From an optimization exercise on the open Yosys and OpenROAD flow, aimed at small area; shortcuts taken in it are not production practice.
RTL that was checked went through simulation tests only; none was proved equivalent to the original.
Not every run is shown, and edits may drop behaviour that the tests do not exercise.
For runs 4 and 7 to 12, only the layout was checked, not whether the RTL still works.
Power and IR drop assume default switching activity.

==> flow/design.v <==
module fp_adder_top ( input  wire        clk,
                      input  wire [31:0] a,
                      input  wire [31:0] b,
                      output wire [31:0] s
                    );
  reg  [31:0] a_q, b_q, s_q;
  wire [31:0] s_d;
  always @(posedge clk) begin
    a_q <= a;
    b_q <= b;
    s_q <= s_d;
  end
  fp_adder u_add ( .a(a_q), .b(b_q), .s(s_d) );
  assign s = s_q;
endmodule

module fp_adder ( input  wire [31:0] a ,
                  input  wire [31:0] b ,
                  output wire [31:0] s 
                );
wire        b_sticky;                   
wire        a_sign  , b_sign, s_sign;
wire [ 7:0] a_exp   , b_exp , d_exp;
wire [ 7:0] s_exp_norm1, s_exp_norm2 ;
wire [22:0] a_mantis, b_mantis;
wire [27:0] oprnd_a, oprnd_norm1, oprnd_norm2, oprnd_round, oprnd_unsigned;
wire [50:0] oprnd_tmp, oprnd_b;
wire [ 4:0] shift_val;
assign  {a_sign  , b_sign  } = (a[30:23] >= b[30:23])? {a[31]   , b[31]   } : {b[31]   , a[31]   }; 
assign  {a_exp   , b_exp   } = (a[30:23] >= b[30:23])? {a[30:23], b[30:23]} : {b[30:23], a[30:23]};
assign  {a_mantis, b_mantis} = (a[30:23] >= b[30:23])? {a[22: 0], b[22: 0]} : {b[22: 0], a[22: 0]};
assign  d_exp     = (a_exp==1 && b_exp==0)? 8'b0 : a_exp - b_exp;
assign  oprnd_tmp = { 1'b0 , {(b_exp==0)? 1'b0 : 1'b1} , b_mantis , {26{1'b0}} } ;
assign  oprnd_b   = ( d_exp >= 50 )? 51'b0 : (oprnd_tmp)>> d_exp ;
assign  b_sticky  = |oprnd_b[23:0];     
assign  oprnd_a   = { 1'b0 , {(a_exp==0)? 1'b0 : 1'b1} , a_mantis , {3{1'b0}} };
assign  oprnd_unsigned[27:0]  = (a_sign == b_sign ) ? oprnd_a + {oprnd_b[50:24],b_sticky} :
                                (a_exp!= b_exp || a_mantis >=  b_mantis) ? oprnd_a - {oprnd_b[50:24],b_sticky} :
                                {oprnd_b[50:24],b_sticky} - oprnd_a;
assign  s_sign    = (a_exp != b_exp || a_mantis >= b_mantis)? a_sign : b_sign;
assign  shift_val   = (oprnd_unsigned[26])? 5'd0  : (oprnd_unsigned[25])? 5'd1  : (oprnd_unsigned[24])? 5'd2  : (oprnd_unsigned[23])? 5'd3  :
                      (oprnd_unsigned[22])? 5'd4  : (oprnd_unsigned[21])? 5'd5  : (oprnd_unsigned[20])? 5'd6  : (oprnd_unsigned[19])? 5'd7  :
                      (oprnd_unsigned[18])? 5'd8  : (oprnd_unsigned[17])? 5'd9  : (oprnd_unsigned[16])? 5'd10 : (oprnd_unsigned[15])? 5'd11 :
                      (oprnd_unsigned[14])? 5'd12 : (oprnd_unsigned[13])? 5'd13 : (oprnd_unsigned[12])? 5'd14 : (oprnd_unsigned[11])? 5'd15 :
                      (oprnd_unsigned[10])? 5'd16 : (oprnd_unsigned[ 9])? 5'd17 : (oprnd_unsigned[ 8])? 5'd18 : (oprnd_unsigned[ 7])? 5'd19 :
                      (oprnd_unsigned[ 6])? 5'd20 : (oprnd_unsigned[ 5])? 5'd21 : (oprnd_unsigned[ 4])? 5'd22 : (oprnd_unsigned[ 3])? 5'd23 :
                      (oprnd_unsigned[ 2])? 5'd24 : (oprnd_unsigned[ 1])? 5'd25 : (oprnd_unsigned[ 0])? 5'd26 : 5'd27 ;    
assign  oprnd_norm1 = ( a_sign != b_sign )? (a_exp==0)? oprnd_unsigned : {((a_exp-1'b1) >= shift_val)? oprnd_unsigned<<shift_val : oprnd_unsigned<<(a_exp-1'b1) } :
                      (oprnd_unsigned[27])? {1'b0, oprnd_unsigned[27:1]} : oprnd_unsigned; 
assign  s_exp_norm1 = ( a_sign != b_sign )? {(oprnd_norm1    [26])? {a_exp-shift_val} : 8'b0 }: 
                                            {(oprnd_unsigned [27])? {a_exp+1'b1     } : a_exp};
assign  oprnd_round =  (~oprnd_norm1[2]                  )? oprnd_norm1 :                             
                       ( oprnd_norm1[1] || oprnd_norm1[0])? oprnd_norm1 + { {25{1'b0}} , 4'b1000 } :  
                         oprnd_norm1 + { {25{1'b0}} , oprnd_norm1[3], 3'b0 } ;                        
assign oprnd_norm2  = (oprnd_round[27])? {1'b0, oprnd_round[27:1]} : oprnd_round;
assign s_exp_norm2  = (oprnd_round[27])? s_exp_norm1 + 1'b1        : s_exp_norm1;
assign s            = {s_sign, s_exp_norm2, oprnd_norm2[25:3]}; 
endmodule
==> flow/run.sh <==
#!/bin/bash
# synth_recipe.tcl (not shown) runs the flow's synth.tcl, then flattens the netlist and writes it again
# the make line also repeats each setting of config.mk as NAME=value (left out here)
make -C /OpenROAD-flow-scripts/flow DESIGN_CONFIG=/design/flow/config.mk WORK_HOME=/design/flow/orfs CLKGATE_MAP_FILE= SYNTH_SCRIPT=/design/flow/synth_recipe.tcl finish
==> flow/config.mk <==
export PLATFORM = sky130hd
export DESIGN_NAME = fp_adder_top
export DESIGN_NICKNAME = fp_adder_top
export VERILOG_FILES = /design/flow/design.v
export SDC_FILE = /design/flow/constraint.sdc
export NUM_CORES = 4
export LEC_CHECK = 0
export CAP_MARGIN = 20
export CORE_MARGIN = 2
export CORE_UTILIZATION = 40
export SLEW_MARGIN = 20
==> flow/constraint.sdc <==
create_clock -name core_clock -period 15.0 [get_ports {clk}]
set_input_delay 3.0000 -clock core_clock [delete_from_list [all_inputs] [get_ports {clk}]]
set_output_delay 3.0000 -clock core_clock [all_outputs]
set_load 0.01 [all_outputs]
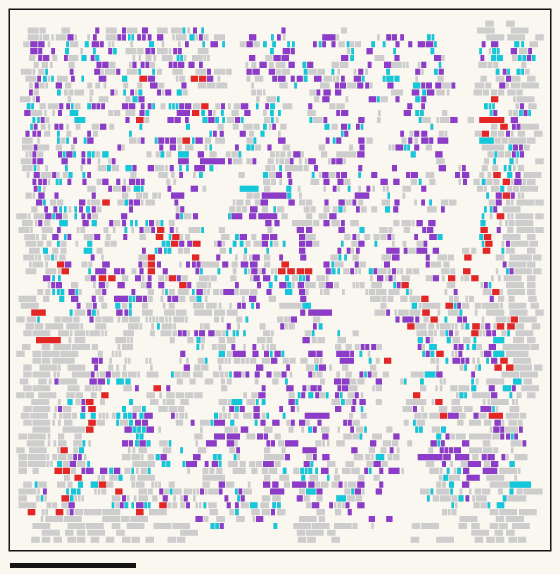
Figure 1: run 1, gate families picked out.
Scale bar: 50 um.
legend:
  red:
    family: xor and xnor cells
    cells: 84
    most_used: xnor2_1
    where: spread over the die
  cyan:
    family: nor cells
    cells: 449
    most_used: nor2_1
    where: spread over the die
  purple:
    family: aoi and oai cells
    cells: 716
    most_used: a21oi_1
    where: spread over the die
most common cell after layout, fill and taps aside: nand2_1
multi-input combinational area share: 0.715
Finished Layout Cells: 3,289

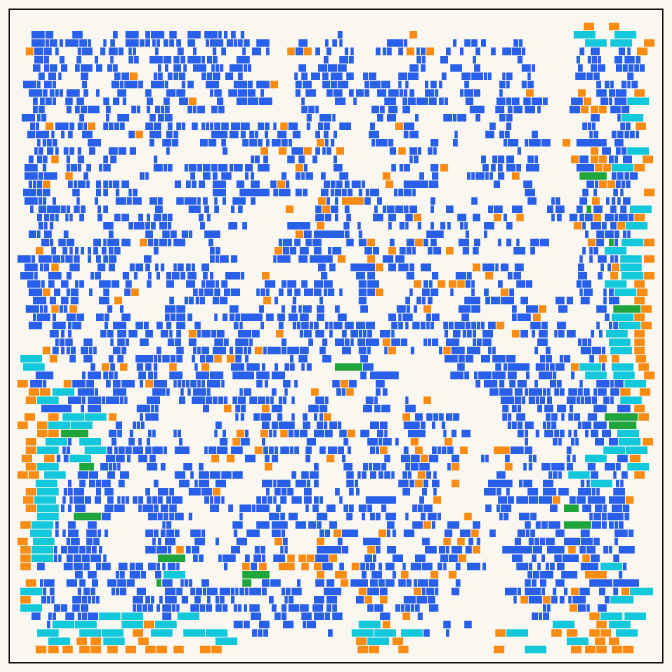
Figure 2: run 1, placement by cell class.
legend:
  green:
    class: clock drivers and dummy loads
    cells: 16
    share_of_their_area: 1.5%
  blue:
    class: remaining logic cells
    cells: 2,308
    share_of_their_area: 77%
  cyan:
    class: registers
    cells: 96
    share_of_their_area: 9.7%
  orange:
    class: remaining buffers and delay cells
    cells: 284
    share_of_their_area: 12%

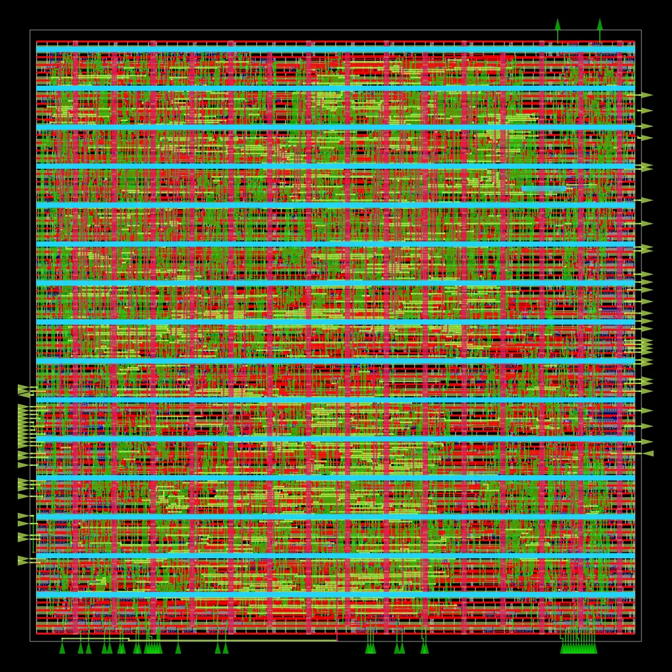
Figure 3: run 1, final layout.
fin area: 20,500 um^2
die footprint: 45,600 um^2
Die W: 213 um
Rows: 76

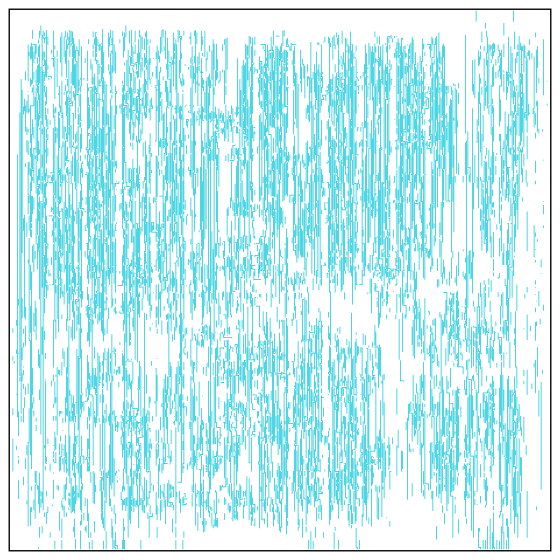
Figure 4: run 1, met2 routing.
wire length on this layer: 35.9 mm
nets with wire on the layer: 2,394
WL final: 84,700 um
GR Layer Usage met2: 0.550
DR vias: 21,600

==> run 1: through the flow <==
| step | setup TNS (ns) | worst slack (ns) | std cells | total power (uW) |
|---|---|---|---|---|
| 6_report | 0 | 0.503 | 3289 | 2750 |
| 3_3_place_gp | 0 | 0.126 | 3261 | 2410 |
| 5_1_grt | -0.489 | -0.0895 | 3289 | 2900 |
| 4_1_cts | 0 | 0.156 | 3277 | 2650 |
| 2_1_floorplan | 0 | 0.0958 | 2567 | 1620 |
| 3_5_place_dp | 0 | 0.0734 | 3261 | 2390 |
==> run 1: metal layers <==
layer / wire [um] / GRT usage / part of all wire
met2: 35900 / 0.550 / 0.42
met3: 7960 / 0.0640 / 0.094
met5: 13 / 0 / 0.00015
met1: 36600 / 0.506 / 0.43
met4: 4200 / 0.173 / 0.050
==> run 1: where the power goes <==
group	internal [uW]	switching (uW)	total, uW
Clock	138	107	245
Combinational	803	1370	2170
Sequential	308	30.0	338
Total	1250	1510	2750
==> run 1: layout make-up <==
cell class / instances / area [um^2]
Timing Repair Buffer: 284 / 2420
Tap cell: 585 / 732
Multi-Input combinational cell: 2184 / 14700
Inverter: 124 / 465
Clock inverter: 5 / 53.8
Fill cell: 4466 / 22700
Sequential cell: 96 / 1920
Clock buffer: 11 / 253
==> run 1: what timing repair did <==
item                                    CTS  global route
endpoints found under the setup margin    3            31
gates resized for setup                   1            61
cloned                                    0             0
hold endpoints to repair                  0             0
pin swaps                                 0             8
buffers inserted                          0            12
==> run 1: registers in the layout, indices dropped and copies added (netlist names) <==
| name | flops |
|---|---|
| a_q | 32 |
| b_q | 32 |
| s_q | 32 |
==> run 1: critical path: cells and delay by family, from the launching register on <==
family,cells,cell delay [ns]
adders and majority gates,4,1.35
AOI/OAI and AO/OA,26,5.55
DFF,1,0.40
and+or+nand+nor,17,4.41
buffers and inverters,10,1.65
xor gates and xnor gates,2,0.58
muxes,2,0.39
==> run 1: cells by family (layout without fill, tap and decap cells) <==
logic type	after synthesis	after routing	share of synthesized area
AND/OR/NAND/NOR	989	989	0.273
multiplexers	126	126	0.0766
adder cells (fa/ha/maj)	113	113	0.0800
XOR/XNOR	84	84	0.0428
buffers and inverters	287	424	0.0701
AO/OA/AOI/OAI	872	872	0.348
flip-flops	96	96	0.110
==> run 1: layout by cell type (no fill, tap or decap), drive strengths merged, types with 60 or more instances in the layout <==
| cell | count |
|---|---|
| a21oi | 205 |
| ha | 97 |
| nor2 | 259 |
| inv | 124 |
| nand2 | 277 |
| clkdlybuf4s50 | 96 |
| a211oi | 60 |
| buf | 188 |
| o21ai | 160 |
| nand3 | 68 |
| mux2i | 99 |
| nor3 | 128 |
| dfxtp | 96 |
| xnor2 | 62 |
==> run 1: how the worst max path moves through the flow <==
stage            start  endpoint  cells after the start
4_1_cts        b_q[25]    s_q[5]                     65
2_1_floorplan  b_q[26]   s_q[25]                     72
3_5_place_dp   b_q[25]    s_q[5]                     65
6_report       b_q[29]   s_q[19]                     61
5_1_grt        b_q[30]   s_q[27]                     67
3_3_place_gp   b_q[27]    s_q[1]                     58
==> results.ini, run 1 <==
[hold_path]
whs_endpoint=s_q[31]
hp-class=reg -> reg
whs_path_depth=1
hold_start=a_q[31]

[setup_path]
reg2regPathDepth=61
rr_endpoint=s_q[19]
slowest_stage=or4b_1
crit_top_cell=buf_4
worstSetupPathType=reg -> reg
reg2reg_slack_ns=0.50
cp.required_ns=15.28
cp_max_fo=11
critPathMaxStageDelay_ns=0.61
cp_data_arrival_time_ns=14.78
rr_startpoint=b_q[29]
cp-end-kind=flip-flop
startpoint_type=flip-flop

[logic_synthesis]
synth-seq-area-share=0.110
synth.top_cell.area_share=0.110
synth_top_cells_by_area=dfxtp_1 (11%), ha_1 (6.9%), nand2_1 (5.9%), a21oi_1 (5.7%), nor2_1 (5.5%)
synth_warnings=1
syn-cell-area_um2=17600
syn_inst=2567
async_flop_share=0
synth_edf_count=0
synth_ff_type=dfxtp_1
syn_area_per_cell_um2=6.84
synthMostInstantiatedCell=nand2_1
ys_types=116
ys_ff_latch=96
synth_common_cells=nand2_1 (277), nor2_1 (259), a21oi_1 (201)
yosysTopAreaCell=dfxtp_1

[route]
drtIter0Drc=2895
first_pass_iters=7
drc=0
wl_per_cell_um=25.7
via_per_inst=6.57
ant_nets=0

[sta]
hold_violations=0
timing.hold.ws_ns=0.710
slew_viol_final=0
fmax_ghz=0.0690
setup_violations=0
relSlewSlack=0.244
skew_ns=0.0138
tightest_slew_ns=1.12
period_minus_slack_ns=14.50
fin_crit_sh=0.966

[clock_network]
htreeDepth=3
numCtsBuffers=9
clockBufferDepth=2
cts_tree=yes
cts_root_buf=clkbuf_16
clock_sinks=96
clkTransAtPathRegs_ns=0.07
clkLatencyLatePin_ns=0.39
cts_hold_buf=0

[grt]
grt_pass1_vias=19900
antenna_found_initial=1
overflow=0
grt_max_degree=100
grtUsageTotal=0.366
grt_pass1_wl_um=127000

[floorplanning]
core-area_um2=43200
initial_core_util=0.407
ios=97

[placed_design]
dp_hpwl_um=67600
place_area_um2=19900
port_buffers=96
place_congestion=1.05

[layout]
nets=2864
num_antenna_cells=0
finish.utilization=0.475
areaGrowthSynthToFinish_pct=16.9
layout-drive-gt1-share=0.134

[job]
cap_violations=0

[outcome]
status=no timing/DRC/antenna violations

[power]
ir_worst_vdd_v=0.0000898
leakagePower_uw=0.00835
p_per_area_nw_per_um2=134

==> inputs of run 2 (changes only) <==
==> flow/design.v (replaced) <==
module fp_adder_top ( input  wire        clk,
                      input  wire [31:0] a,
                      input  wire [31:0] b,
                      output wire [31:0] s
                    );
  reg  [31:0] a_q, b_q, s_q;
  wire [31:0] s_d;
  always @(posedge clk) begin
    a_q <= a;
    b_q <= b;
    s_q <= s_d;
  end
  fp_adder u_add ( .a(a_q), .b(b_q), .s(s_d) );
  assign s = s_q;
endmodule

module fp_adder ( input  wire [31:0] a ,
                  input  wire [31:0] b ,
                  output wire [31:0] s
                );
wire        swap = a[30:0] < b[30:0];
wire [31:0] x = swap ? b : a;
wire [31:0] y = swap ? a : b;
wire [7:0]  ex = x[30:23], ey = y[30:23];
wire        hx = |ex, hy = |ey;
wire        sub = x[31] ^ y[31];
wire [7:0]  d = (ex == 8'd1 && ey == 8'd0) ? 8'd0 : ex - ey;
wire        big = |d[7:5];
wire [4:0]  sh = d[4:0] | {5{big}};
wire [25:0] ysig = {hy, y[22:0], 2'b00};
wire [25:0] ysh = ysig >> sh;
wire [25:0] msk = ~(26'h3ffffff << sh);
wire        sticky = |(ysig & msk);
wire [27:0] bs = {1'b0, ysh, sticky};
wire [27:0] aa = {1'b0, hx, x[22:0], 3'b000};
wire [27:0] u = sub ? aa - bs : aa + bs;
reg  [4:0]  lz;
integer i;
always @* begin
  lz = 5'd28;
  for (i = 0; i < 28; i = i + 1)
    if (u[i]) lz = 5'd27 - i;
end
wire [7:0]  cap = (sub && ex != 8'd0) ? ex : 8'd1;
wire [4:0]  t = ({3'b000, lz} <= cap) ? lz : cap[4:0];
wire [28:0] sl = {1'b0, u} << t;
wire [27:0] n1 = sl[28:1];
wire        rnd = n1[2] & (n1[1] | n1[0] | n1[3]);
wire [23:0] mr = {1'b0, n1[25:3]} + rnd;
wire        r27 = mr[23] & n1[26];
wire [7:0]  e1 = n1[26] ? ex + 8'd1 - t : 8'd0;
wire [7:0]  e2 = e1 + r27;
assign s = {x[31], e2, mr[22:0]};
endmodule
--- a/flow/config.mk
+++ b/flow/config.mk
@@ -5,6 +5,7 @@
 export SDC_FILE = /design/flow/constraint.sdc
 export NUM_CORES = 4
 export LEC_CHECK = 0
+export ABC_AREA = 1
 export CAP_MARGIN = 20
 export CORE_MARGIN = 2
 export CORE_UTILIZATION = 40
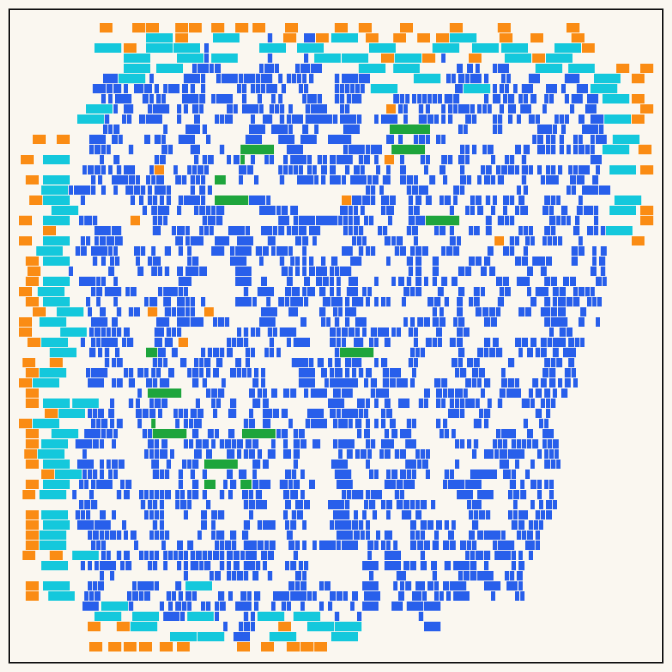
Figure 5: run 2, placement by cell class.
sequential share of cell area: 0.147
Core Area: 28,700 um^2

==> run 2 against run 1 <==
  * Critical path type unchanged
  * Routed wire length is 59% lower
  * Critical path depth is 23 higher
  * Still clean
  * Cell count is 26% lower
  * Worst setup slack better by 1.0 ns
  * Combinational power is 44% lower
  * Via count is 42% lower
  * Die area is 33% lower
  * Global-route usage is 14 points lower
  * Synthesized cell count is 22% lower
==> results.ini, run 2 <==
[placed_design]
port_buffers=96
place_congestion=0.917
dp_hpwl_um=28200

[route]
drt-total-wl_um=34700
drc=0
ant_nets=0
first_pass_iters=7
vias=12600
via_per_inst=5.16
drtIter0Drc=1143
wl_per_cell_um=14.2

[floorplanning]
fp.dieW_um=175
die_h_um=175
ios=97
initial_core_util=0.406
rows=62
die_area_um2=30500

[setup_path]
cp_max_fo=35
slowest_stage=nand2_1
startpoint_type=flip-flop
cp.required_ns=15.26
critPathMaxStageDelay_ns=0.54
cp-end-kind=flip-flop
cp_data_arrival_time_ns=13.75
worstSetupPathType=reg -> reg
path_delay_family=simple AND/OR/NAND/NOR gates
crit_buf_inv=10
crit_top_cell=nand2_1

[sta]
hold_violations=0
tightest_slew_ns=0.931
fin_crit_sh=0.899
period_minus_slack_ns=13.49
slew_viol_final=0
relSlewSlack=0.373
fin_tns_setup_ns=0
skew_ns=0.0123
setup_violations=0
rsz0062_at_grt=no
timing.hold.ws_ns=0.575
fmax_ghz=0.0741

[layout]
layout-drive-gt1-share=0.0545
nets=2221
final_cell_mix=nand2_1 (613), nand3_1 (299), inv_1 (248), nor2_1 (156), ha_1 (105)
regArea_um2=1920
areaGrowthSynthToFinish_pct=12.1
multi_input_area_um2=8340
num_antenna_cells=0
final_common_cell=nand2_1
finish.utilization=0.455
largestRegisters=a_q (32), b_q (32), s_q (32)
nFillCells=3182

[outcome]
status=no timing/DRC/antenna violations

[clock_network]
ctsResizeCount=0
clkTransAtPathRegs_ns=0.07
cts_setup_buffers=0
cts_tree=yes
htreeDepth=3
cts_root_buf=clkbuf_16
clock_sinks=96
cts_hold_buf=0
clockBufferDepth=2
numCtsBuffers=9
clkLatencyLatePin_ns=0.36

[logic_synthesis]
syn-cell-area_um2=11700
synth_common_cells=nand2_1 (613), nand3_1 (299), inv_1 (248)
syn_area_per_cell_um2=5.81
synth_warnings=2
ys_ff_latch=96
synth_edf_count=0
yosysTopAreaCell=nand2_1
synthMostInstantiatedCell=nand2_1
ys_types=54
synth_top_cells_by_area=nand2_1 (20%), dfxtp_1 (16%), nand3_1 (13%), ha_1 (11%), inv_1 (8.0%)
synth.top_cell.area_share=0.197
synth_ff_type=dfxtp_1
syn_inst=2006
async_flop_share=0
synth-seq-area-share=0.165

[grt]
grt_pass1_wl_um=56600
antenna_found_initial=0
overflow=0
grt_pass1_vias=11700
grtUsageTotal=0.225
grt_max_degree=94

[job]
cap_violations=0

[power]
leakagePower_uw=0.00687
ir_worst_vdd_v=0.0000534
p_per_area_nw_per_um2=136

[hold_path]
hp-class=reg -> reg

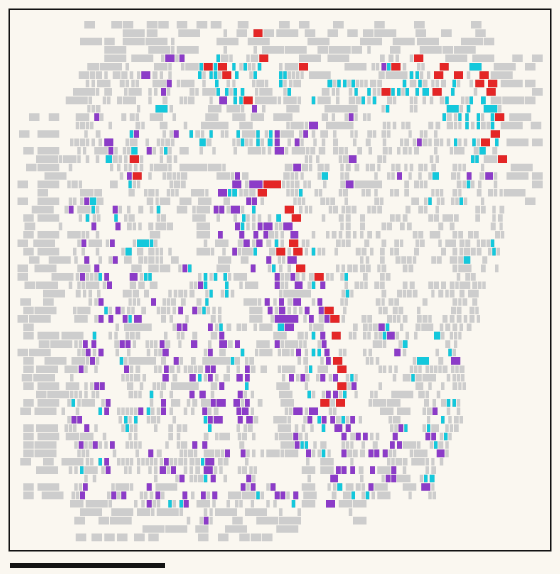
Figure 6: run 2, gate families picked out.
Scale bar: 50 um.
legend:
  red:
    family: xor and xnor cells
    cells: 41
    most_used: xor2_1
  cyan:
    family: nor cells
    cells: 182
    most_used: nor2_1
    where: spread over the die
  purple:
    family: aoi and oai cells
    cells: 239
    most_used: o21ai_0

[run 2: cell types whose count changed in the layout (fill, tap and decap cells not counted), sizes merged, moves of 43 or more]
cell    change
nand2     +353
nor2       -88
o21ai      -51
nand3     +248
inv       +142
a21o       -43
a21oi     -120
xnor2      -56
a211oi     -57
buf       -179
nor3      -120
mux2i      -99
[run 2: report_power, final]
part / internal [uW] / switching [uW]
Clock: 131 / 112
Sequential: 310 / 15.3
Combinational: 418 / 790
[run 2: area by class of cell]
class                      count  share of cell area
sequential                    96               0.147
timing repair buffer         105              0.0787
clock buffer                  11              0.0178
inverter                     266              0.0764
tap                          384              0.0368
multi-input combinational   1571               0.638
clock inverter                 5             0.00498
[run 2: worst register-to-register path: cells and delay by family, from the launching register on]
kind / cells / cell delay [ns]
adder cells (fa/ha/maj): 6 / 1.71
flip-flops: 1 / 0.34
buffers and inverters: 10 / 1.22
AND/OR/NAND/NOR: 50 / 6.47
XOR/XNOR: 1 / 0.18
AO/OA/AOI/OAI: 17 / 3.47
[run 2: final timing paths]
kind / to / from / slack, ns / cells after the start
setup / recovery: s_q[29] / b_q[26] / 1.51 / 84
hold / removal: s_q[31] / a_q[31] / 0.57 / 2
setup reg to reg: s_q[29] / b_q[26] / 1.51 / 84
hold reg to reg: s_q[31] / a_q[31] / 0.57 / 2
[run 2: logic make-up (layout without fill, tap and decap cells)]
family | count (synthesis) | in the layout | synth area share
xor gates and xnor gates | 41 | 41 | 0.0314
and+or+nand+nor | 1171 | 1171 | 0.442
adders and majority gates | 107 | 107 | 0.116
DFF | 96 | 96 | 0.165
buffers and inverters | 339 | 387 | 0.120
AOI/OAI and AO/OA | 252 | 252 | 0.126
[run 2: stage by stage]
step                      instances  setup WS [ns]  power, uW  cell area (um^2)
after global routing           2438          0.115       1960             13100
after detailed placement       2422           1.74       1530             12800
after CTS                      2438           1.72       1780             13100
after global placement         2422           2.09       1520             12800
final                          2438           1.51       1780             13100
after floorplan                2006           3.96       1210             11700
[run 2: metal layers]
| layer | share of wire | vias up | global-route usage |
|---|---|---|---|
| met3 | 0.043 | 64 | 0.0235 |
| met4 | 0.026 | 0 | 0.0726 |
| met2 | 0.46 | 341 | 0.385 |
| li1 | - | 6594 | - |
| met5 | 0 | - | 0 |
| met1 | 0.47 | 5586 | 0.297 |
==> inputs of run 3 (changes only) <==
==> flow/design.v (replaced) <==
module fp_adder_top ( input  wire        clk,
                      input  wire [31:0] a,
                      input  wire [31:0] b,
                      output wire [31:0] s
                    );
  reg  [31:0] a_q, b_q, s_q;
  wire [31:0] s_d;
  always @(posedge clk) begin
    a_q <= a;
    b_q <= b;
    s_q <= s_d;
  end
  fp_adder u_add ( .a(a_q), .b(b_q), .s(s_d) );
  assign s = s_q;
endmodule

module fp_adder ( input  wire [31:0] a ,
                  input  wire [31:0] b ,
                  output wire [31:0] s
                );
genvar i;
wire [7:0]  ea = a[30:23], eb = b[30:23];
wire [22:0] ma = a[22:0],  mb = b[22:0];
wire        sub = a[31] ^ b[31];
wire        hx = |ea | |eb;
wire        hy = |ea & |eb;
wire special = ~(|ea[7:1] | |eb[7:1]) & (ea[0] ^ eb[0]);
wire swap = a[30:0] < b[30:0];
wire [31:0] x = swap ? b : a;
wire [31:0] y = swap ? a : b;
wire [7:0]  ex = x[30:23];
wire [7:0] d = swap ? eb - ea : ea - eb;
wire big = |d[7:5];
wire [4:0] sh = special ? 5'd0 : (d[4:0] | {5{big}});
wire [25:0] r0 = {hy, y[22:0], 2'b00};
wire [25:0] r1 = sh[0] ? {1'b0,  r0[25:1]} : r0;
wire [25:0] r2 = sh[1] ? {2'b0,  r1[25:2]} : r1;
wire [25:0] r3 = sh[2] ? {4'b0,  r2[25:4]} : r2;
wire [25:0] r4 = sh[3] ? {8'b0,  r3[25:8]} : r3;
wire [25:0] r5 = sh[4] ? {16'b0, r4[25:16]} : r4;
wire sticky = (sh[1] & r1[1]) | (sh[2] & |r2[3:0]) | (sh[3] & |r3[7:0]) | (sh[4] & |r4[15:0]);
wire [27:0] aa = {1'b0, hx, x[22:0], 3'b000};
wire [27:0] bb = {1'b0, r5, sticky} ^ {28{sub}};
wire [27:0] u;
wire [28:0] c; wire [27:0] p = aa ^ bb, g = aa & bb;
assign c[0] = sub;
generate for (i = 0; i < 28; i = i + 2) begin : g_add
  assign u[i] = p[i] ^ c[i];
  if (i + 1 < 27) begin : g_u
    assign u[i+1] = p[i+1] ^ (g[i] | (p[i] & c[i]));
  end
  assign c[i+2] = g[i+1] | (p[i+1] & g[i]) | (p[i+1] & p[i] & c[i]);
end endgenerate
assign u[27] = (g[26] | (p[26] & c[26])) & ~sub;
reg  [4:0]  lz;
integer k;
always @* begin
  lz = 5'd28;
  for (k = 0; k < 28; k = k + 1)
    if (u[k]) lz = 5'd27 - k;
end
wire [7:0] cap = (sub && ex != 8'd0) ? ex : 8'd1;
wire       le  = (|cap[7:5]) | ~(lz > cap[4:0]);
wire [4:0] t   = le ? lz : cap[4:0];
wire [27:0] l0 = u;
wire [27:0] l1 = t[0] ? {l0[26:0], 1'b0}  : l0;
wire [27:0] l2 = t[1] ? {l1[25:0], 2'b0}  : l1;
wire [27:0] l3 = t[2] ? {l2[23:0], 4'b0}  : l2;
wire [27:0] l4 = t[3] ? {l3[19:0], 8'b0}  : l3;
wire [27:0] l5 = t[4] ? {l4[11:0], 16'b0} : l4;
wire [26:0] n1 = l5[27:1];
wire rnd = n1[2] & (n1[1] | n1[0] | n1[3]);
wire [22:0] m;
wire r27;
wire [23:0] rc;
wire [6:0] gc;
assign gc[0] = rnd;
generate for (i = 0; i < 6; i = i + 1) begin : g_rg
  assign gc[i+1] = gc[i] & (&n1[3+4*i+3:3+4*i]);
end endgenerate
generate for (i = 0; i < 23; i = i + 1) begin : g_rnd
  if ((i % 4) == 0) begin : g0
    assign rc[i] = gc[i/4];
  end else begin : g1
    assign rc[i] = gc[i/4] & (&n1[3+i-1:3+(i/4)*4]);
  end
  assign m[i] = n1[3+i] ^ rc[i];
end endgenerate
assign r27 = gc[5] & (&n1[25:23]) & n1[26];
wire [7:0] e2;
assign e2 = ex + 8'd1 - t + r27;
assign s = {x[31], e2 & {8{n1[26]}}, m};
endmodule
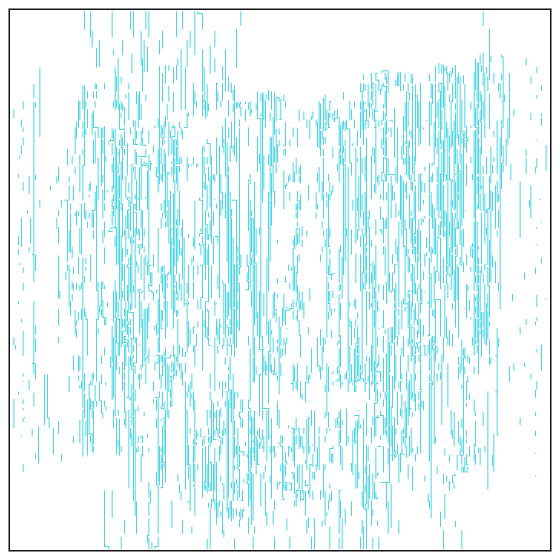
Figure 7: run 3, met2 routing.
longest straight run: 61.2 um
share of all routed wire: 47%
wire length on this layer: 12,800 um

==> run 3 against run 2 <==
  * Hold slack worse by 0.11 ns
  * Total power is 11% higher
  * Worst setup slack worse by 0.034 ns
  * Critical endpoint is now s_q[30]
==> results.ini, run 3 <==
[outcome]
status=no timing/DRC/antenna violations

[sta]
setup_violations=0
period_minus_slack_ns=13.52
fin_crit_sh=0.902
relSlewSlack=0.504
hold_violations=0
skew_ns=0.0122
rsz0062_at_grt=no
fmax_ghz=0.0739
fin_tns_setup_ns=0
tightest_slew_ns=0.736
slew_viol_final=0

[layout]
final_common_cell=nand2_1
layout-drive-gt1-share=0.0558
areaGrowthSynthToFinish_pct=14.1
final_cells=1991
final_cell_mix=nand2_1 (476), nand3_1 (258), inv_1 (181), nor2_1 (104)
largestRegisters=a_q (32), b_q (32), s_q (32)
num_antenna_cells=0
nets=1827

[logic_synthesis]
synthMostInstantiatedCell=nand2_1
ys_ff_latch=96
ys_types=49
syn_area_per_cell_um2=6.19
synth_warnings=2
syn-cell-area_um2=9980
yosysTopAreaCell=dfxtp_1
synth_edf_count=0
synth.top_cell.area_share=0.193
synth-seq-area-share=0.193
async_flop_share=0
synth_ff_type=dfxtp_1
syn_inst=1611
synth_top_cells_by_area=dfxtp_1 (19%), nand2_1 (18%), nand3_1 (13%), ha_1 (11%), inv_1 (6.8%)
synth_common_cells=nand2_1 (478), nand3_1 (258), inv_1 (182)

[clock_network]
clockBufferDepth=2
clkTransAtPathRegs_ns=0.08
numCtsBuffers=9
cts_setup_buffers=0
clock_sinks=96
cts_root_buf=clkbuf_16
clkLatencyLatePin_ns=0.36
cts_tree=yes
htreeDepth=3

[grt]
grtUsageTotal=0.207
grt_pass1_vias=9312
grt_max_degree=76
overflow=0
grt_pass1_wl_um=44700
antenna_found_initial=0

[setup_path]
rr_startpoint=a_q[25]
slowest_stage=clkinv_1
cp_data_arrival_time_ns=13.77
cp-end-kind=flip-flop
worstSetupPathType=reg -> reg
reg2reg_slack_ns=1.48
rr_endpoint=s_q[30]
startpoint_type=flip-flop
cp.required_ns=15.25
crit_top_cell=nand2_1
critPathMaxStageDelay_ns=0.58
reg2regPathDepth=89
cp_max_fo=25

[floorplanning]
die_h_um=162
die_area_um2=26200
initial_core_util=0.409
rows=57
fp.dieW_um=162
core-area_um2=24400
ios=97

[power]
pwr-share-seq=0.168
p_sw_frac=0.519
power.net_switching_uw=1020
pwr-share-comb=0.710
p_per_area_nw_per_um2=173
clockPowerShare=0.122
p_total_uw=1970
leakagePower_uw=0.00582
ir_worst_vdd_v=0.0000882
p_int_uw=946

[route]
via_per_inst=5.05
ant_nets=0
drc=0
wl_per_cell_um=13.5
drtIter0Drc=611
drt-total-wl_um=26900
first_pass_iters=7
vias=10000

[job]
cap_violations=0

[hold_path]
hp-class=reg -> reg
whs_endpoint=s_q[31]
whs_path_depth=2
hold_start=a_q[31]

[placed_design]
place_inst=1973
dp_hpwl_um=22000
port_buffers=96
place_congestion=0.929

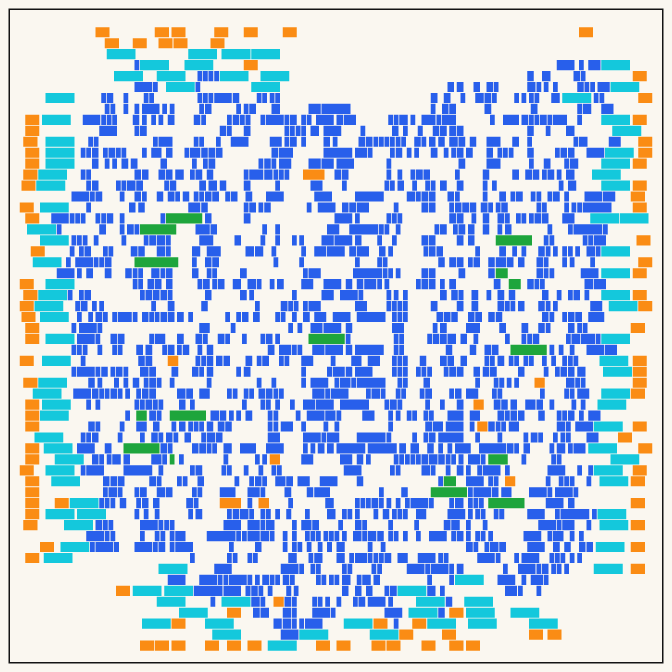
Figure 8: run 3, placement by cell class.
legend:
  blue:
    class: remaining logic cells
    cells: 1,449
    share_of_their_area: 70%
  orange:
    class: remaining buffers and delay cells
    cells: 106
    share_of_their_area: 9.6%
  green:
    class: clock drivers and dummy loads
    cells: 16
    share_of_their_area: 2.8%
  cyan:
    class: registers
    cells: 96
    share_of_their_area: 18%

-- run 3: changes by cell type after synthesis, moves of 8 or more --
cell	previous run	this run
nand3_1	299	258
a21oi_1	84	33
xor2_1	34	45
fa_1	2	15
buf_4	13	5
nand2_1	613	478
inv_1	248	182
ha_1	105	85
nor2_1	156	104
-- run 3: area by class of cell --
type,count,area [um^2]
Clock buffer,11,243
Clock inverter,5,63.8
Fill cell,2659,13000
Timing Repair Buffer,106,1050
Inverter,195,738
Timing Repair inverter,1,7.51
Sequential cell,96,1920
Tap cell,324,405
Multi-Input combinational cell,1253,6950
-- run 3: per-stage QoR --
stage	util	hold WS (ns)	cell area [um^2]	setup slack (ns)
2_1_floorplan	-	0.433	9980	3.66
3_3_place_gp	0.452	0.459	11000	1.48
3_5_place_dp	0.452	0.459	11000	1.09
4_1_cts	0.465	0.469	11300	1.07
5_1_grt	0.467	0.510	11400	0.0293
6_report	0.467	0.465	11400	1.48
-- run 3: kinds of logic (layout without fill, tap and decap cells) --
logic type | Yosys count | in the layout | synth area share
AO/OA/AOI/OAI | 163 | 163 | 0.0900
buffers and inverters | 262 | 318 | 0.112
flip-flops | 96 | 96 | 0.193
AND/OR/NAND/NOR | 933 | 933 | 0.418
multiplexers | 3 | 3 | 0.00301
XOR/XNOR | 54 | 54 | 0.0474
adder cells (fa/ha/maj) | 100 | 100 | 0.137
-- run 3: power by group through the flow --
stage | registers (uW) | clock network [uW] | logic, uW
final | 331 | 241 | 1400
after global placement | 337 | 0 | 1370
after floorplan | 359 | 0 | 1040
after detailed placement | 338 | 0 | 1380
after CTS | 332 | 248 | 1390
after global routing | 336 | 259 | 1590
-- run 3: critical path: cells and delay by family, from the launching register on --
kind	cells	cell delay, ns
and+or+nand+nor	54	6.25
AOI/OAI and AO/OA	14	2.58
adders and majority gates	7	2.06
buffers and inverters	13	1.95
DFF	1	0.38
xor gates and xnor gates	1	0.14
-- run 3: worst max path at each step --
| stage | start | endpoint | cells past startpoint |
|---|---|---|---|
| after floorplan | a_q[25] | s_q[30] | 93 |
| after global placement | a_q[25] | s_q[30] | 94 |
| after detailed placement | a_q[25] | s_q[30] | 92 |
| after CTS | a_q[25] | s_q[30] | 94 |
| after global routing | a_q[25] | s_q[30] | 98 |
| final | a_q[25] | s_q[30] | 89 |
-- run 3: per-layer routing --
metal  part of all wire  GRT usage  up-vias
met3              0.037     0.0222       19
met4              0.011     0.0422        0
met5                  0          0        -
li1                   -          -     5313
met1               0.48      0.277     4522
met2               0.47      0.362      195
-- run 3: repair_timing --
item | in CTS | in global routing
endpoints found under the setup margin | 0 | 6
gates resized for setup | 0 | 11
hold buffers | 0 | 0
==> inputs of run 4 (changes only) <==
--- a/flow/design.v
+++ b/flow/design.v
@@ -44,14 +44,20 @@
 wire [27:0] u;
 wire [28:0] c; wire [27:0] p = aa ^ bb, g = aa & bb;
 assign c[0] = sub;
-generate for (i = 0; i < 28; i = i + 2) begin : g_add
+generate for (i = 0; i < 28; i = i + 4) begin : g_add
+  wire c1 = g[i] | (p[i] & c[i]);
+  wire c2 = g[i+1] | (p[i+1] & g[i]) | (p[i+1] & p[i] & c[i]);
+  wire c3 = g[i+2] | (p[i+2] & g[i+1]) | (p[i+2] & p[i+1] & g[i]) | (p[i+2] & p[i+1] & p[i] & c[i]);
   assign u[i] = p[i] ^ c[i];
-  if (i + 1 < 27) begin : g_u
-    assign u[i+1] = p[i+1] ^ (g[i] | (p[i] & c[i]));
+  assign u[i+1] = p[i+1] ^ c1;
+  assign u[i+2] = p[i+2] ^ c2;
+  if (i + 3 < 27) begin : g_u
+    assign u[i+3] = p[i+3] ^ c3;
+  end else begin : g_u27
+    assign u[27] = c3 & ~sub;
   end
-  assign c[i+2] = g[i+1] | (p[i+1] & g[i]) | (p[i+1] & p[i] & c[i]);
+  assign c[i+4] = g[i+3] | (p[i+3] & g[i+2]) | (p[i+3] & p[i+2] & g[i+1]) | (p[i+3] & p[i+2] & p[i+1] & g[i]) | (p[i+3] & p[i+2] & p[i+1] & p[i] & c[i]);
 end endgenerate
-assign u[27] = (g[26] | (p[26] & c[26])) & ~sub;
 reg  [4:0]  lz;
 integer k;
 always @* begin
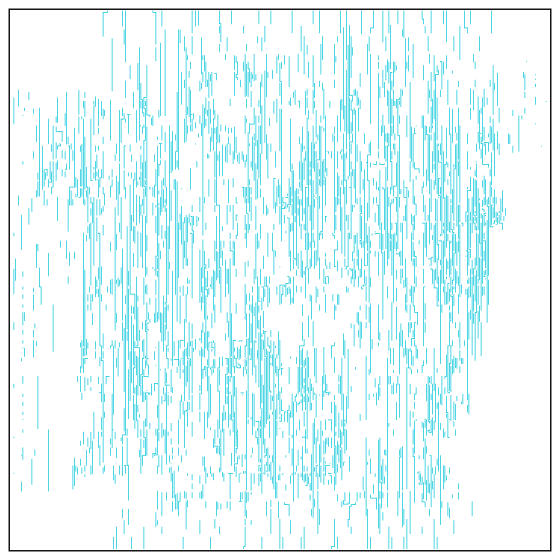
Figure 9: run 4, met2 routing.
share of all routed wire: 45%
nets with wire on the layer: 1,451
main direction: vertical
longest straight run: 44.9 um
GR Layer Usage met2: 0.342
WL final: 27,600 um
DR vias: 10,400

==> run 4 against run 3 <==
  * Clock skew is 0.0024 ns lower
  * Critical endpoint unchanged
  * Global-route usage hardly changed
  * Highest routed layer unchanged
  * Die area is 2.9% higher
  * Hold slack worse by 0.0034 ns
  * Cell count is 2.5% higher
  * Sequential share of layout area is 0.36 points lower
  * Worst setup slack better by 0.30 ns
==> results.ini, run 4 <==
[outcome]
status=no timing/DRC/antenna violations

[layout]
regArea_um2=1920
final_common_cell=nand2_1
nFillCells=2694
num_antenna_cells=0
final_cell_mix=nand2_1 (506), nand3_1 (262), inv_1 (182), dfxtp_1 (96), clkdlybuf4s50_1 (96)
layout-drive-gt1-share=0.0632
finalInstanceArea_um2=11600
areaGrowthSynthToFinish_pct=13.2

[setup_path]
worstSetupPathType=reg -> reg
cp-end-kind=flip-flop
cp.required_ns=15.25
cp_data_arrival_time_ns=13.47
critPathMaxStageDelay_ns=0.39
slowest_stage=ha_1

[placed_design]
place_inst=2025
dp_hpwl_um=22300
place_congestion=0.927

[sta]
fmax_ghz=0.0756
slew_viol_final=0
fin_crit_sh=0.882
fin_tns_setup_ns=0
rsz0062_at_grt=no
hold_violations=0
relSlewSlack=0.332

[grt]
overflow=0
grt_max_degree=115
grtUsageTotal=0.207

[route]
via_per_inst=5.09
drc=0
drtIter0Drc=846
ant_nets=0

[power]
p_per_area_nw_per_um2=177
pwr-share-comb=0.723
pwr-share-seq=0.160
clockPowerShare=0.117
p_int_uw=962
leakagePower_uw=0.00584

[logic_synthesis]
synth_top_cells_by_area=dfxtp_1 (19%), nand2_1 (18%), nand3_1 (13%), ha_1 (10%), inv_1 (6.7%)
synth_warnings=2
synth_ff_type=dfxtp_1
syn_inst=1659
synth_common_cells=nand2_1 (506), nand3_1 (262), inv_1 (182)
synth-seq-area-share=0.187
ys_ff_latch=96
yosysTopAreaCell=dfxtp_1
syn-cell-area_um2=10300
synthMostInstantiatedCell=nand2_1
ys_types=52

[clock_network]
clkTransAtPathRegs_ns=0.07
clkLatencyLatePin_ns=0.36
clockBufferDepth=2
htreeDepth=3
numCtsBuffers=9
clock_sinks=96
cts_setup_buffers=0
cts_root_buf=clkbuf_16

[job]
cap_violations=0

[floorplanning]
initial_core_util=0.408
die_area_um2=27000
fp.dieW_um=164

[hold_path]
hp-class=reg -> reg

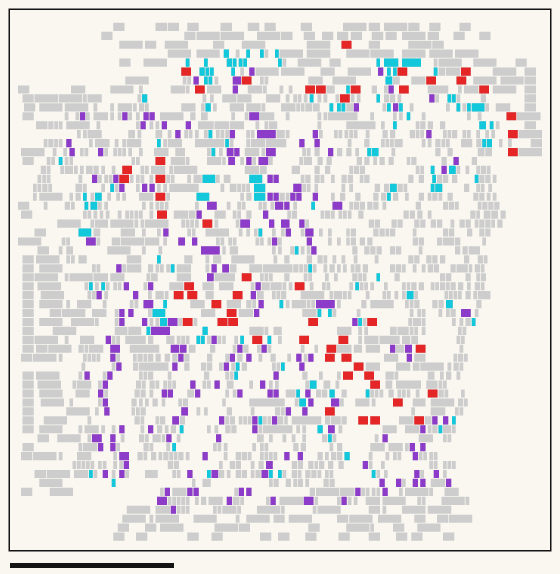
Figure 10: run 4, gate families picked out.
Scale bar: 50 um.
Finished Layout Cells: 2,040
multi-input combinational area share: 0.622

[run 4: cell types whose count changed in the layout (fill, tap and decap cells not counted), moves of 6 or more]
cell	change
o21ai_2	+9
nand2_1	+30
nor2_1	-18
fa_1	-6
o21ai_1	-7
a21oi_1	+14
o21ai_0	+10
[run 4: path summary, 6_finish.rpt]
kind,start,to,slack (ns),cells past startpoint
hold reg to reg,b_q[31],s_q[31],0.46,2
setup reg to reg,a_q[28],s_q[30],1.78,84
hold / removal,b_q[31],s_q[31],0.46,2
setup / recovery,a_q[28],s_q[30],1.78,84
[run 4: repair_timing]
| action | in CTS | in global routing |
|---|---|---|
| setup endpoints to repair | 0 | 2 |
| hold buffers | 0 | 0 |
| gates resized for setup | 0 | 3 |
[run 4: cells by family after synthesis]
group | count (synthesis) | share of synthesized area
adders and majority gates | 95 | 0.122
and+or+nand+nor | 956 | 0.425
DFF | 96 | 0.187
AOI/OAI and AO/OA | 193 | 0.108
buffers and inverters | 265 | 0.112
xor gates and xnor gates | 54 | 0.0460
[run 4: critical path, delay by kind of cell (launching register included)]
kind	cells	cell delay (ns)
buffers and inverters	12	1.32
xor gates and xnor gates	2	0.43
adders and majority gates	7	1.90
AOI/OAI and AO/OA	13	2.56
and+or+nand+nor	50	6.51
DFF	1	0.34
[run 4: area by class of cell]
class                   instances  area share
well taps                     330      0.0355
clock buffers                  10      0.0205
clock inverters                 4     0.00473
multi-input cells            1299       0.622
flip-flops and latches         96       0.165
repair buffers                105      0.0884
inverters                     196      0.0632
[run 4: power groups by stage]
stage | logic, uW | clock network [uW] | registers (uW)
after floorplan | 1110 | 0 | 356
after global placement | 1470 | 0 | 336
after detailed placement | 1470 | 0 | 336
after CTS | 1480 | 248 | 330
after global routing | 1690 | 257 | 334
final | 1490 | 241 | 329
[run 4: per-layer routing]
metal  global-route usage  share of wire  vias up  wire (um)
li1                     -              -     5491          -
met1                0.289           0.50     4669      13800
met2                0.342           0.45      198      12400
met3               0.0240          0.035       25        968
met4               0.0470          0.015        0        417
met5                    0              0        -          0
[run 4: per-stage QoR]
step	hold slack (ns)	worst slack [ns]	utilization
floorplan	0.433	4.11	-
global placement	0.459	1.61	0.449
detailed placement	0.460	1.21	0.449
CTS	0.469	1.15	0.461
global route	0.485	0.106	0.462
finish	0.462	1.78	0.462
==> inputs of run 5 (changes only) <==
--- a/flow/design.v
+++ b/flow/design.v
@@ -44,20 +44,14 @@
 wire [27:0] u;
 wire [28:0] c; wire [27:0] p = aa ^ bb, g = aa & bb;
 assign c[0] = sub;
-generate for (i = 0; i < 28; i = i + 4) begin : g_add
-  wire c1 = g[i] | (p[i] & c[i]);
-  wire c2 = g[i+1] | (p[i+1] & g[i]) | (p[i+1] & p[i] & c[i]);
-  wire c3 = g[i+2] | (p[i+2] & g[i+1]) | (p[i+2] & p[i+1] & g[i]) | (p[i+2] & p[i+1] & p[i] & c[i]);
+generate for (i = 0; i < 28; i = i + 2) begin : g_add
   assign u[i] = p[i] ^ c[i];
-  assign u[i+1] = p[i+1] ^ c1;
-  assign u[i+2] = p[i+2] ^ c2;
-  if (i + 3 < 27) begin : g_u
-    assign u[i+3] = p[i+3] ^ c3;
-  end else begin : g_u27
-    assign u[27] = c3 & ~sub;
+  if (i + 1 < 27) begin : g_u
+    assign u[i+1] = p[i+1] ^ (g[i] | (p[i] & c[i]));
   end
-  assign c[i+4] = g[i+3] | (p[i+3] & g[i+2]) | (p[i+3] & p[i+2] & g[i+1]) | (p[i+3] & p[i+2] & p[i+1] & g[i]) | (p[i+3] & p[i+2] & p[i+1] & p[i] & c[i]);
+  assign c[i+2] = g[i+1] | (p[i+1] & g[i]) | (p[i+1] & p[i] & c[i]);
 end endgenerate
+assign u[27] = (g[26] | (p[26] & c[26])) & ~sub;
 reg  [4:0]  lz;
 integer k;
 always @* begin
==> flow/flow/run.sh (new file) <==
#!/bin/bash
# Layout flow: the standard ORFS flow with two changes:
#  - synthesis maps logic with the ABC script in flow/abc_area.script (ABC_AREA=1),
#  - port buffers are sky130_fd_sc_hd__buf_1.
# Each tool's output stays in orfs/logs/; make's own output goes to flow_make.log.
set -euo pipefail
F=$(pwd)
mkdir -p "$F/scripts"
for f in "$FLOW_HOME"/scripts/*; do ln -sf "$f" "$F/scripts/"; done
rm -f "$F/scripts/abc_area.script"
cp "$F/flow/abc_area.script" "$F/scripts/abc_area.script"
EXTRA=$(cat "$F/flow/extra_make_args" 2>/dev/null || true)
sed "s#\"\${@:-finish}\"#SCRIPTS_DIR=$F/scripts ABC_AREA=1 BUFFER_PORTS_ARGS='-buffer_cell sky130_fd_sc_hd__buf_1' $EXTRA \"\${@:-finish}\"#" standard.sh > "$F/my_standard.sh"
bash "$F/my_standard.sh" > "$F/flow_make.log" 2>&1
==> flow/flow/abc_area.script (new file) <==
strash
dch -f
amap
topo
stime -c
buffer -c
upsize -c
dnsize -c
==> flow/standard.sh (new file) <==
#!/bin/bash
# synth_recipe.tcl (not shown) runs the flow's synth.tcl, then flattens the netlist and writes it again
# the make line also repeats each setting of config.mk as NAME=value (left out here)
make -C /OpenROAD-flow-scripts/flow DESIGN_CONFIG=/design/flow/config.mk WORK_HOME=/design/flow/orfs CLKGATE_MAP_FILE= SYNTH_SCRIPT=/design/flow/synth_recipe.tcl "${@:-finish}"
--- a/flow/config.mk
+++ b/flow/config.mk
@@ -5,7 +5,6 @@
 export SDC_FILE = /design/flow/constraint.sdc
 export NUM_CORES = 4
 export LEC_CHECK = 0
-export ABC_AREA = 1
 export CAP_MARGIN = 20
 export CORE_MARGIN = 2
 export CORE_UTILIZATION = 40
removed: flow/run.sh
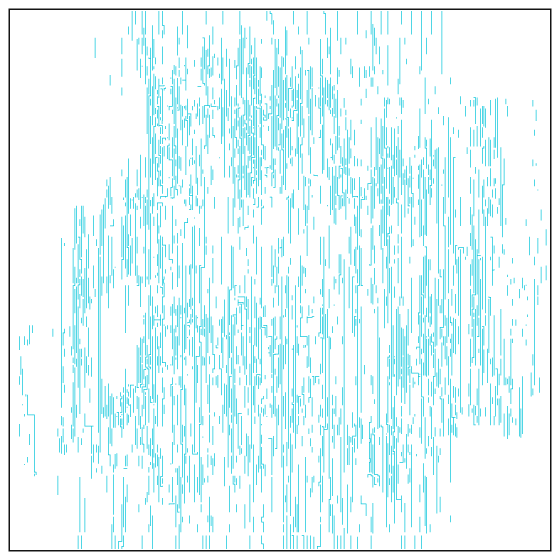
Figure 11: run 5, met2 routing.
share of all routed wire: 46%
main direction: vertical
wire length on this layer: 11,200 um
nets with wire on the layer: 1,209
WL final: 24,100 um
GR Layer Usage met2: 0.343

==> run 5 against run 4 <==
  * Still clean
  * Sequential share of layout area is 2.3 points higher
  * Clock-buffer cell count stayed put
  * Synthesized area is 20% lower
  * Largest power group unchanged
==> results.ini, run 5 <==
[outcome]
status=no timing/DRC/antenna violations

[setup_path]
crit_top_cell=nor2_1
slowest_stage=fa_2
rr_endpoint=s_q[30]
critPathMaxStageDelay_ns=0.50
cp-end-kind=flip-flop
reg2regPathDepth=94
reg2reg_slack_ns=0.49
cp_max_fo=15
cp_data_arrival_time_ns=14.78
rr_startpoint=b_q[23]
cp.required_ns=15.27
crit_buf_inv=12
path_delay_family=simple AND/OR/NAND/NOR gates
worstSetupPathType=reg -> reg
startpoint_type=flip-flop

[power]
ir_worst_vdd_v=0.0000810
leakagePower_uw=0.00439
p_per_area_nw_per_um2=188

[layout]
layout-drive-gt1-share=0.190
nets=1421
regArea_um2=1930
nFillCells=1978
multi_input_area_um2=6130
areaGrowthSynthToFinish_pct=24.6
num_antenna_cells=0
largestRegisters=a_q (32), b_q (32), s_q (32)
final_cell_mix=nor2_1 (181), o22ai_1 (124), inv_1 (109), buf_1 (96), a21oi_1 (94)
finish.utilization=0.508

[sta]
setup_violations=0
skew_ns=0.0161
slew_viol_final=0
fmax_ghz=0.0689
fin_crit_sh=0.967
timing.hold.ws_ns=0.567
hold_violations=0
rsz0062_at_grt=yes
period_minus_slack_ns=14.51
relSlewSlack=0.373
tightest_slew_ns=0.940

[logic_synthesis]
yosys.area_share.simple=0.183
synthMostInstantiatedCell=nor2_1
syn-cell-area_um2=8240
yosysTopAreaCell=dfxtp_1
synth_common_cells=nor2_1 (191), o22ai_1 (134), inv_1 (113)
ys_types=66
synth_adder_area_share=0.165
synthMuxAreaShare=0
synth_top_cells_by_area=dfxtp_1 (23%), ha_1 (13%), o22ai_1 (10%), nor2_1 (8.7%), o22a_1 (8.3%)
synth_ff_type=dfxtp_1
synth_warnings=2
async_flop_share=0
synth_compound_area_frac=0.330
ys_ff_latch=96
syn_area_per_cell_um2=7.35
synth-seq-area-share=0.233
synth_top_family_by_area=compound AO/OA/AOI/OAI gates
synth_edf_count=0
synth_xor_area_frac=0.00106
syn_inst=1121
synth.top_cell.area_share=0.233

[clock_network]
cts_root_buf=clkbuf_16
clock_sinks=96
htreeDepth=3
numCtsBuffers=9
clkLatencyLatePin_ns=0.37
cts_hold_buf=0
clkTransAtPathRegs_ns=0.07
cts_tree=yes
clockBufferDepth=2

[placed_design]
place_inst=1478
place_congestion=0.917
port_buffers=96
dp_hpwl_um=18200

[grt]
overflow=0
grt_pass1_wl_um=37700
antenna_found_initial=0
grt_pass1_vias=7721
grt_max_degree=51
grtUsageTotal=0.212

[route]
vias=8656
via_per_inst=5.65
drc=0
drtIter0Drc=612
ant_nets=0
wl_per_cell_um=15.8
first_pass_iters=5

[job]
cap_violations=0

[floorplanning]
die_h_um=148
rows=52
initial_core_util=0.407
die_area_um2=21800
core-area_um2=20200
fp.dieW_um=148
ios=97

[hold_path]
whs_path_depth=1
hp-class=reg -> reg
hold_start=b_q[31]
whs_endpoint=s_q[31]

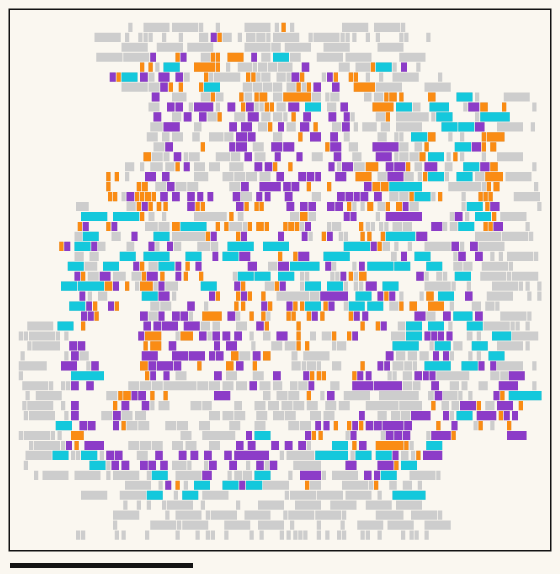
Figure 12: run 5, gate families picked out.
Scale bar: 50 um.
multi-input combinational area share: 0.597
Finished Layout Cells: 1,531
most common cell after layout, fill and taps aside: nor2_1

==> run 5: cell types whose count changed in the layout (fill, tap and decap cells not counted), sizes merged, moves of 71 or more <==
cell,delta
clkdlybuf4s50,-96
o22ai,+134
buf,+178
nor2,+90
o22a,+78
inv,-71
nand2,-466
o21ai,-95
nand3,-259
==> run 5: worst max-delay path by stage <==
stage                   end  cells past startpoint  startpoint
floorplan           s_q[30]                     92     a_q[28]
global placement    s_q[30]                     95     a_q[25]
detailed placement  s_q[30]                     95      b_q[2]
CTS                 s_q[30]                     90      b_q[2]
global route        s_q[30]                     96     a_q[25]
finish              s_q[30]                     94     b_q[23]
==> run 5: metrics by stage <==
stage	setup slack [ns]	area, um^2	TNS [ns]	total power, uW
after global placement	-0.148	9160	-0.148	1550
after floorplan	0.625	8240	0	1230
after CTS	0.0106	9650	0	1820
after global routing	-0.608	10300	-1.12	2100
after detailed placement	-0.353	9160	-0.521	1550
final	0.489	10300	0	1940
==> run 5: what timing repair did <==
action | in CTS | in global routing
gates resized for setup | 16 | 110
gates cloned | 0 | 2
setup endpoints to repair | 3 | 8
buffers inserted | 17 | 18
pin swaps | 7 | 54
==> run 5: power breakdown <==
| group | leakage, uW | internal (uW) | switching (uW) |
|---|---|---|---|
| Combinational | 0.00344 | 553 | 806 |
| Sequential | 0.000809 | 314 | 15.0 |
| Clock | 0.000143 | 133 | 115 |
| Total | 0.00439 | 999 | 936 |
==> run 5: cell type report <==
type | instances | share of cell area
multi-input cells | 840 | 0.597
flip-flops and latches | 96 | 0.188
repair buffers | 187 | 0.107
inverters | 120 | 0.0447
well taps | 270 | 0.0329
clock buffers | 10 | 0.0223
clock inverters | 6 | 0.00743
repair inverters | 2 | 0.00122
==> run 5: metal layers <==
metal	share of wire	routed length [um]	global-route usage
met5	0	0	0
met4	0.024	571	0.0654
met3	0.051	1230	0.0352
met2	0.46	11200	0.343
met1	0.46	11200	0.290
==> run 5: cells by family after synthesis <==
logic type | after synthesis
flops | 96
fa+ha+maj | 100
buf+inv | 185
simple gates | 337
compound gates | 402
xor+xnor | 1
==> inputs of run 6 (changes only) <==
==> flow/flow/abc_area.script (replaced) <==
strash
&get -n
&st
&dch -f
&nf -R 1000
&put
topo
stime -c
buffer -c
upsize -c
dnsize -c
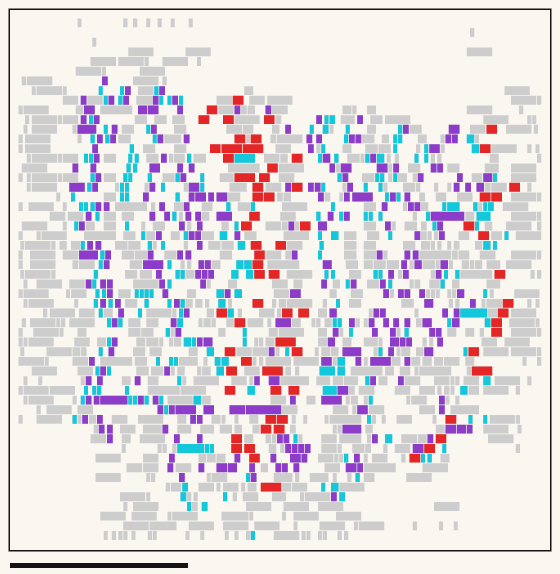
Figure 13: run 6, gate families picked out.
Scale bar: 50 um.
multi-input combinational area share: 0.643
Finished Layout Cells: 1,555

==> run 6 against run 5 <==
  * Synthesized area up 6.1%
  * Design area about the same
  * Worst setup slack better by 0.32 ns
  * Highest routed layer unchanged
  * Maximum frequency up 2.2%
==> results.ini, run 6 <==
[route]
drc=0
via_per_inst=5.15
vias=8003
drt-total-wl_um=22000
first_pass_iters=5
ant_nets=0
wl_per_cell_um=14.1
drtIter0Drc=433

[placed_design]
port_buffers=96
place_area_um2=9420
dp_hpwl_um=17400
place_congestion=0.869
pre_cts_ws_ns=0.146

[sta]
hold_violations=0
skew_ns=0.00867
tightest_slew_ns=0.898
slew_viol_final=0
setup_ws_ns=0.808
period_minus_slack_ns=14.19
fin_crit_sh=0.946
relSlewSlack=0.399
fmax_ghz=0.0705
setup_violations=0

[setup_path]
cp.required_ns=15.22
critPathMaxStageDelay_ns=0.59
cp_data_arrival_time_ns=14.41
worstSetupPathType=reg -> reg
slowest_stage=fa_1
cp_max_fo=10
startpoint_type=flip-flop
cp-end-kind=flip-flop

[clock_network]
cts_tree=yes
cts_hold_buf=0
clkLatencyLatePin_ns=0.36
clkTransAtPathRegs_ns=0.07
clockBufferDepth=2
htreeDepth=3
cts_root_buf=clkbuf_16
numCtsBuffers=9
clock_sinks=96

[floorplanning]
ios=97
fp.dieW_um=152
die_h_um=152
rows=54
initial_core_util=0.404
core-area_um2=21600
die_area_um2=23100

[logic_synthesis]
yosysTopAreaCell=dfxtp_1
synth_ff_type=dfxtp_1
ys_types=72
synthMostInstantiatedCell=nor2_1
synth_top_cells_by_area=dfxtp_1 (22%), ha_1 (12%), mux2i_1 (8.7%), a21oi_1 (8.2%), nor2_1 (7.9%)
synth_edf_count=0
syn-cell-area_um2=8740
async_flop_share=0
syn_area_per_cell_um2=7.51
synth.top_cell.area_share=0.220
synth-seq-area-share=0.220
ys_ff_latch=96
syn_inst=1165
synth_common_cells=nor2_1 (184), a21oi_1 (143), nand2_1 (120)
synth_warnings=2

[layout]
finalInstanceArea_um2=10300
nFillCells=2223
largestRegisters=a_q (32), b_q (32), s_q (32)
final_common_cell=nor2_1
layout-drive-gt1-share=0.129
num_antenna_cells=0
multi_input_area_um2=6600
regArea_um2=1920
areaGrowthSynthToFinish_pct=17.4
final_cell_mix=nor2_1 (179), a21oi_1 (132), nand2_1 (113), buf_1 (96), dfxtp_1 (94)
nets=1435

[job]
cap_violations=0

[power]
ir_worst_vdd_v=0.0000986
p_per_area_nw_per_um2=196
leakagePower_uw=0.00462

[hold_path]
hp-class=reg -> reg

[outcome]
status=no timing/DRC/antenna violations

[grt]
grt_max_degree=97
antenna_found_initial=0
grt_pass1_wl_um=34300
grt_pass1_vias=7121
grtUsageTotal=0.178
overflow=0

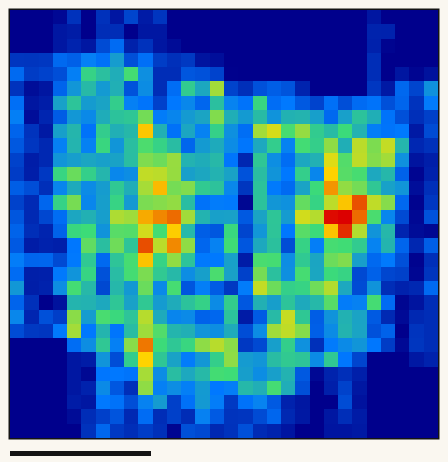
Figure 14: run 6, signal metal coverage by tile.
Scale bar: 50 um. The die is cut into 30 by 30 equal tiles; dark blue is low, red is high, scaled to the fullest tile. Values are wire area over tile area, all layers added.
fullest tile: 0.59
tiles over half the peak: 13%
nearly empty tiles: 19%
mean over tiles: 0.15

## run 6: through the flow
stage / std cells / total power (uW) / hold WS (ns) / utilization / TNS (ns)
floorplan: 1165 / 1370 / 0.478 / - / 0
finish: 1555 / 2010 / 0.567 / 0.475 / 0
global route: 1555 / 2200 / 0.586 / 0.475 / -0.172
global placement: 1509 / 1680 / 0.536 / 0.436 / 0
CTS: 1525 / 1910 / 0.568 / 0.449 / 0
detailed placement: 1509 / 1680 / 0.549 / 0.436 / 0
## run 6: where the power goes
part	total [uW]	switching (uW)	internal [uW]
Sequential	332	15.2	317
Clock	221	106	115
Combinational	1460	888	572
Total	2010	1010	1000
## run 6: area by class of cell
cell class | instances | share of cell area
multi-input cells | 946 | 0.643
inverters | 68 | 0.0253
repair buffers | 149 | 0.0830
clock buffers | 10 | 0.0223
well taps | 280 | 0.0341
clock inverters | 6 | 0.00487
flip-flops and latches | 96 | 0.187
## run 6: critical path: cells and delay by family (launching register included)
| kind | cells | cell delay [ns] |
|---|---|---|
| compound gates | 24 | 4.08 |
| xor+xnor | 2 | 0.27 |
| fa+ha+maj | 7 | 1.93 |
| buf+inv | 10 | 1.28 |
| flops | 1 | 0.36 |
| mux | 3 | 0.45 |
| simple gates | 40 | 5.59 |
## run 6: timing repair
action,4_1_cts,5_1_grt
resized for setup,0,73
endpoints found under the setup margin,0,8
endpoints found under the hold margin,0,0
setup buffers,0,28
## run 6: cells by family (layout without fill, tap and decap cells)
family,Yosys count,in the layout,synth area share
flops,96,96,0.220
fa+ha+maj,100,100,0.156
simple gates,410,410,0.210
buf+inv,125,233,0.0589
xor+xnor,69,69,0.0717
mux,81,81,0.0937
compound gates,284,286,0.190
## run 6: layer usage
metal	wire length [um]	global-route usage
met4	506	0.0552
met1	10500	0.237
met2	10300	0.298
met5	0	0
met3	704	0.0277
## run 6: worst paths after layout
check,start,endpoint,slack [ns],cells after the start
setup / recovery,a_q[26],s_q[30],0.81,86
hold / removal,b_q[31],s_q[31],0.57,1
setup reg to reg,a_q[26],s_q[30],0.81,86
hold reg to reg,b_q[31],s_q[31],0.57,1
## Run 7: files that changed since run 6, shown whole
==> flow/design.v <==
module fp_adder_top ( input  wire        clk,
                      input  wire [31:0] a,
                      input  wire [31:0] b,
                      output wire [31:0] s
                    );
  reg  [31:0] a_q, b_q, s_q;
  wire [31:0] s_d;
  always @(posedge clk) begin
    a_q <= a;
    b_q <= b;
    s_q <= s_d;
  end
  fp_adder u_add ( .a(a_q), .b(b_q), .s(s_d) );
  assign s = s_q;
endmodule

module fp_adder ( input  wire [31:0] a ,
                  input  wire [31:0] b ,
                  output wire [31:0] s
                );
wire [7:0]  ea = a[30:23], eb = b[30:23];
wire        sub = a[31] ^ b[31];
wire        hx  = |ea | |eb;            
wire        hy  = |ea & |eb;            
wire        special = ~(|ea[7:1] | |eb[7:1]) & (ea[0] ^ eb[0]);
wire        ge = ea >= eb;
wire [7:0]  ex = ge ? ea : eb;
wire [22:0] mx = ge ? a[22:0] : b[22:0];
wire [22:0] my = ge ? b[22:0] : a[22:0];
wire [7:0]  dab = ea - eb, dba = eb - ea;
wire [7:0]  d = ge ? dab : dba;
wire [4:0]  sh = special ? 5'd0 : (d[4:0] | {5{|d[7:5]}});
wire        mlt;
fpa_lt23 u_lt (.a(a[22:0]), .b(b[22:0]), .lt(mlt));
wire        neg = (ea == eb) & mlt;
wire        sgn = (ge & ~neg) ? a[31] : b[31];
wire [25:0] aln;
wire        sticky;
fpa_align u_aln (.m({hy, my, 2'b00}), .sh(sh), .qn(aln), .sticky(sticky));
wire [27:0] u;
fpa_addsub u_add (.aa({1'b0, hx, mx, 3'b000} ^ {28{sub & neg}}),
                  .bb({1'b0, ~aln, sticky} ^ {28{sub & ~neg}}), .sub(sub), .u(u));
wire [4:0]  t;
fpa_lzcap u_lzc (.u(u), .ex(ex), .sub(sub), .t(t));
wire [26:0] n1;
fpa_norm u_nrm (.u(u), .t(t), .n(n1));
wire [22:0] m;
wire        r27;
fpa_round u_rnd (.n(n1), .m(m), .r27(r27));
wire [7:0]  e2 = ex + 8'd1 - t + r27;
assign s = {sgn, e2 & {8{n1[26]}}, m};
endmodule
module fpa_lt23 ( input wire [22:0] a, input wire [22:0] b, output wire lt );
wire [23:0] bw;
assign bw[0] = 1'b0;
genvar i;
generate for (i = 0; i < 23; i = i + 1) begin : g_lt
  assign bw[i+1] = (~a[i] & b[i]) | (~(a[i] ^ b[i]) & bw[i]);
end endgenerate
assign lt = bw[23];
endmodule
module fpa_align ( input wire [25:0] m, input wire [4:0] sh,
                   output wire [25:0] qn, output wire sticky );
wire [4:0]  shn = ~sh;
wire [25:0] r1n, r2, r3n, r4;
fpa_rsh #(.W(26), .S(1),  .INV(0)) u_s1 (.d(m),   .s(sh[0]), .sn(shn[0]), .q(r1n));
fpa_rsh #(.W(26), .S(2),  .INV(1)) u_s2 (.d(r1n), .s(sh[1]), .sn(shn[1]), .q(r2));
fpa_rsh #(.W(26), .S(4),  .INV(0)) u_s3 (.d(r2),  .s(sh[2]), .sn(shn[2]), .q(r3n));
fpa_rsh #(.W(26), .S(8),  .INV(1)) u_s4 (.d(r3n), .s(sh[3]), .sn(shn[3]), .q(r4));
fpa_rsh #(.W(26), .S(16), .INV(0)) u_s5 (.d(r4),  .s(sh[4]), .sn(shn[4]), .q(qn));
assign sticky = (sh[1] & ~r1n[1]) | (sh[2] & |r2[3:0]) | (sh[3] & ~&r3n[7:0]) | (sh[4] & |r4[15:0]);
endmodule
module fpa_rsh #(parameter W = 26, parameter S = 1, parameter INV = 0)
                ( input wire [W-1:0] d, input wire s, input wire sn, output wire [W-1:0] q );
genvar i;
generate for (i = 0; i < W; i = i + 1) begin : g_b
  if (i + S < W) begin : g_m
    fpa_aoi22 u (.a1(d[i+S]), .a2(s), .b1(d[i]), .b2(sn), .y(q[i]));
  end else if (INV == 0) begin : g_z
    fpa_nand2 u (.a(d[i]), .b(sn), .y(q[i]));
  end else begin : g_o
    fpa_aoi21 u (.a1(d[i]), .a2(sn), .b(s), .y(q[i]));
  end
end endgenerate
endmodule
module fpa_aoi22 ( input wire a1, input wire a2, input wire b1, input wire b2, output wire y );
assign y = ~((a1 & a2) | (b1 & b2));
endmodule
module fpa_aoi21 ( input wire a1, input wire a2, input wire b, output wire y );
assign y = ~((a1 & a2) | b);
endmodule
module fpa_nand2 ( input wire a, input wire b, output wire y );
assign y = ~(a & b);
endmodule
module fpa_addsub ( input wire [27:0] aa, input wire [27:0] bb, input wire sub,
                    output wire [27:0] u );
wire [27:0] p = aa ^ bb, g = aa & bb;
wire [28:0] c;
assign c[0] = sub;
genvar i;
generate for (i = 0; i < 26; i = i + 2) begin : g_add
  assign u[i]   = p[i] ^ c[i];
  assign u[i+1] = p[i+1] ^ (g[i] | (p[i] & c[i]));
  assign c[i+2] = g[i+1] | (p[i+1] & g[i]) | (p[i+1] & p[i] & c[i]);
end endgenerate
assign u[26] = p[26] ^ c[26];
assign u[27] = (g[26] | (p[26] & c[26])) & ~sub;    
endmodule
module fpa_lzcap ( input wire [27:0] u, input wire [7:0] ex, input wire sub,
                   output wire [4:0] t );
reg  [4:0] lz;
integer k;
always @* begin
  lz = 5'd28;
  for (k = 0; k < 28; k = k + 1)
    if (u[k]) lz = 5'd27 - k;
end
wire [7:0] cap = (sub && ex != 8'd0) ? ex : 8'd1;
wire       le  = (|cap[7:5]) | ~(lz > cap[4:0]);
assign t = le ? lz : cap[4:0];
endmodule
module fpa_norm ( input wire [27:0] u, input wire [4:0] t, output wire [26:0] n );
wire [27:0] l1 = t[0] ? {u[26:0],  1'b0}  : u;
wire [27:0] l2 = t[1] ? {l1[25:0], 2'b0}  : l1;
wire [27:0] l3 = t[2] ? {l2[23:0], 4'b0}  : l2;
wire [27:0] l4 = t[3] ? {l3[19:0], 8'b0}  : l3;
wire [27:0] l5 = t[4] ? {l4[11:0], 16'b0} : l4;
assign n = l5[27:1];
endmodule
module fpa_round ( input wire [26:0] n, output wire [22:0] m, output wire r27 );
wire rnd = n[2] & (n[1] | n[0] | n[3]);
wire [22:0] x = n[25:3];
wire [6:0]  gc;                         
assign gc[0] = rnd;
genvar i;
generate for (i = 0; i < 6; i = i + 1) begin : g_grp
  if (i < 5) begin : g_full
    assign gc[i+1] = gc[i] & (&x[4*i+3:4*i]);
  end else begin : g_last
    assign gc[i+1] = gc[i] & (&x[22:20]);
  end
end endgenerate
generate for (i = 0; i < 23; i = i + 1) begin : g_bit
  if ((i % 4) == 0) begin : g0
    assign m[i] = x[i] ^ gc[i/4];
  end else begin : g1
    assign m[i] = x[i] ^ (gc[i/4] & (&x[i-1:(i/4)*4]));
  end
end endgenerate
assign r27 = gc[6] & n[26];
endmodule
==> flow/flow/abc_area.script <==
strash
&get -n
&st
&dch -f
&nf -R 1000
&put
==> flow/config.mk <==
export PLATFORM = sky130hd
export DESIGN_NAME = fp_adder_top
export DESIGN_NICKNAME = fp_adder_top
export VERILOG_FILES = /design/flow/design.v
export SDC_FILE = /design/flow/constraint.sdc
export NUM_CORES = 4
export LEC_CHECK = 0
export CAP_MARGIN = 20
export CORE_MARGIN = 2
export CORE_UTILIZATION = 40
export SLEW_MARGIN = 20
export SYNTH_HIERARCHICAL = 1
export SYNTH_MINIMUM_KEEP_SIZE = 0
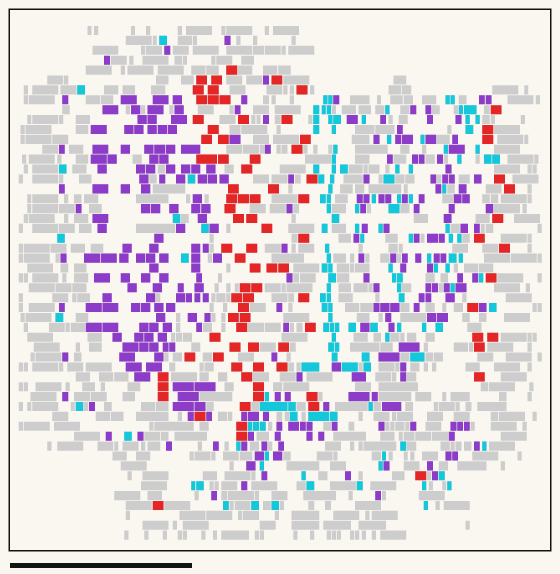
Figure 15: run 7, gate families picked out.
Scale bar: 50 um.
legend:
  red:
    family: xor and xnor cells
    cells: 87
    most_used: xnor2_1
  cyan:
    family: nor cells
    cells: 137
    most_used: nor2_1
  purple:
    family: aoi and oai cells
    cells: 274

==> run 7 against run 6 <==
  * Critical path depth rose by 1
  * Sequential share of layout area rose by 0.20 points
  * Worst setup slack improved by 0.20 ns
  * Clock power rose by 19%
  * Maximum frequency rose by 1.4%
  * Hold slack got worse by 0.078 ns
  * Critical endpoint unchanged
  * Largest power group unchanged
  * Highest routed layer unchanged
==> results.ini, run 7 <==
[outcome]
status=no timing/DRC/antenna violations

[layout]
areaGrowthSynthToFinish_pct=21.9
multi_input_area_um2=6600
layout-drive-gt1-share=0.121
largestRegisters=a_q (32), b_q (32), s_q (32)
nets=1326
finalInstanceArea_um2=10200
regArea_um2=1930
final_common_cell=buf_1
final_cell_mix=buf_1 (96), dfxtp_1 (91), nand2_1 (90), a21oi_1 (77), a22oi_1 (77)
nFillCells=2039
num_antenna_cells=0

[logic_synthesis]
syn-cell-area_um2=8350
synth_xor_area_frac=0.0913
synth_common_cells=a22oi_1 (99), dfxtp_1 (96), nand2_1 (93)
synth_edf_count=0
syn_area_per_cell_um2=8.26
synthMuxAreaShare=0.110
async_flop_share=0
yosysTopAreaCell=dfxtp_1
synth_compound_area_frac=0.213
ys_types=45
synthMostInstantiatedCell=a22oi_1
synth_ff_type=dfxtp_1
ys_ff_latch=96
synth_adder_area_share=0.166
synth_top_cells_by_area=dfxtp_1 (23%), ha_1 (12%), a22oi_1 (8.9%), xnor2_1 (6.8%), mux2_1 (5.5%)
yosys.area_share.simple=0.158
synth-seq-area-share=0.230
syn_inst=1010
synth_warnings=8
synth.top_cell.area_share=0.230
synth_top_family_by_area=compound AO/OA/AOI/OAI gates

[floorplanning]
fp.dieW_um=148
rows=52
initial_core_util=0.410
die_area_um2=22000
ios=97
core-area_um2=20400

[placed_design]
port_buffers=96
dp_hpwl_um=17600
place_area_um2=9630
place_congestion=0.937

[route]
drtIter0Drc=439
wl_per_cell_um=15.2
first_pass_iters=5
via_per_inst=5.42
drc=0
ant_nets=0
vias=7770

[clock_network]
clkTransAtPathRegs_ns=0.07
htreeDepth=3
clock_sinks=96
clockBufferDepth=2
cts_root_buf=clkbuf_16
cts_hold_buf=0
cts_tree=yes
clkLatencyLatePin_ns=0.36
numCtsBuffers=9

[sta]
hold_violations=0
setup_violations=0
fin_crit_sh=0.933
timing.hold.ws_ns=0.488
skew_ns=0.00968
slew_viol_final=0
tightest_slew_ns=1.05
fin_tns_setup_ns=0
fmax_ghz=0.0715
relSlewSlack=0.302
period_minus_slack_ns=13.99

[setup_path]
cp-end-kind=flip-flop
critPathMaxStageDelay_ns=0.39
startpoint_type=flip-flop
cp.required_ns=15.26
crit_buf_inv=5
worstSetupPathType=reg -> reg
slowest_stage=fa_1
path_delay_family=simple AND/OR/NAND/NOR gates
cp_data_arrival_time_ns=14.25
cp_max_fo=26
crit_top_cell=nand2_1

[grt]
antenna_found_initial=0
grtUsageTotal=0.196
overflow=0
grt_max_degree=53
grt_pass1_vias=7169
grt_pass1_wl_um=35400

[power]
leakagePower_uw=0.00403
p_per_area_nw_per_um2=202
ir_worst_vdd_v=0.0000825

[job]
cap_violations=0

[hold_path]
hp-class=reg -> reg

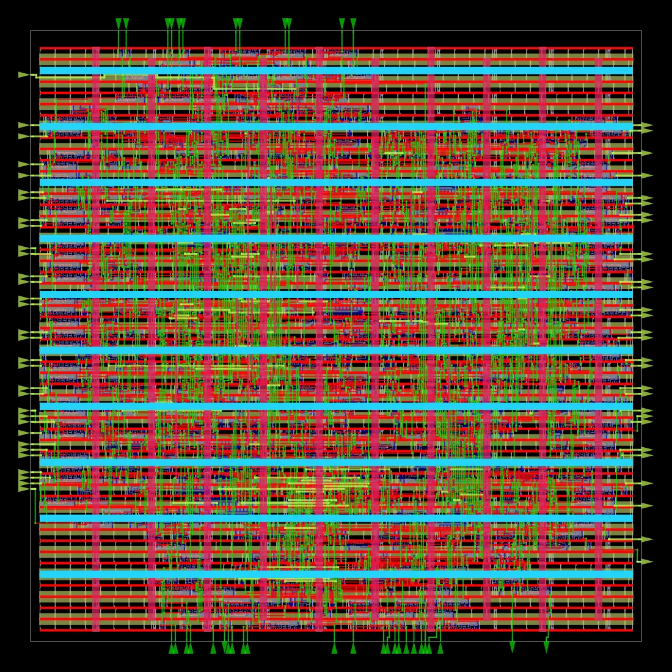
Figure 16: run 7, final layout.
WL final: 21,900 um
Final Core Density: 0.500
Finished Layout Cells: 1,434
Die Y: 148 um

run 7: changes by cell type after synthesis, moves of 41 or more:
cell and delta:
a22oi_1 +99, inv_1 -60, a21oi_1 -56, nor2_1 -102, clkinv_1 +64, mux2_1 +41
run 7: final timing paths:
| path | start | to | slack, ns | depth (start not counted) |
|---|---|---|---|---|
| max | a_q[23] | s_q[30] | 1.01 | 87 |
| min reg2reg | a_q[31] | s_q[31] | 0.49 | 1 |
| min | a_q[31] | s_q[31] | 0.49 | 1 |
| max reg2reg | a_q[23] | s_q[30] | 1.01 | 87 |
run 7: cell families after synthesis:
kind of cell    after synthesis
xor+xnor                     87
fa+ha+maj                   100
simple gates                287
flops                        96
other cells                   1
compound gates              285
buf+inv                      69
mux                          85
run 7: repair_timing:
| action | 4_1_cts | 5_1_grt |
|---|---|---|
| endpoints found under the setup margin | 0 | 6 |
| buffers inserted | 0 | 20 |
| hold endpoints to repair | 0 | 0 |
| gates resized for setup | 0 | 17 |
run 7: per-stage QoR:
step	power, uW	cells	utilization	worst slack, ns
global placement	1710	1400	0.473	0.704
floorplan	1380	1012	-	-0.448
CTS	1980	1414	0.489	0.518
global route	2240	1434	0.500	-0.0532
finish	2050	1434	0.500	1.01
detailed placement	1710	1400	0.473	0.678
run 7: routing by layer:
| layer | GRT usage | part of all wire | vias up |
|---|---|---|---|
| met5 | 0 | 0 | - |
| met4 | 0.0629 | 0.021 | 0 |
| met3 | 0.0301 | 0.041 | 29 |
| met2 | 0.329 | 0.47 | 182 |
| met1 | 0.260 | 0.47 | 3560 |
| li1 | - | - | 3999 |
run 7: per-module statistics from Yosys (local to each module, per instance), excerpt:
module        cells inside  flops+latches
fp_adder               275              0
fp_adder_top            96             96
fpa_addsub             103              0
fpa_align               16              0
fpa_aoi21                1              0
fpa_aoi22                1              0
fpa_lt23                74              0
fpa_lzcap               88              0
fpa_nand2                1              0
fpa_norm               180              0
fpa_round               48              0
run 7: report_power, final:
part	switching (uW)	total [uW]	internal, uW
Clock	102	264	162
Combinational	872	1460	585
Sequential	16.7	333	317
Total	991	2050	1060
run 7: layout make-up:
cell class                 count  share of cell area
clock buffer                   9              0.0221
clock inverter                 5              0.0104
inverter                      68              0.0264
multi-input combinational    847               0.649
sequential                    96               0.189
tap                          270              0.0332
timing repair buffer         139              0.0696
## Run 8: files that changed since run 7, shown whole
==> flow/design.v <==
module fp_adder_top ( input  wire        clk,
                      input  wire [31:0] a,
                      input  wire [31:0] b,
                      output wire [31:0] s
                    );
  reg  [31:0] a_q, b_q, s_q;
  wire [31:0] s_d;
  always @(posedge clk) begin
    a_q <= a;
    b_q <= b;
    s_q <= s_d;
  end
  fp_adder u_add ( .a(a_q), .b(b_q), .s(s_d) );
  assign s = s_q;
endmodule

module fp_adder ( input  wire [31:0] a ,
                  input  wire [31:0] b ,
                  output wire [31:0] s
                );
wire [7:0]  ea = a[30:23], eb = b[30:23];
wire        sub = a[31] ^ b[31];
wire        hx  = |ea | |eb;            
wire        hy  = |ea & |eb;            
wire        special = ~(|ea[7:1] | |eb[7:1]) & (ea[0] ^ eb[0]);
wire        ge = a[30:0] >= b[30:0];
wire [22:0] mxn, myn;
wire [7:0]  exn;
fpa_muxi #(.W(23)) u_mx (.a(a[22:0]), .b(b[22:0]), .s(ge), .sn(~ge), .y(mxn));
fpa_muxi #(.W(23)) u_my (.a(b[22:0]), .b(a[22:0]), .s(ge), .sn(~ge), .y(myn));
fpa_muxi #(.W(8))  u_ex (.a(ea), .b(eb), .s(ge), .sn(~ge), .y(exn));
wire [7:0]  ex = ~exn;
wire [7:0]  dab = ea - eb, dba = eb - ea;
wire [7:0]  d = ge ? dab : dba;
wire [4:0]  sh = special ? 5'd0 : (d[4:0] | {5{|d[7:5]}});
wire        sgn = ge ? a[31] : b[31];
wire [25:0] al;
wire        sticky;
fpa_align u_aln (.mn({~hy, myn}), .sh(sh), .q(al), .sticky(sticky));
wire [27:0] u;
fpa_addsub u_add (.hx(hx), .mxn(mxn), .al(al), .sticky(sticky), .sub(sub), .u(u));
wire [4:0]  t;
fpa_lzcap u_lzc (.u(u), .ex(ex), .sub(sub), .t(t));
wire [27:0] n1n;
fpa_norm u_nrm (.u(u), .t(t), .nn(n1n));
wire [30:0] em;
fpa_round u_rnd (.nn(n1n[27:1]), .ex(ex), .t(t), .em(em));
assign s = {sgn, em};
endmodule
module fpa_align ( input wire [23:0] mn, input wire [4:0] sh,
                   output wire [25:0] q, output wire sticky );
wire [4:0]  shn = ~sh;
wire [25:0] r1, r2n, r3, r4n;
fpa_sh #(.W(26), .S(1),  .INV(1), .ZL(2)) u_s1 (.d({mn, 2'b11}), .s(sh[0]), .sn(shn[0]), .q(r1));
fpa_sh #(.W(26), .S(2),  .INV(0), .ZL(1)) u_s2 (.d(r1),  .s(sh[1]), .sn(shn[1]), .q(r2n));
fpa_sh #(.W(26), .S(4),  .INV(1), .ZL(0)) u_s3 (.d(r2n), .s(sh[2]), .sn(shn[2]), .q(r3));
fpa_sh #(.W(26), .S(8),  .INV(0), .ZL(0)) u_s4 (.d(r3),  .s(sh[3]), .sn(shn[3]), .q(r4n));
fpa_sh #(.W(26), .S(16), .INV(1), .ZL(0)) u_s5 (.d(r4n), .s(sh[4]), .sn(shn[4]), .q(q));
assign sticky = (sh[1] & r1[1]) | (sh[2] & ~&r2n[3:0]) | (sh[3] & |r3[7:0]) | (sh[4] & ~&r4n[15:0]);
endmodule
module fpa_norm ( input wire [27:0] u, input wire [4:0] t, output wire [27:0] nn );
wire [4:0]  tn = ~t;
wire [27:0] l1n, l2, l3n, l4;
fpa_sh #(.W(28), .S(1),  .INV(0), .LEFT(1)) u_s1 (.d(u),   .s(t[0]), .sn(tn[0]), .q(l1n));
fpa_sh #(.W(28), .S(2),  .INV(1), .LEFT(1)) u_s2 (.d(l1n), .s(t[1]), .sn(tn[1]), .q(l2));
fpa_sh #(.W(28), .S(4),  .INV(0), .LEFT(1)) u_s3 (.d(l2),  .s(t[2]), .sn(tn[2]), .q(l3n));
fpa_sh #(.W(28), .S(8),  .INV(1), .LEFT(1)) u_s4 (.d(l3n), .s(t[3]), .sn(tn[3]), .q(l4));
fpa_sh #(.W(28), .S(16), .INV(0), .LEFT(1)) u_s5 (.d(l4),  .s(t[4]), .sn(tn[4]), .q(nn));
endmodule
module fpa_sh #(parameter W = 26, parameter S = 1, parameter INV = 0,
                parameter LEFT = 0, parameter ZL = 0)
               ( input wire [W-1:0] d, input wire s, input wire sn, output wire [W-1:0] q );
genvar i;
generate for (i = 0; i < W; i = i + 1) begin : g_b
  localparam integer J = LEFT ? i - S : i + S;
  localparam HAS1 = (J >= 0) && (J < W) && (J >= ZL);
  localparam HAS0 = (i >= ZL);
  if (HAS1 && HAS0) begin : g_m
    fpa_aoi22 u (.a1(d[J]), .a2(s), .b1(d[i]), .b2(sn), .y(q[i]));
  end else if (HAS0) begin : g_0
    if (INV == 0) begin : g_t
      fpa_nand2 u (.a(d[i]), .b(sn), .y(q[i]));
    end else begin : g_i
      fpa_nor2 u (.a(d[i]), .b(s), .y(q[i]));
    end
  end else if (HAS1) begin : g_1
    if (INV == 0) begin : g_t
      fpa_nand2 u (.a(d[J]), .b(s), .y(q[i]));
    end else begin : g_i
      fpa_nor2 u (.a(d[J]), .b(sn), .y(q[i]));
    end
  end else begin : g_c
    assign q[i] = (INV == 0);
  end
end endgenerate
endmodule
module fpa_muxi #(parameter W = 1)
                 ( input wire [W-1:0] a, input wire [W-1:0] b, input wire s, input wire sn,
                   output wire [W-1:0] y );
genvar i;
generate for (i = 0; i < W; i = i + 1) begin : g_b
  fpa_aoi22 u (.a1(a[i]), .a2(s), .b1(b[i]), .b2(sn), .y(y[i]));
end endgenerate
endmodule
module fpa_aoi22 ( input wire a1, input wire a2, input wire b1, input wire b2, output wire y );
assign y = ~((a1 & a2) | (b1 & b2));
endmodule
module fpa_nand2 ( input wire a, input wire b, output wire y );
assign y = ~(a & b);
endmodule
module fpa_nor2 ( input wire a, input wire b, output wire y );
assign y = ~(a | b);
endmodule
module fpa_addsub ( input wire hx, input wire [22:0] mxn, input wire [25:0] al,
                    input wire sticky, input wire sub,
                    output wire [27:0] u );
wire [27:0] aa = {1'b0, hx, ~mxn, 3'b000};
wire [27:0] bb = {1'b0, al, sticky} ^ {28{sub}};
wire [27:0] p = aa ^ bb, g = aa & bb;
wire [28:0] c;
assign c[0] = sub;
genvar i;
generate for (i = 0; i < 26; i = i + 2) begin : g_add
  assign u[i]   = p[i] ^ c[i];
  assign u[i+1] = p[i+1] ^ (g[i] | (p[i] & c[i]));
  assign c[i+2] = g[i+1] | (p[i+1] & g[i]) | (p[i+1] & p[i] & c[i]);
end endgenerate
assign u[26] = p[26] ^ c[26];
assign u[27] = (g[26] | (p[26] & c[26])) & ~sub;    
endmodule
module fpa_lzcap ( input wire [27:0] u, input wire [7:0] ex, input wire sub,
                   output wire [4:0] t );
reg  [4:0] lz;
integer k;
always @* begin
  lz = 5'd28;
  for (k = 0; k < 28; k = k + 1)
    if (u[k]) lz = 5'd27 - k;
end
wire [7:0] cap = (sub && ex != 8'd0) ? ex : 8'd1;
wire       le  = (|cap[7:5]) | ~(lz > cap[4:0]);
assign t = le ? lz : cap[4:0];
endmodule
module fpa_round ( input wire [26:0] nn, input wire [7:0] ex, input wire [4:0] t,
                   output wire [30:0] em );
wire [26:0] n = ~nn;
wire [22:0] m;
wire        r27;
wire [7:0]  e2 = ex + 8'd1 - t + r27;
assign em = {e2 & {8{n[26]}}, m};
wire rnd = n[2] & (n[1] | n[0] | n[3]);
wire [22:0] x = n[25:3];
wire [6:0]  gc;                         
assign gc[0] = rnd;
genvar i;
generate for (i = 0; i < 6; i = i + 1) begin : g_grp
  if (i < 5) begin : g_full
    assign gc[i+1] = gc[i] & (&x[4*i+3:4*i]);
  end else begin : g_last
    assign gc[i+1] = gc[i] & (&x[22:20]);
  end
end endgenerate
generate for (i = 0; i < 23; i = i + 1) begin : g_bit
  if ((i % 4) == 0) begin : g0
    assign m[i] = x[i] ^ gc[i/4];
  end else begin : g1
    assign m[i] = x[i] ^ (gc[i/4] & (&x[i-1:(i/4)*4]));
  end
end endgenerate
assign r27 = gc[6] & n[26];
endmodule
==> flow/flow/extra_make_args <==
ADDER_MAP_FILE=
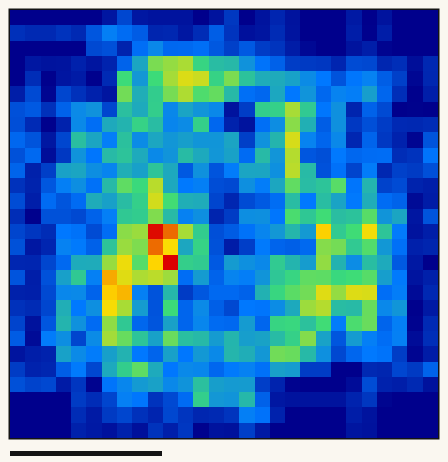
Figure 17: run 8, signal metal coverage by tile.
Scale bar: 50 um. The die is cut into 28 by 28 equal tiles; dark blue is low, red is high, scaled to the fullest tile. Values are wire area over tile area, all layers added.
fullest tile: 0.71
nearly empty tiles: 12%
tiles over half the peak: 10%
emptiest ninth of the die: top right
mean over tiles: 0.17
densest ninth of the die: middle

==> run 8 against run 7 <==
  * Combinational power decreased by 7%
  * Non-clock buffer count rose by 4
  * Hold slack better by 0.11 ns
  * Largest power group unchanged
  * Worst setup slack improved by 0.15 ns
  * Critical path depth fell by 13
  * Routed wire length fell by 3.7%
  * Sequential cell count unchanged
  * Maximum frequency rose by 1.0%
  * Register-to-register slack improved by 0.15 ns
  * Global-route usage is 1.0 points higher
  * Still clean
  * Sequential share of layout area rose by 2.0 points
  * Sequential power barely moved
==> results.ini, run 8 <==
[outcome]
status=no timing/DRC/antenna violations

[sta]
relSlewSlack=0.527
hold_violations=0
setup_violations=0
fin_crit_sh=0.923
tightest_slew_ns=0.710
slew_viol_final=0
fmax_ghz=0.0722
skew_ns=0.00925
period_minus_slack_ns=13.85

[setup_path]
cp.required_ns=15.22
cp-end-kind=flip-flop
slowest_stage=or3_4
startpoint_type=flip-flop
critPathMaxStageDelay_ns=0.44
reg2regPathDepth=74
crit_end=s_q[30]
cp_max_fo=56
crit_path_start=a_q[25]
rr_endpoint=s_q[30]
worstSetupPathType=reg -> reg
crit_top_cell=nor2_1
reg2reg_slack_ns=1.15
rr_startpoint=a_q[25]
cp_data_arrival_time_ns=14.07

[grt]
grt_pass1_wl_um=33700
overflow=0
grtUsageTotal=0.206
antenna_found_initial=0
grt_pass1_vias=6979
grt_max_degree=57

[power]
pwr-share-seq=0.173
pwr-share-comb=0.705
p_int_uw=973
p_sw_frac=0.495
power.net_switching_uw=954
clockPowerShare=0.122
leakagePower_uw=0.00335
p_per_area_nw_per_um2=210
ir_worst_vdd_v=0.0000890

[layout]
finish.utilization=0.506
final_common_cell=a22oi_1
finalInstanceArea_um2=9180
areaGrowthSynthToFinish_pct=23.1
nets=1186
layout-drive-gt1-share=0.122
final_cell_mix=a22oi_1 (229), nor2_1 (106), dfxtp_1 (96), buf_1 (96), xnor2_1 (78)
num_antenna_cells=0
largestRegisters=a_q (32), b_q (32), s_q (32)

[clock_network]
htreeDepth=3
cts_hold_buf=0
clock_sinks=96
numCtsBuffers=9
clkLatencyLatePin_ns=0.36
clkTransAtPathRegs_ns=0.07
clockBufferDepth=2
cts_root_buf=clkbuf_16
cts_tree=yes

[job]
cap_violations=0

[route]
vias=7818
wl_met2_um=9690
route.met3.wl_um=836
via_per_inst=5.77
first_pass_iters=5
wl_met1_um=9730
top_layer=met4
drt-total-wl_um=21000
ant_nets=0
drtIter0Drc=475
drc=0
wl_per_cell_um=15.5

[logic_synthesis]
syn_inst=966
syn_area_per_cell_um2=7.72
synth_warnings=8
syn-cell-area_um2=7460

[floorplanning]
initial_core_util=0.411
core-area_um2=18100
rows=49
ios=97
die_area_um2=19800
fp.dieW_um=141
die_h_um=141

[placed_design]
dp_hpwl_um=16300
port_buffers=96
place_area_um2=8490
place_congestion=0.929

[hold_path]
hold_start=b_q[31]
hp-class=reg -> reg

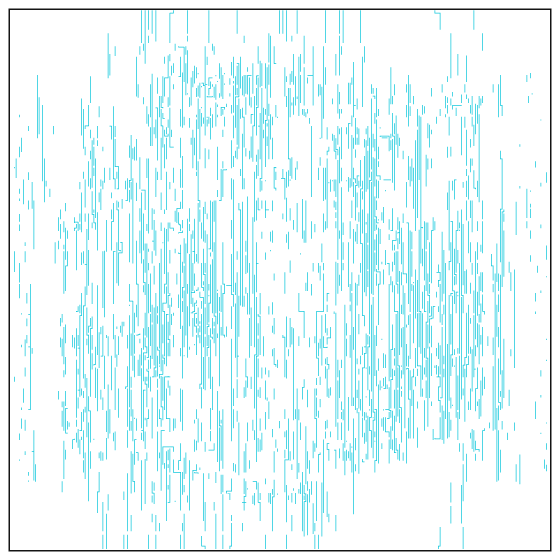
Figure 18: run 8, met2 routing.
nets with wire on the layer: 1,000
main direction: vertical

-- run 8: worst min path at each step --
stage / endpoint / slack (ns) / depth (start not counted)
6_report: s_q[31] / 0.60 / 1
5_1_grt: s_q[31] / 0.64 / 1
4_1_cts: s_q[31] / 0.61 / 1
3_5_place_dp: s_q[31] / 0.60 / 1
3_3_place_gp: s_q[31] / 0.58 / 1
2_1_floorplan: s_q[31] / 0.55 / 2
-- run 8: through the flow --
step,power [uW],setup slack (ns),hold slack [ns],TNS (ns),instances
after floorplan,1300,0.00682,0.546,0,966
after global placement,1610,0.123,0.584,0,1325
after detailed placement,1610,-0.210,0.596,-0.351,1325
after CTS,1850,0.00989,0.613,0,1342
after global routing,2100,-0.0422,0.640,-0.0422,1355
final,1930,1.15,0.601,0,1355
-- run 8: area by class of cell --
cell class              instances  area (um^2)
repair buffers                143          721
well taps                     229          287
clock inverters                 7         78.8
inverters                      29          140
multi-input cells             841         5810
flip-flops and latches         96         1920
fillers                      1844         8960
clock buffers                   9          225
repair inverters                1         5.00
-- run 8: metal layers --
layer  up-vias  track usage
met5         -            0
met4         0       0.0895
met3        56       0.0309
met2       237        0.340
met1      3539        0.270
li1       3986            -
-- run 8: power by group through the flow --
stage / registers [uW] / logic (uW) / clock network, uW
floorplan: 361 / 935 / 0
global placement: 340 / 1270 / 0
detailed placement: 340 / 1270 / 0
CTS: 334 / 1270 / 241
global route: 339 / 1510 / 254
finish: 334 / 1360 / 235
-- run 8: worst max-delay path: cells and delay by family, from the launching register on --
kind / cells / cell delay (ns)
flops: 1 / 0.39
fa+ha+maj: 1 / 0.36
buf+inv: 7 / 1.15
xor+xnor: 2 / 0.33
compound gates: 26 / 4.59
simple gates: 38 / 6.87
-- run 8: what timing repair did --
item,4_1_cts,5_1_grt
buffers inserted,1,10
resized for setup,1,65
pin swaps,2,7
endpoints found under the setup margin,3,12
cloned,0,3
==> inputs of run 9 (changes only) <==
==> flow/config.mk (replaced) <==
export PLATFORM = sky130hd
export DESIGN_NAME = fp_adder_top
export DESIGN_NICKNAME = fp_adder_top
export VERILOG_FILES = /design/flow/design.v
export SDC_FILE = /design/flow/constraint.sdc
export NUM_CORES = 4
export LEC_CHECK = 0
export CAP_MARGIN = 10
export CORE_MARGIN = 2
export CORE_UTILIZATION = 75
export SLEW_MARGIN = 10
export SYNTH_HIERARCHICAL = 1
export SYNTH_MINIMUM_KEEP_SIZE = 0
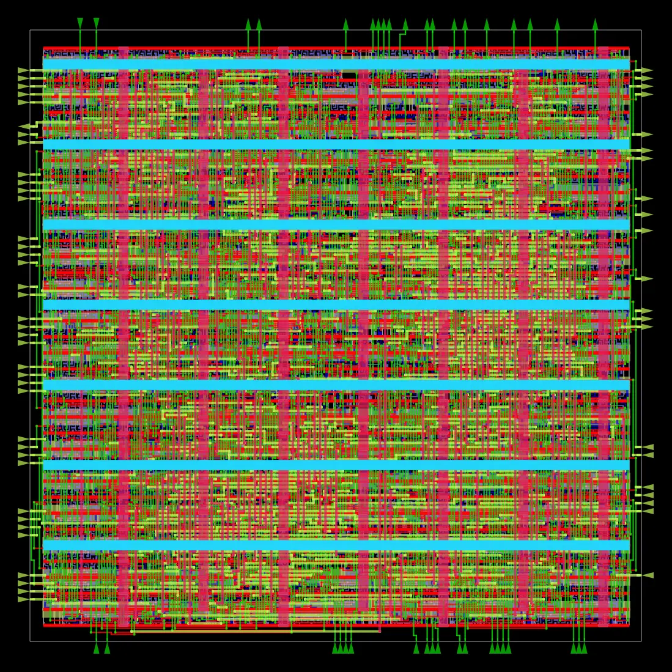
Figure 19: run 9, final layout.
Die W: 104 um
Finished Layout Cells: 1,246

==> run 9 against run 8 <==
  * The layout now fails its checks (setup timing)
  * Combinational power grew 8%
  * Sequential share of layout area grew 0.42 points
  * Sequential cell count unchanged
  * Via count is 22% higher
  * Clock power shrank 22%
  * Synthesized cell count did not move
  * Worst setup slack got worse by 1.3 ns
  * Utilization grew 42 points
  * Die area is 46% lower
  * Total power up 3.5%
  * Synthesized area unchanged
==> results.ini, run 9 <==
[placed_design]
place_area_um2=8280
place_congestion=1.04
port_buffers=96
dp_hpwl_um=16200

[floorplanning]
core-area_um2=9730
initial_core_util=0.767
rows=36
die_area_um2=10800
ios=97

[setup_path]
startpoint_type=flip-flop
cp-end-kind=flip-flop
slowest_stage=dfxtp_1
cp_data_arrival_time_ns=15.45
critPathMaxStageDelay_ns=0.46
cp.required_ns=15.31
worstSetupPathType=reg -> reg
cp_max_fo=24

[job]
cap_violations=0

[layout]
nets=1173
largestRegisters=a_q (32), b_q (32), s_q (32)
finish.utilization=0.928
areaGrowthSynthToFinish_pct=21.0
num_antenna_cells=0
finalInstanceArea_um2=9030
layout-drive-gt1-share=0.132

[grt]
grt_max_degree=57
antenna_found_initial=0
grt_pass1_wl_um=37000
grt_pass1_vias=7903
overflow=0
grtUsageTotal=0.413

[clock_network]
clockBufferDepth=2
htreeDepth=3
numCtsBuffers=9
clkLatencyLatePin_ns=0.43
cts_hold_buf=0
cts_root_buf=clkbuf_8
clkTransAtPathRegs_ns=0.11
cts_tree=yes
clock_sinks=96

[sta]
setup_violations=2
hold_violations=0
fmax_ghz=0.0661
relSlewSlack=0.526
period_minus_slack_ns=15.14
tightest_slew_ns=0.712
fin_crit_sh=1.01
slew_viol_final=0
skew_ns=0.0212
setup_ws_ns=-0.140

[logic_synthesis]
synth_warnings=8
syn_area_per_cell_um2=7.72
syn-cell-area_um2=7460

[route]
wl_per_cell_um=23.1
drt-total-wl_um=28700
drc=0
ant_nets=0
drtIter0Drc=1973
via_per_inst=7.66
first_pass_iters=17
vias=9546

[outcome]
status=failed layout checks
violations=setup timing

[power]
leakagePower_uw=0.00331
ir_worst_vdd_v=0.000160
p_per_area_nw_per_um2=221

[hold_path]
hp-class=reg -> reg

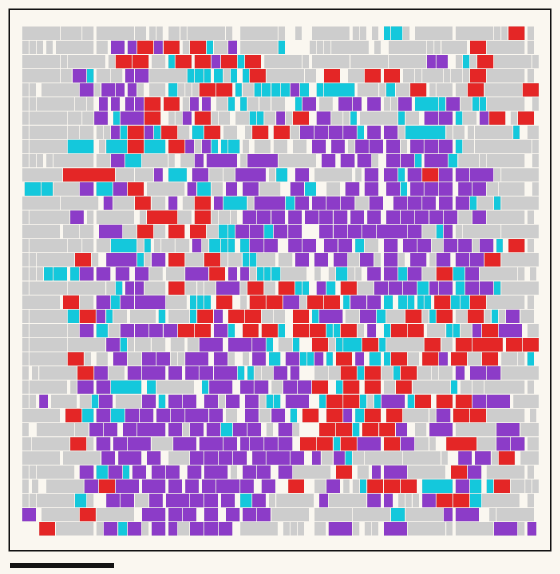
Figure 20: run 9, gate families picked out.
Scale bar: 20 um.
legend:
  purple:
    family: aoi and oai cells
    cells: 349
    most_used: a22oi_1
    where: spread over the die
  cyan:
    family: nor cells
    cells: 174
    most_used: nor2_1
    where: spread over the die
  red:
    family: xor and xnor cells
    cells: 139
    most_used: xnor2_1
    where: spread over the die
multi-input combinational area share: 0.658
most common cell after layout, fill and taps aside: a22oi_1

run 9: layout make-up:
cell class	instances	area [um^2]
multi-input combinational	842	5940
sequential	96	1930
fill	367	698
timing repair buffer	130	636
tap	133	166
inverter	29	155
clock buffer	9	124
clock inverter	7	77.6
run 9: power breakdown:
| part | switching, uW | internal, uW | total [uW] |
|---|---|---|---|
| registers | 25.0 | 315 | 341 |
| logic | 955 | 514 | 1470 |
| clock network | 105 | 79.0 | 184 |
run 9: metal layers:
metal | routed length (um) | global-route usage | share of wire | vias to the layer above
met1 | 9420 | 0.494 | 0.33 | 4190
li1 | - | - | - | 3960
met2 | 12500 | 0.702 | 0.43 | 1028
met4 | 2680 | 0.163 | 0.093 | 0
met3 | 4170 | 0.118 | 0.15 | 368
met5 | 0 | 0 | 0 | -
run 9: critical path: cells and delay by family, from the launching register on:
family / cells / cell delay, ns
DFF: 1 / 0.46
and+or+nand+nor: 36 / 7.35
xor gates and xnor gates: 2 / 0.35
AOI/OAI and AO/OA: 31 / 6.28
buffers and inverters: 3 / 0.51
run 9: worst paths after layout:
path,slack (ns),start,depth (start not counted),to
min reg2reg,0.65,a_q[31],1,s_q[31]
max,-0.14,b_q[24],72,s_q[30]
max reg2reg,-0.14,b_q[24],72,s_q[30]
min,0.65,a_q[31],1,s_q[31]
run 9: repair_timing:
| item | 4_1_cts | 5_1_grt |
|---|---|---|
| endpoints found under the setup margin | 8 | 12 |
| setup buffers | 4 | 6 |
| pin swaps | 4 | 12 |
| gates resized for setup | 18 | 92 |
| cloned | 2 | 1 |
run 9: stage by stage:
stage | TNS (ns) | worst slack [ns] | std cells | hold slack, ns | power [uW]
after floorplan | 0 | 0.00682 | 966 | 0.546 | 1300
after global placement | 0 | 0.0718 | 1217 | 0.591 | 1540
after detailed placement | -1.97 | -0.555 | 1217 | 0.610 | 1570
after CTS | 0 | 0.0203 | 1239 | 0.638 | 1780
after global routing | -4.10 | -0.920 | 1246 | 0.651 | 2080
final | -0.200 | -0.140 | 1246 | 0.652 | 1990
==> inputs of run 10 (changes only) <==
--- a/flow/config.mk
+++ b/flow/config.mk
@@ -7,7 +7,8 @@
 export LEC_CHECK = 0
 export CAP_MARGIN = 10
 export CORE_MARGIN = 2
-export CORE_UTILIZATION = 75
+export CORE_UTILIZATION = 65
+export CTS_BUF_LIST = sky130_fd_sc_hd__clkbuf_8
 export SLEW_MARGIN = 10
 export SYNTH_HIERARCHICAL = 1
 export SYNTH_MINIMUM_KEEP_SIZE = 0
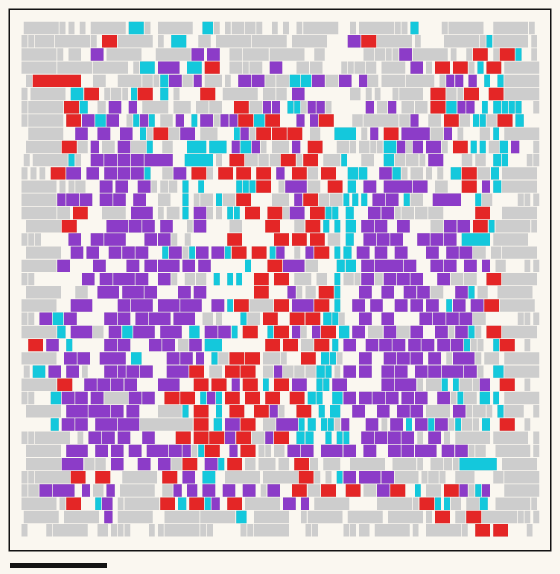
Figure 21: run 10, gate families picked out.
Scale bar: 20 um.
legend:
  cyan:
    family: nor cells
    cells: 174
    most_used: nor2_1
    where: spread over the die
  red:
    family: xor and xnor cells
    cells: 139
    most_used: xnor2_1
    where: spread over the die
  purple:
    family: aoi and oai cells
    cells: 349
    most_used: a22oi_1
    where: spread over the die
multi-input combinational area share: 0.648
Finished Layout Cells: 1,265

==> run 10 against run 9 <==
  * The run now finishes clean
  * Design area is 0.65% lower
  * Clock-buffer cell count increased by 2
  * Critical path depth grew 1
  * Largest cell class unchanged
==> results.ini, run 10 <==
[placed_design]
place_area_um2=8320
place_congestion=0.943
dp_hpwl_um=15300
port_buffers=96

[power]
pwr-share-seq=0.179
p_per_area_nw_per_um2=208
p_sw_frac=0.506
pwr-share-comb=0.727
ir_worst_vdd_v=0.000209
power.net_switching_uw=945
clockPowerShare=0.094
leakagePower_uw=0.00330
p_int_uw=922

[logic_synthesis]
syn_area_per_cell_um2=7.72
syn_inst=966
syn-cell-area_um2=7460
synth_warnings=8

[setup_path]
cp.required_ns=15.25
cp-end-kind=flip-flop
worstSetupPathType=reg -> reg
cp_data_arrival_time_ns=14.38
cp_max_fo=22
slowest_stage=or3_4
startpoint_type=flip-flop
critPathMaxStageDelay_ns=0.45

[sta]
fmax_ghz=0.0708
slew_viol_final=0
tightest_slew_ns=0.713
timing.hold.ws_ns=0.599
setup_violations=0
skew_ns=0.00895
relSlewSlack=0.525
fin_crit_sh=0.942
fin_tns_setup_ns=0
hold_violations=0
period_minus_slack_ns=14.13

[clock_network]
numCtsBuffers=9
clkTransAtPathRegs_ns=0.09
cts_root_buf=clkbuf_8
clockBufferDepth=2
clock_sinks=96
clkLatencyLatePin_ns=0.38
cts_tree=yes
htreeDepth=3
cts_hold_buf=0

[layout]
finish.utilization=0.793
final_cell_mix=a22oi_1 (227), nor2_1 (106), dfxtp_1 (96), buf_1 (96), xnor2_1 (78)
layout-drive-gt1-share=0.119
areaGrowthSynthToFinish_pct=20.2
largestRegisters=a_q (32), b_q (32), s_q (32)
finalInstanceArea_um2=8970
nets=1183
num_antenna_cells=0
final_common_cell=a22oi_1

[floorplanning]
rows=39
die_h_um=111
initial_core_util=0.659
core-area_um2=11300
ios=97
die_area_um2=12400
fp.dieW_um=111

[outcome]
status=no timing/DRC/antenna violations

[route]
drc=0
drtIter0Drc=797
ant_nets=0
via_per_inst=6.45
first_pass_iters=6

[job]
cap_violations=0

[grt]
antenna_found_initial=0
grt_pass1_wl_um=32500
overflow=0
grt_pass1_vias=7147
grt_max_degree=48

[hold_path]
hp-class=reg -> reg

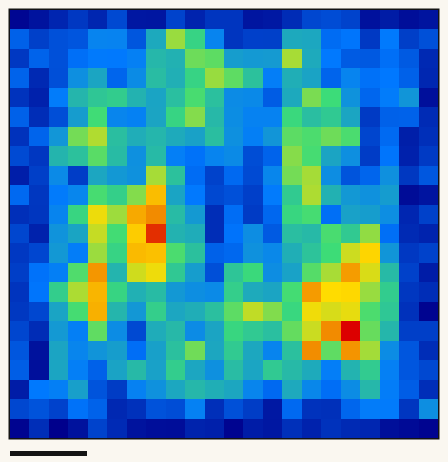
Figure 22: run 10, signal metal coverage by tile.
Scale bar: 20 um. The die is cut into 22 by 22 equal tiles; dark blue is low, red is high, scaled to the fullest tile. Values are wire area over tile area, all layers added.
fullest tile: 0.89
mean over tiles: 0.28
tiles over half the peak: 16%
densest ninth of the die: left middle
nearly empty tiles: 1.2%
Routed WL per cell: 16.2 um
GRT Util Overall: 0.313
WL final: 20,500 um
DR vias: 8,165

[run 10: critical path, delay by kind of cell (launching register included)]
kind	cells	cell delay, ns
AND/OR/NAND/NOR	37	7.07
AO/OA/AOI/OAI	30	5.34
adder cells (fa/ha/maj)	1	0.36
XOR/XNOR	1	0.15
flip-flops	1	0.40
buffers and inverters	4	0.63
[run 10: power groups by stage]
stage,Sequential [uW],Combinational [uW],Clock (uW)
after floorplan,361,935,0
after global placement,339,1210,0
after detailed placement,341,1230,0
after CTS,335,1240,177
after global routing,340,1490,186
final,335,1360,175
[run 10: final timing paths]
path | slack (ns) | to | from | cells after the start
min reg2reg | 0.60 | s_q[31] | b_q[31] | 1
min | 0.60 | s_q[31] | b_q[31] | 1
max | 0.87 | s_q[30] | a_q[25] | 73
max reg2reg | 0.87 | s_q[30] | a_q[25] | 73
[run 10: stage by stage]
stage	setup slack (ns)	instances	power, uW
2_1_floorplan	0.00682	966	1300
6_report	0.873	1265	1870
3_5_place_dp	-0.219	1231	1570
4_1_cts	0.0253	1247	1750
3_3_place_gp	0.283	1231	1550
5_1_grt	-0.230	1265	2010
[run 10: cell type report]
cell class | instances | area, um^2
Multi-Input combinational cell | 841 | 5810
Fill cell | 843 | 2350
Sequential cell | 96 | 1920
Timing Repair Buffer | 140 | 706
Tap cell | 143 | 179
Clock buffer | 11 | 151
Inverter | 29 | 144
Clock inverter | 4 | 53.8
Timing Repair inverter | 1 | 5.00
[run 10: what timing repair did]
action / 4_1_cts / 5_1_grt
gates resized for setup: 2 / 70
pin swaps: 1 / 10
buffers inserted: 1 / 15
endpoints found under the setup margin: 4 / 12
cloned: 0 / 3
hold endpoints to repair: 0 / 0
[run 10: per-layer routing]
metal  vias up  wire, um  GRT usage
met5         -         0          0
met4         0       943      0.151
met3        83      1360     0.0416
met2       404      9620      0.535
met1      3707      8590      0.390
li1       3971         -          -
==> inputs of run 11 (changes only) <==
==> flow/flow/abc_area.script (replaced) <==
strash
&get -n
&st
&deepsyn -T 20
&nf -R 1000
&put
--- a/flow/config.mk
+++ b/flow/config.mk
@@ -8,7 +8,6 @@
 export CAP_MARGIN = 10
 export CORE_MARGIN = 2
 export CORE_UTILIZATION = 65
-export CTS_BUF_LIST = sky130_fd_sc_hd__clkbuf_8
 export SLEW_MARGIN = 10
 export SYNTH_HIERARCHICAL = 1
 export SYNTH_MINIMUM_KEEP_SIZE = 0
==> run 11 against run 10 <==
  * The flow now stops in 4_1_cts
  * Synthesized area decreased by 7.4%
  * Synthesized cell count decreased by 7.7%
==> results.ini, run 11 <==
[clock_network]
htreeDepth=3
clock_sinks=96
numCtsBuffers=9
cts_hold_buf=0
cts_root_buf=clkbuf_8
cts_setup_buffers=125
clockBufferDepth=2
ctsResizeCount=187

[logic_synthesis]
syn_area_per_cell_um2=7.74
syn-cell-area_um2=6910
synth_warnings=8
syn_inst=892

[placed_design]
place_congestion=1.08
place_inst=1332
port_buffers=96
dp_hpwl_um=18300

[floorplanning]
initial_core_util=0.669
fp.dieW_um=107
rows=37
die_h_um=107
ios=97

[outcome]
error=[ERROR DPL-0038] Utilization greater than 100%, impossible to legalize
status=stopped before the end
haltStage=4_1_cts

run 11: worst min-delay path by stage:
| stage | startpoint | to | cells after the start |
|---|---|---|---|
| 2_1_floorplan | a_q[31] | s_q[31] | 2 |
| 3_3_place_gp | b_q[31] | s_q[31] | 1 |
| 3_5_place_dp | b_q[31] | s_q[31] | 1 |
run 11: power by group through the flow:
stage,Combinational [uW],Sequential [uW],Clock [uW]
after floorplan,838,359,0
after global placement,1450,336,0
after detailed placement,1520,340,0
run 11: through the flow:
stage | cell area, um^2 | hold WS (ns) | setup slack, ns | util
3_3_place_gp | 9230 | 0.578 | -0.782 | 0.894
2_1_floorplan | 7060 | 0.546 | -2.47 | -
3_5_place_dp | 9230 | 0.630 | -2.19 | 0.894
==> inputs of run 12 (changes only) <==
==> flow/flow/abc_area.script (replaced) <==
strash
&get -n
&st
&dch -f
&nf -R 1000
&put
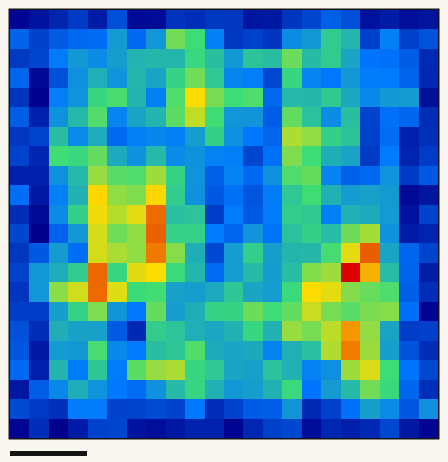
Figure 23: run 12, signal metal coverage by tile.
Scale bar: 20 um. The die is cut into 22 by 22 equal tiles; dark blue is low, red is high, scaled to the fullest tile. Values are wire area over tile area, all layers added.
densest ninth of the die: left middle
mean over tiles: 0.29
tiles over half the peak: 19%
fullest tile: 0.87
Routed WL per cell: 16.8 um
WL final: 21,300 um
GRT Util Overall: 0.323
DR vias: 8,304

==> run 12 against run 11 <==
  * The run now finishes clean
  * Synthesized cell count is 8.3% higher
  * Synthesized area is 8.0% higher
==> results.ini, run 12 <==
[placed_design]
place_inst=1231
port_buffers=96
place_congestion=0.943
place_area_um2=8320
dp_hpwl_um=15300
pre_cts_ws_ns=-0.219

[hold_path]
whs_path_depth=1
hp-class=reg -> reg
whs_endpoint=s_q[31]
hold_start=b_q[31]

[logic_synthesis]
syn_inst=966
syn_area_per_cell_um2=7.72
synth_warnings=8

[layout]
nets=1182
areaGrowthSynthToFinish_pct=21.3
num_antenna_cells=0
final_common_cell=a22oi_1
final_cell_mix=a22oi_1 (228), nor2_1 (106), dfxtp_1 (96), buf_1 (96), xnor2_1 (78)
layout-drive-gt1-share=0.119
largestRegisters=a_q (32), b_q (32), s_q (32)
finish.utilization=0.800
finalInstanceArea_um2=9050

[sta]
tightest_slew_ns=0.710
period_minus_slack_ns=14.09
setup_ws_ns=0.906
fin_crit_sh=0.940
skew_ns=0.00741
hold_violations=0
relSlewSlack=0.527
slew_viol_final=0
setup_violations=0
timing.hold.ws_ns=0.592
fmax_ghz=0.0709

[clock_network]
clkTransAtPathRegs_ns=0.06
numCtsBuffers=9
cts_root_buf=clkbuf_16
clockBufferDepth=2
htreeDepth=3
clkLatencyLatePin_ns=0.36
clock_sinks=96
cts_tree=yes

[setup_path]
cp.required_ns=15.22
cp_data_arrival_time_ns=14.32
worstSetupPathType=reg -> reg
rr_startpoint=a_q[25]
slowest_stage=or3_4
critPathMaxStageDelay_ns=0.44
cp_max_fo=47
cp-end-kind=flip-flop
rr_endpoint=s_q[30]
reg2reg_slack_ns=0.91
startpoint_type=flip-flop
reg2regPathDepth=71

[grt]
overflow=0
antenna_found_initial=0
grt_max_degree=48
grt_pass1_vias=7297
grt_pass1_wl_um=33300

[route]
drc=0
first_pass_iters=10
ant_nets=0
via_per_inst=6.57
drtIter0Drc=864

[floorplanning]
initial_core_util=0.659
core-area_um2=11300

[power]
ir_worst_vdd_v=0.000210
leakagePower_uw=0.00333
p_per_area_nw_per_um2=215

[job]
cap_violations=0

[outcome]
status=no timing/DRC/antenna violations

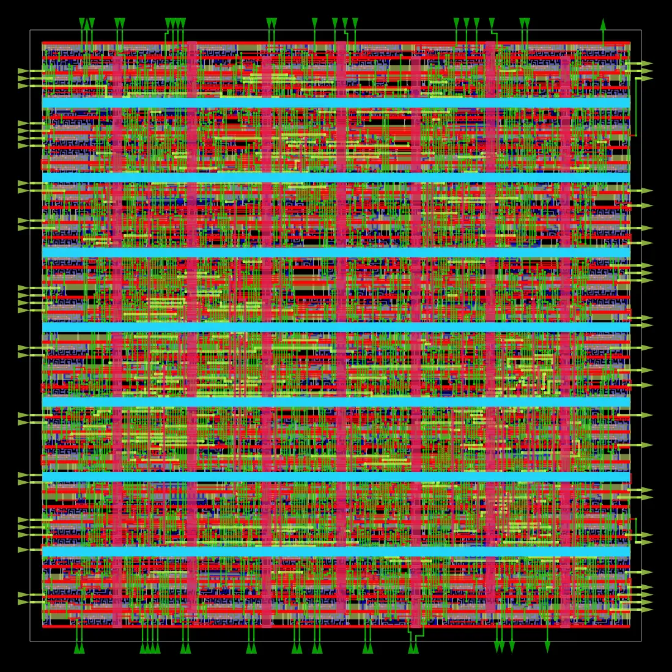
Figure 24: run 12, final layout.
Rows: 39
Die W: 111 um
# IOs: 97
die footprint: 12,400 um^2
Finished Layout Cells: 1,264

==> run 12: metrics by stage <==
step	TNS (ns)	power (uW)
final	0	1950
after CTS	0	1820
after detailed placement	-0.428	1570
after floorplan	0	1300
after global routing	-0.440	2080
after global placement	0	1550
==> run 12: metal layers <==
layer | up-vias | track usage | share of wire | routed length (um)
li1 | 3978 | - | - | -
met5 | - | 0 | 0 | 0
met1 | 3818 | 0.394 | 0.41 | 8810
met2 | 427 | 0.557 | 0.48 | 10200
met3 | 81 | 0.0437 | 0.067 | 1420
met4 | 0 | 0.165 | 0.039 | 835
==> run 12: worst max-delay path: cells and delay by family (launching register included) <==
kind                     cells  cell delay [ns]
AO/OA/AOI/OAI               28             5.09
XOR/XNOR                     1             0.15
adder cells (fa/ha/maj)      1             0.35
buffers and inverters        5             1.07
flip-flops                   1             0.38
AND/OR/NAND/NOR             36             6.85
==> run 12: worst max path at each step <==
| stage | start | end | slack [ns] | depth (start not counted) |
|---|---|---|---|---|
| 3_5_place_dp | a_q[25] | s_q[30] | -0.22 | 70 |
| 6_report | a_q[25] | s_q[30] | 0.91 | 71 |
| 4_1_cts | a_q[25] | s_q[30] | 0.01 | 72 |
| 2_1_floorplan | a_q[25] | s_q[30] | 0.007 | 70 |
| 3_3_place_gp | a_q[25] | s_q[30] | 0.28 | 71 |
| 5_1_grt | a_q[25] | s_q[30] | -0.22 | 74 |
==> run 12: power breakdown <==
| part | switching (uW) | total (uW) | internal, uW |
|---|---|---|---|
| registers | 19.4 | 335 | 315 |
| logic | 854 | 1380 | 524 |
| clock network | 96.6 | 234 | 137 |
==> run 12: timing repair <==
| item | CTS | global route |
|---|---|---|
| pin swaps | 2 | 9 |
| hold buffers | 0 | 0 |
| cloned | 1 | 2 |
| endpoints found under the setup margin | 5 | 12 |
| gates resized for setup | 3 | 64 |
| buffers inserted | 1 | 14 |
==> run 12: cell type report <==
class / instances / area (um^2)
repair buffers: 139 / 694
repair inverters: 1 / 5.00
flip-flops and latches: 96 / 1920
well taps: 143 / 179
clock buffers: 11 / 253
multi-input cells: 841 / 5800
clock inverters: 4 / 53.8
fillers: 835 / 2270
inverters: 29 / 143

==> screenshots <==
Signal metal coverage by tile.
image #1
Scale bar: 50 um. The die is cut into 30 by 30 equal tiles; dark blue is low, red is high, scaled to the fullest tile. Values are wire area over tile area, all layers added.
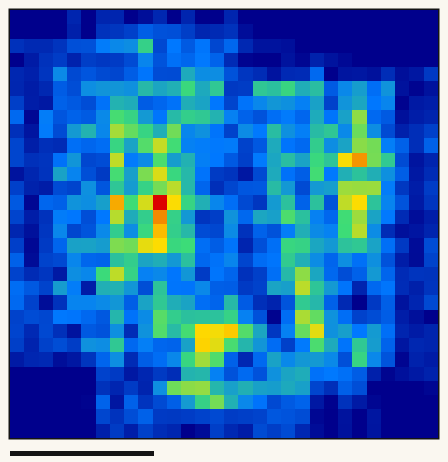
image #2
Scale bar: 20 um. The die is cut into 21 by 21 equal tiles; dark blue is low, red is high, scaled to the fullest tile. Values are wire area over tile area, all layers added.
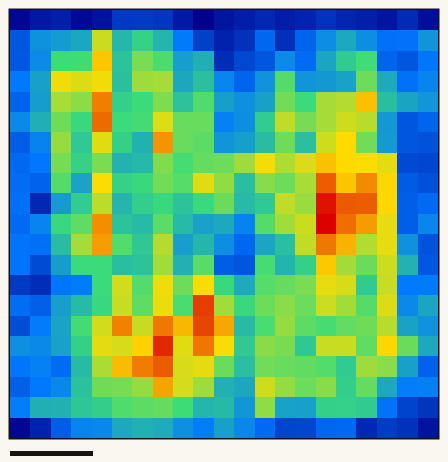
image #3
Scale bar: 50 um. The die is cut into 33 by 33 equal tiles; dark blue is low, red is high, scaled to the fullest tile. Values are wire area over tile area, all layers added.
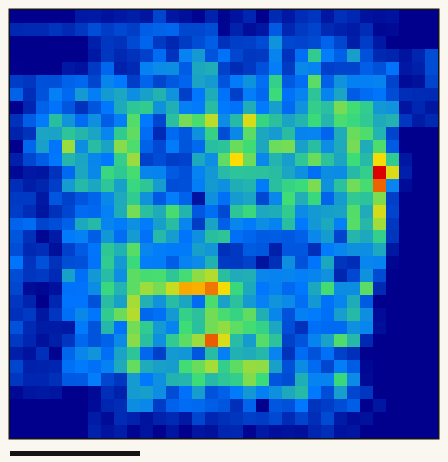
image #4
Scale bar: 50 um. The die is cut into 30 by 30 equal tiles; dark blue is low, red is high, scaled to the fullest tile. Values are wire area over tile area, all layers added.
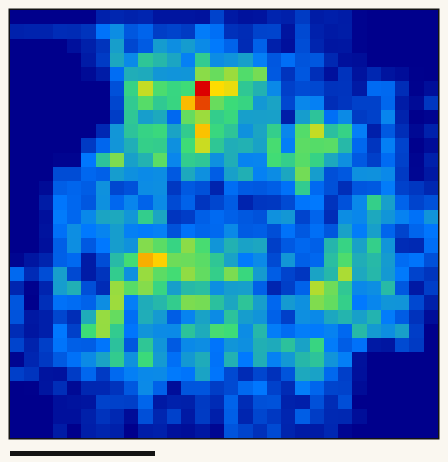
image #5
Scale bar: 50 um. The die is cut into 21 by 21 equal tiles; dark blue is low, red is high, scaled to the fullest tile. Values are wire area over tile area, all layers added.
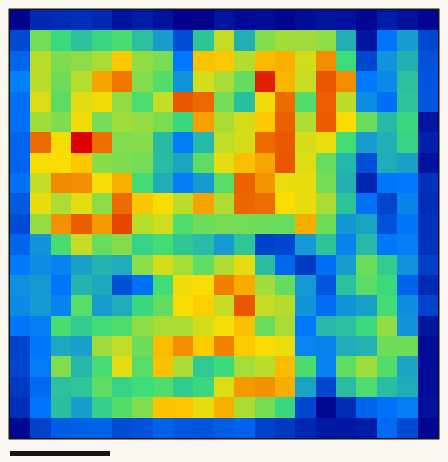
run 4 -> image #3
run 9 -> image #2
run 7 -> image #1
run 1 -> image #5
run 5 -> image #4
Of these, largest die: image #5
Of these, smallest die: image #2


==> screenshots <==
Placement by cell class.
(a)
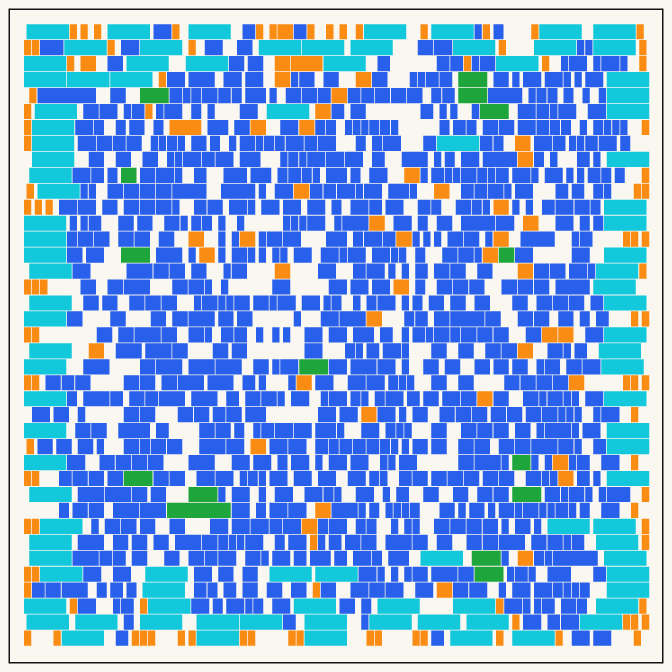
(b)
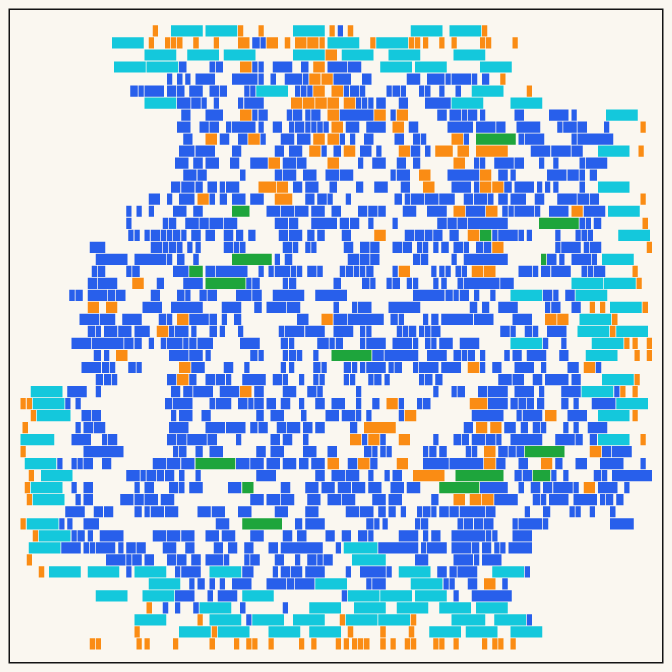
(c)
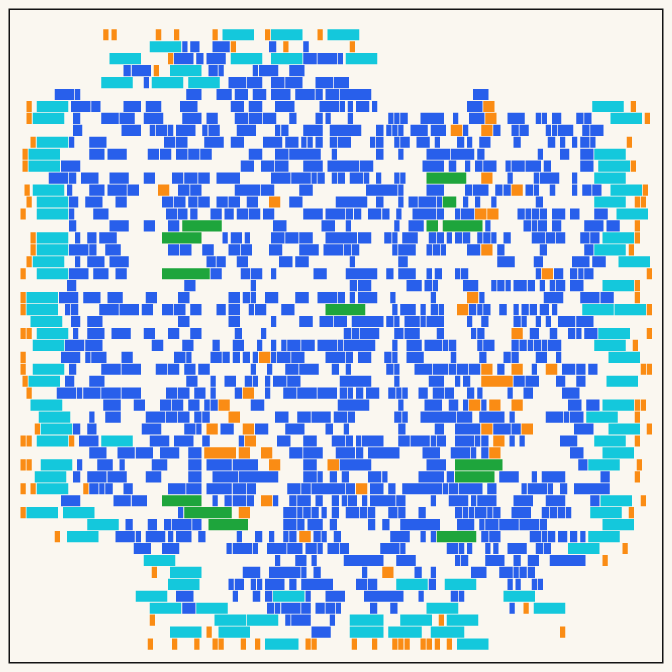
(d)
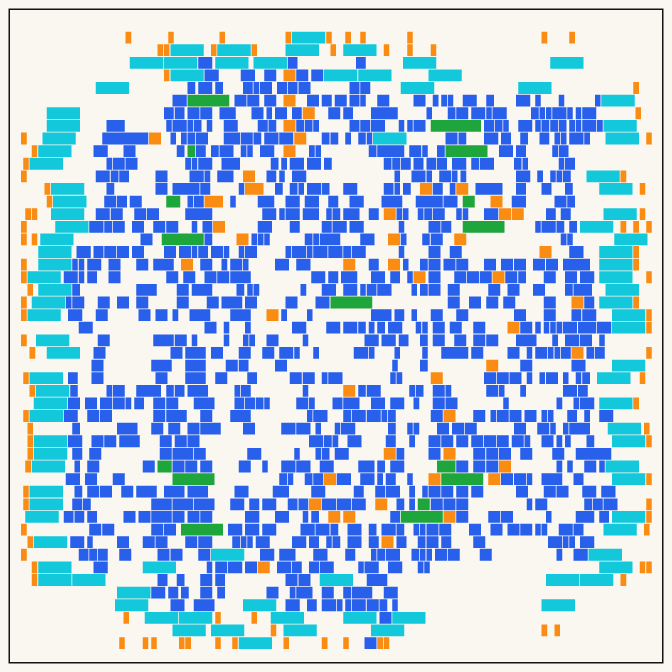
(e)
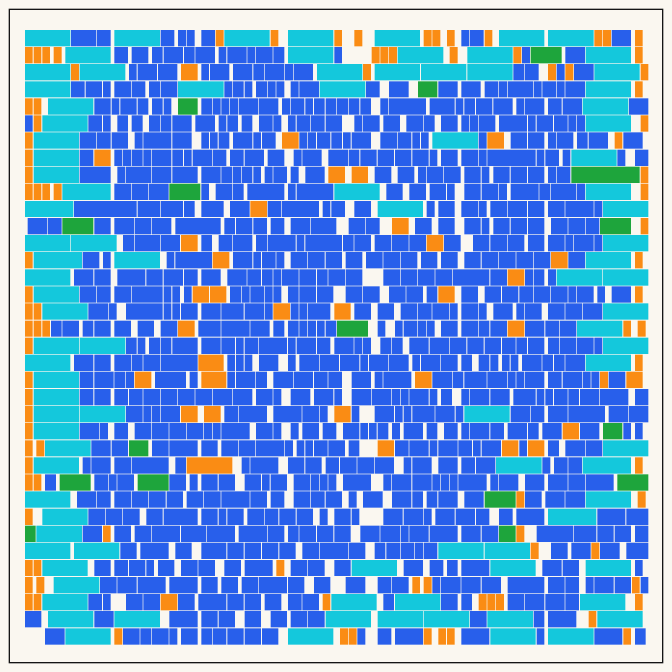
(f)
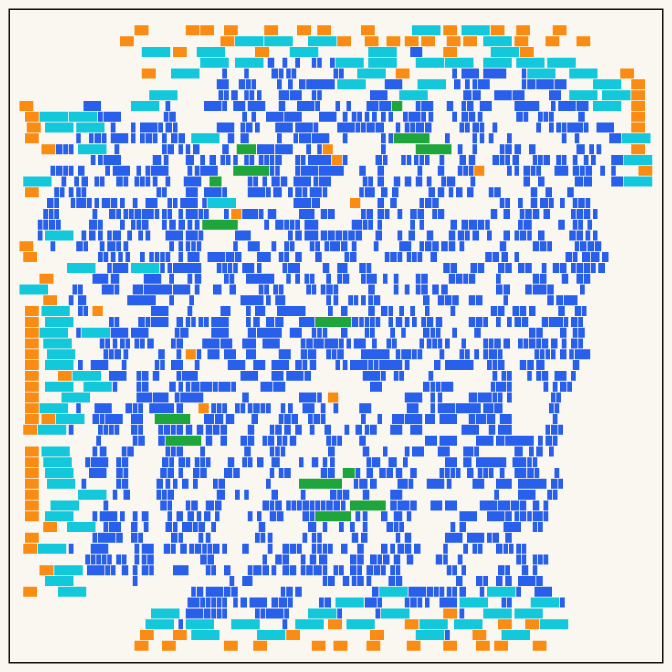
run 9 -> (e)
run 4 -> (f)
run 5 -> (b)
run 10 -> (a)
run 8 -> (d)
run 7 -> (c)
The one with the highest utilization is (e).
The one with the most cells is (f).

-- static timing again, ports no longer ideal --
No port has a modelled driver above. Below, the same layouts with a new extraction and two added sets of constraints.
Step 1 (the two cells are an assumption about what drives the block):
set clk [get_ports {clk}]
set_driving_cell -lib_cell sky130_fd_sc_hd__clkbuf_16 $clk
set_driving_cell -lib_cell sky130_fd_sc_hd__buf_2 [delete_from_list [all_inputs] $clk]
Step 2 adds t to the input delays and takes it off the output delays; t is the mean of the earliest and latest rising clock arrival at the registers after step 1. Input paths then give back, and output paths get back, about the clock's delay inside the block.
a / b / c = no drivers / after step 1 / after step 2; a / b = the first two.
| run | t, ns | setup WS [ns] | worst hold slack (ns) | worst setup path after step 2 | worst data-port slew with drivers (ns) |
|---|---|---|---|---|---|
| run 1 | 0.433 | 0.503 / 0.503 / 0.503 | 0.710 / 0.710 / 0.710 | register to register | 0.05 |
| run 2 | 0.410 | 1.511 / 1.511 / 1.511 | 0.575 / 0.575 / 0.575 | register to register | 0.05 |
| run 3 | 0.405 | 1.477 / 1.477 / 1.477 | 0.465 / 0.465 / 0.465 | register to register | 0.04 |
| run 4 | 0.402 | 1.776 / 1.776 / 1.776 | 0.462 / 0.462 / 0.462 | register to register | 0.03 |
| run 5 | 0.409 | 0.489 / 0.489 / 0.489 | 0.567 / 0.567 / 0.567 | register to register | 0.04 |
| run 6 | 0.397 | 0.808 / 0.808 / 0.808 | 0.567 / 0.567 / 0.567 | register to register | 0.04 |
| run 7 | 0.398 | 1.007 / 1.007 / 1.007 | 0.488 / 0.488 / 0.488 | register to register | 0.04 |
| run 8 | 0.398 | 1.152 / 1.152 / 1.152 | 0.601 / 0.601 / 0.601 | register to register | 0.03 |
| run 9 | 0.460 | -0.140 / -0.140 / -0.140 | 0.652 / 0.652 / 0.652 | register to register | 0.05 |
| run 10 | 0.415 | 0.873 / 0.873 / 0.873 | 0.599 / 0.599 / 0.599 | register to register | 0.04 |
| run 12 | 0.396 | 0.906 / 0.906 / 0.906 | 0.592 / 0.592 / 0.592 | register to register | 0.04 |
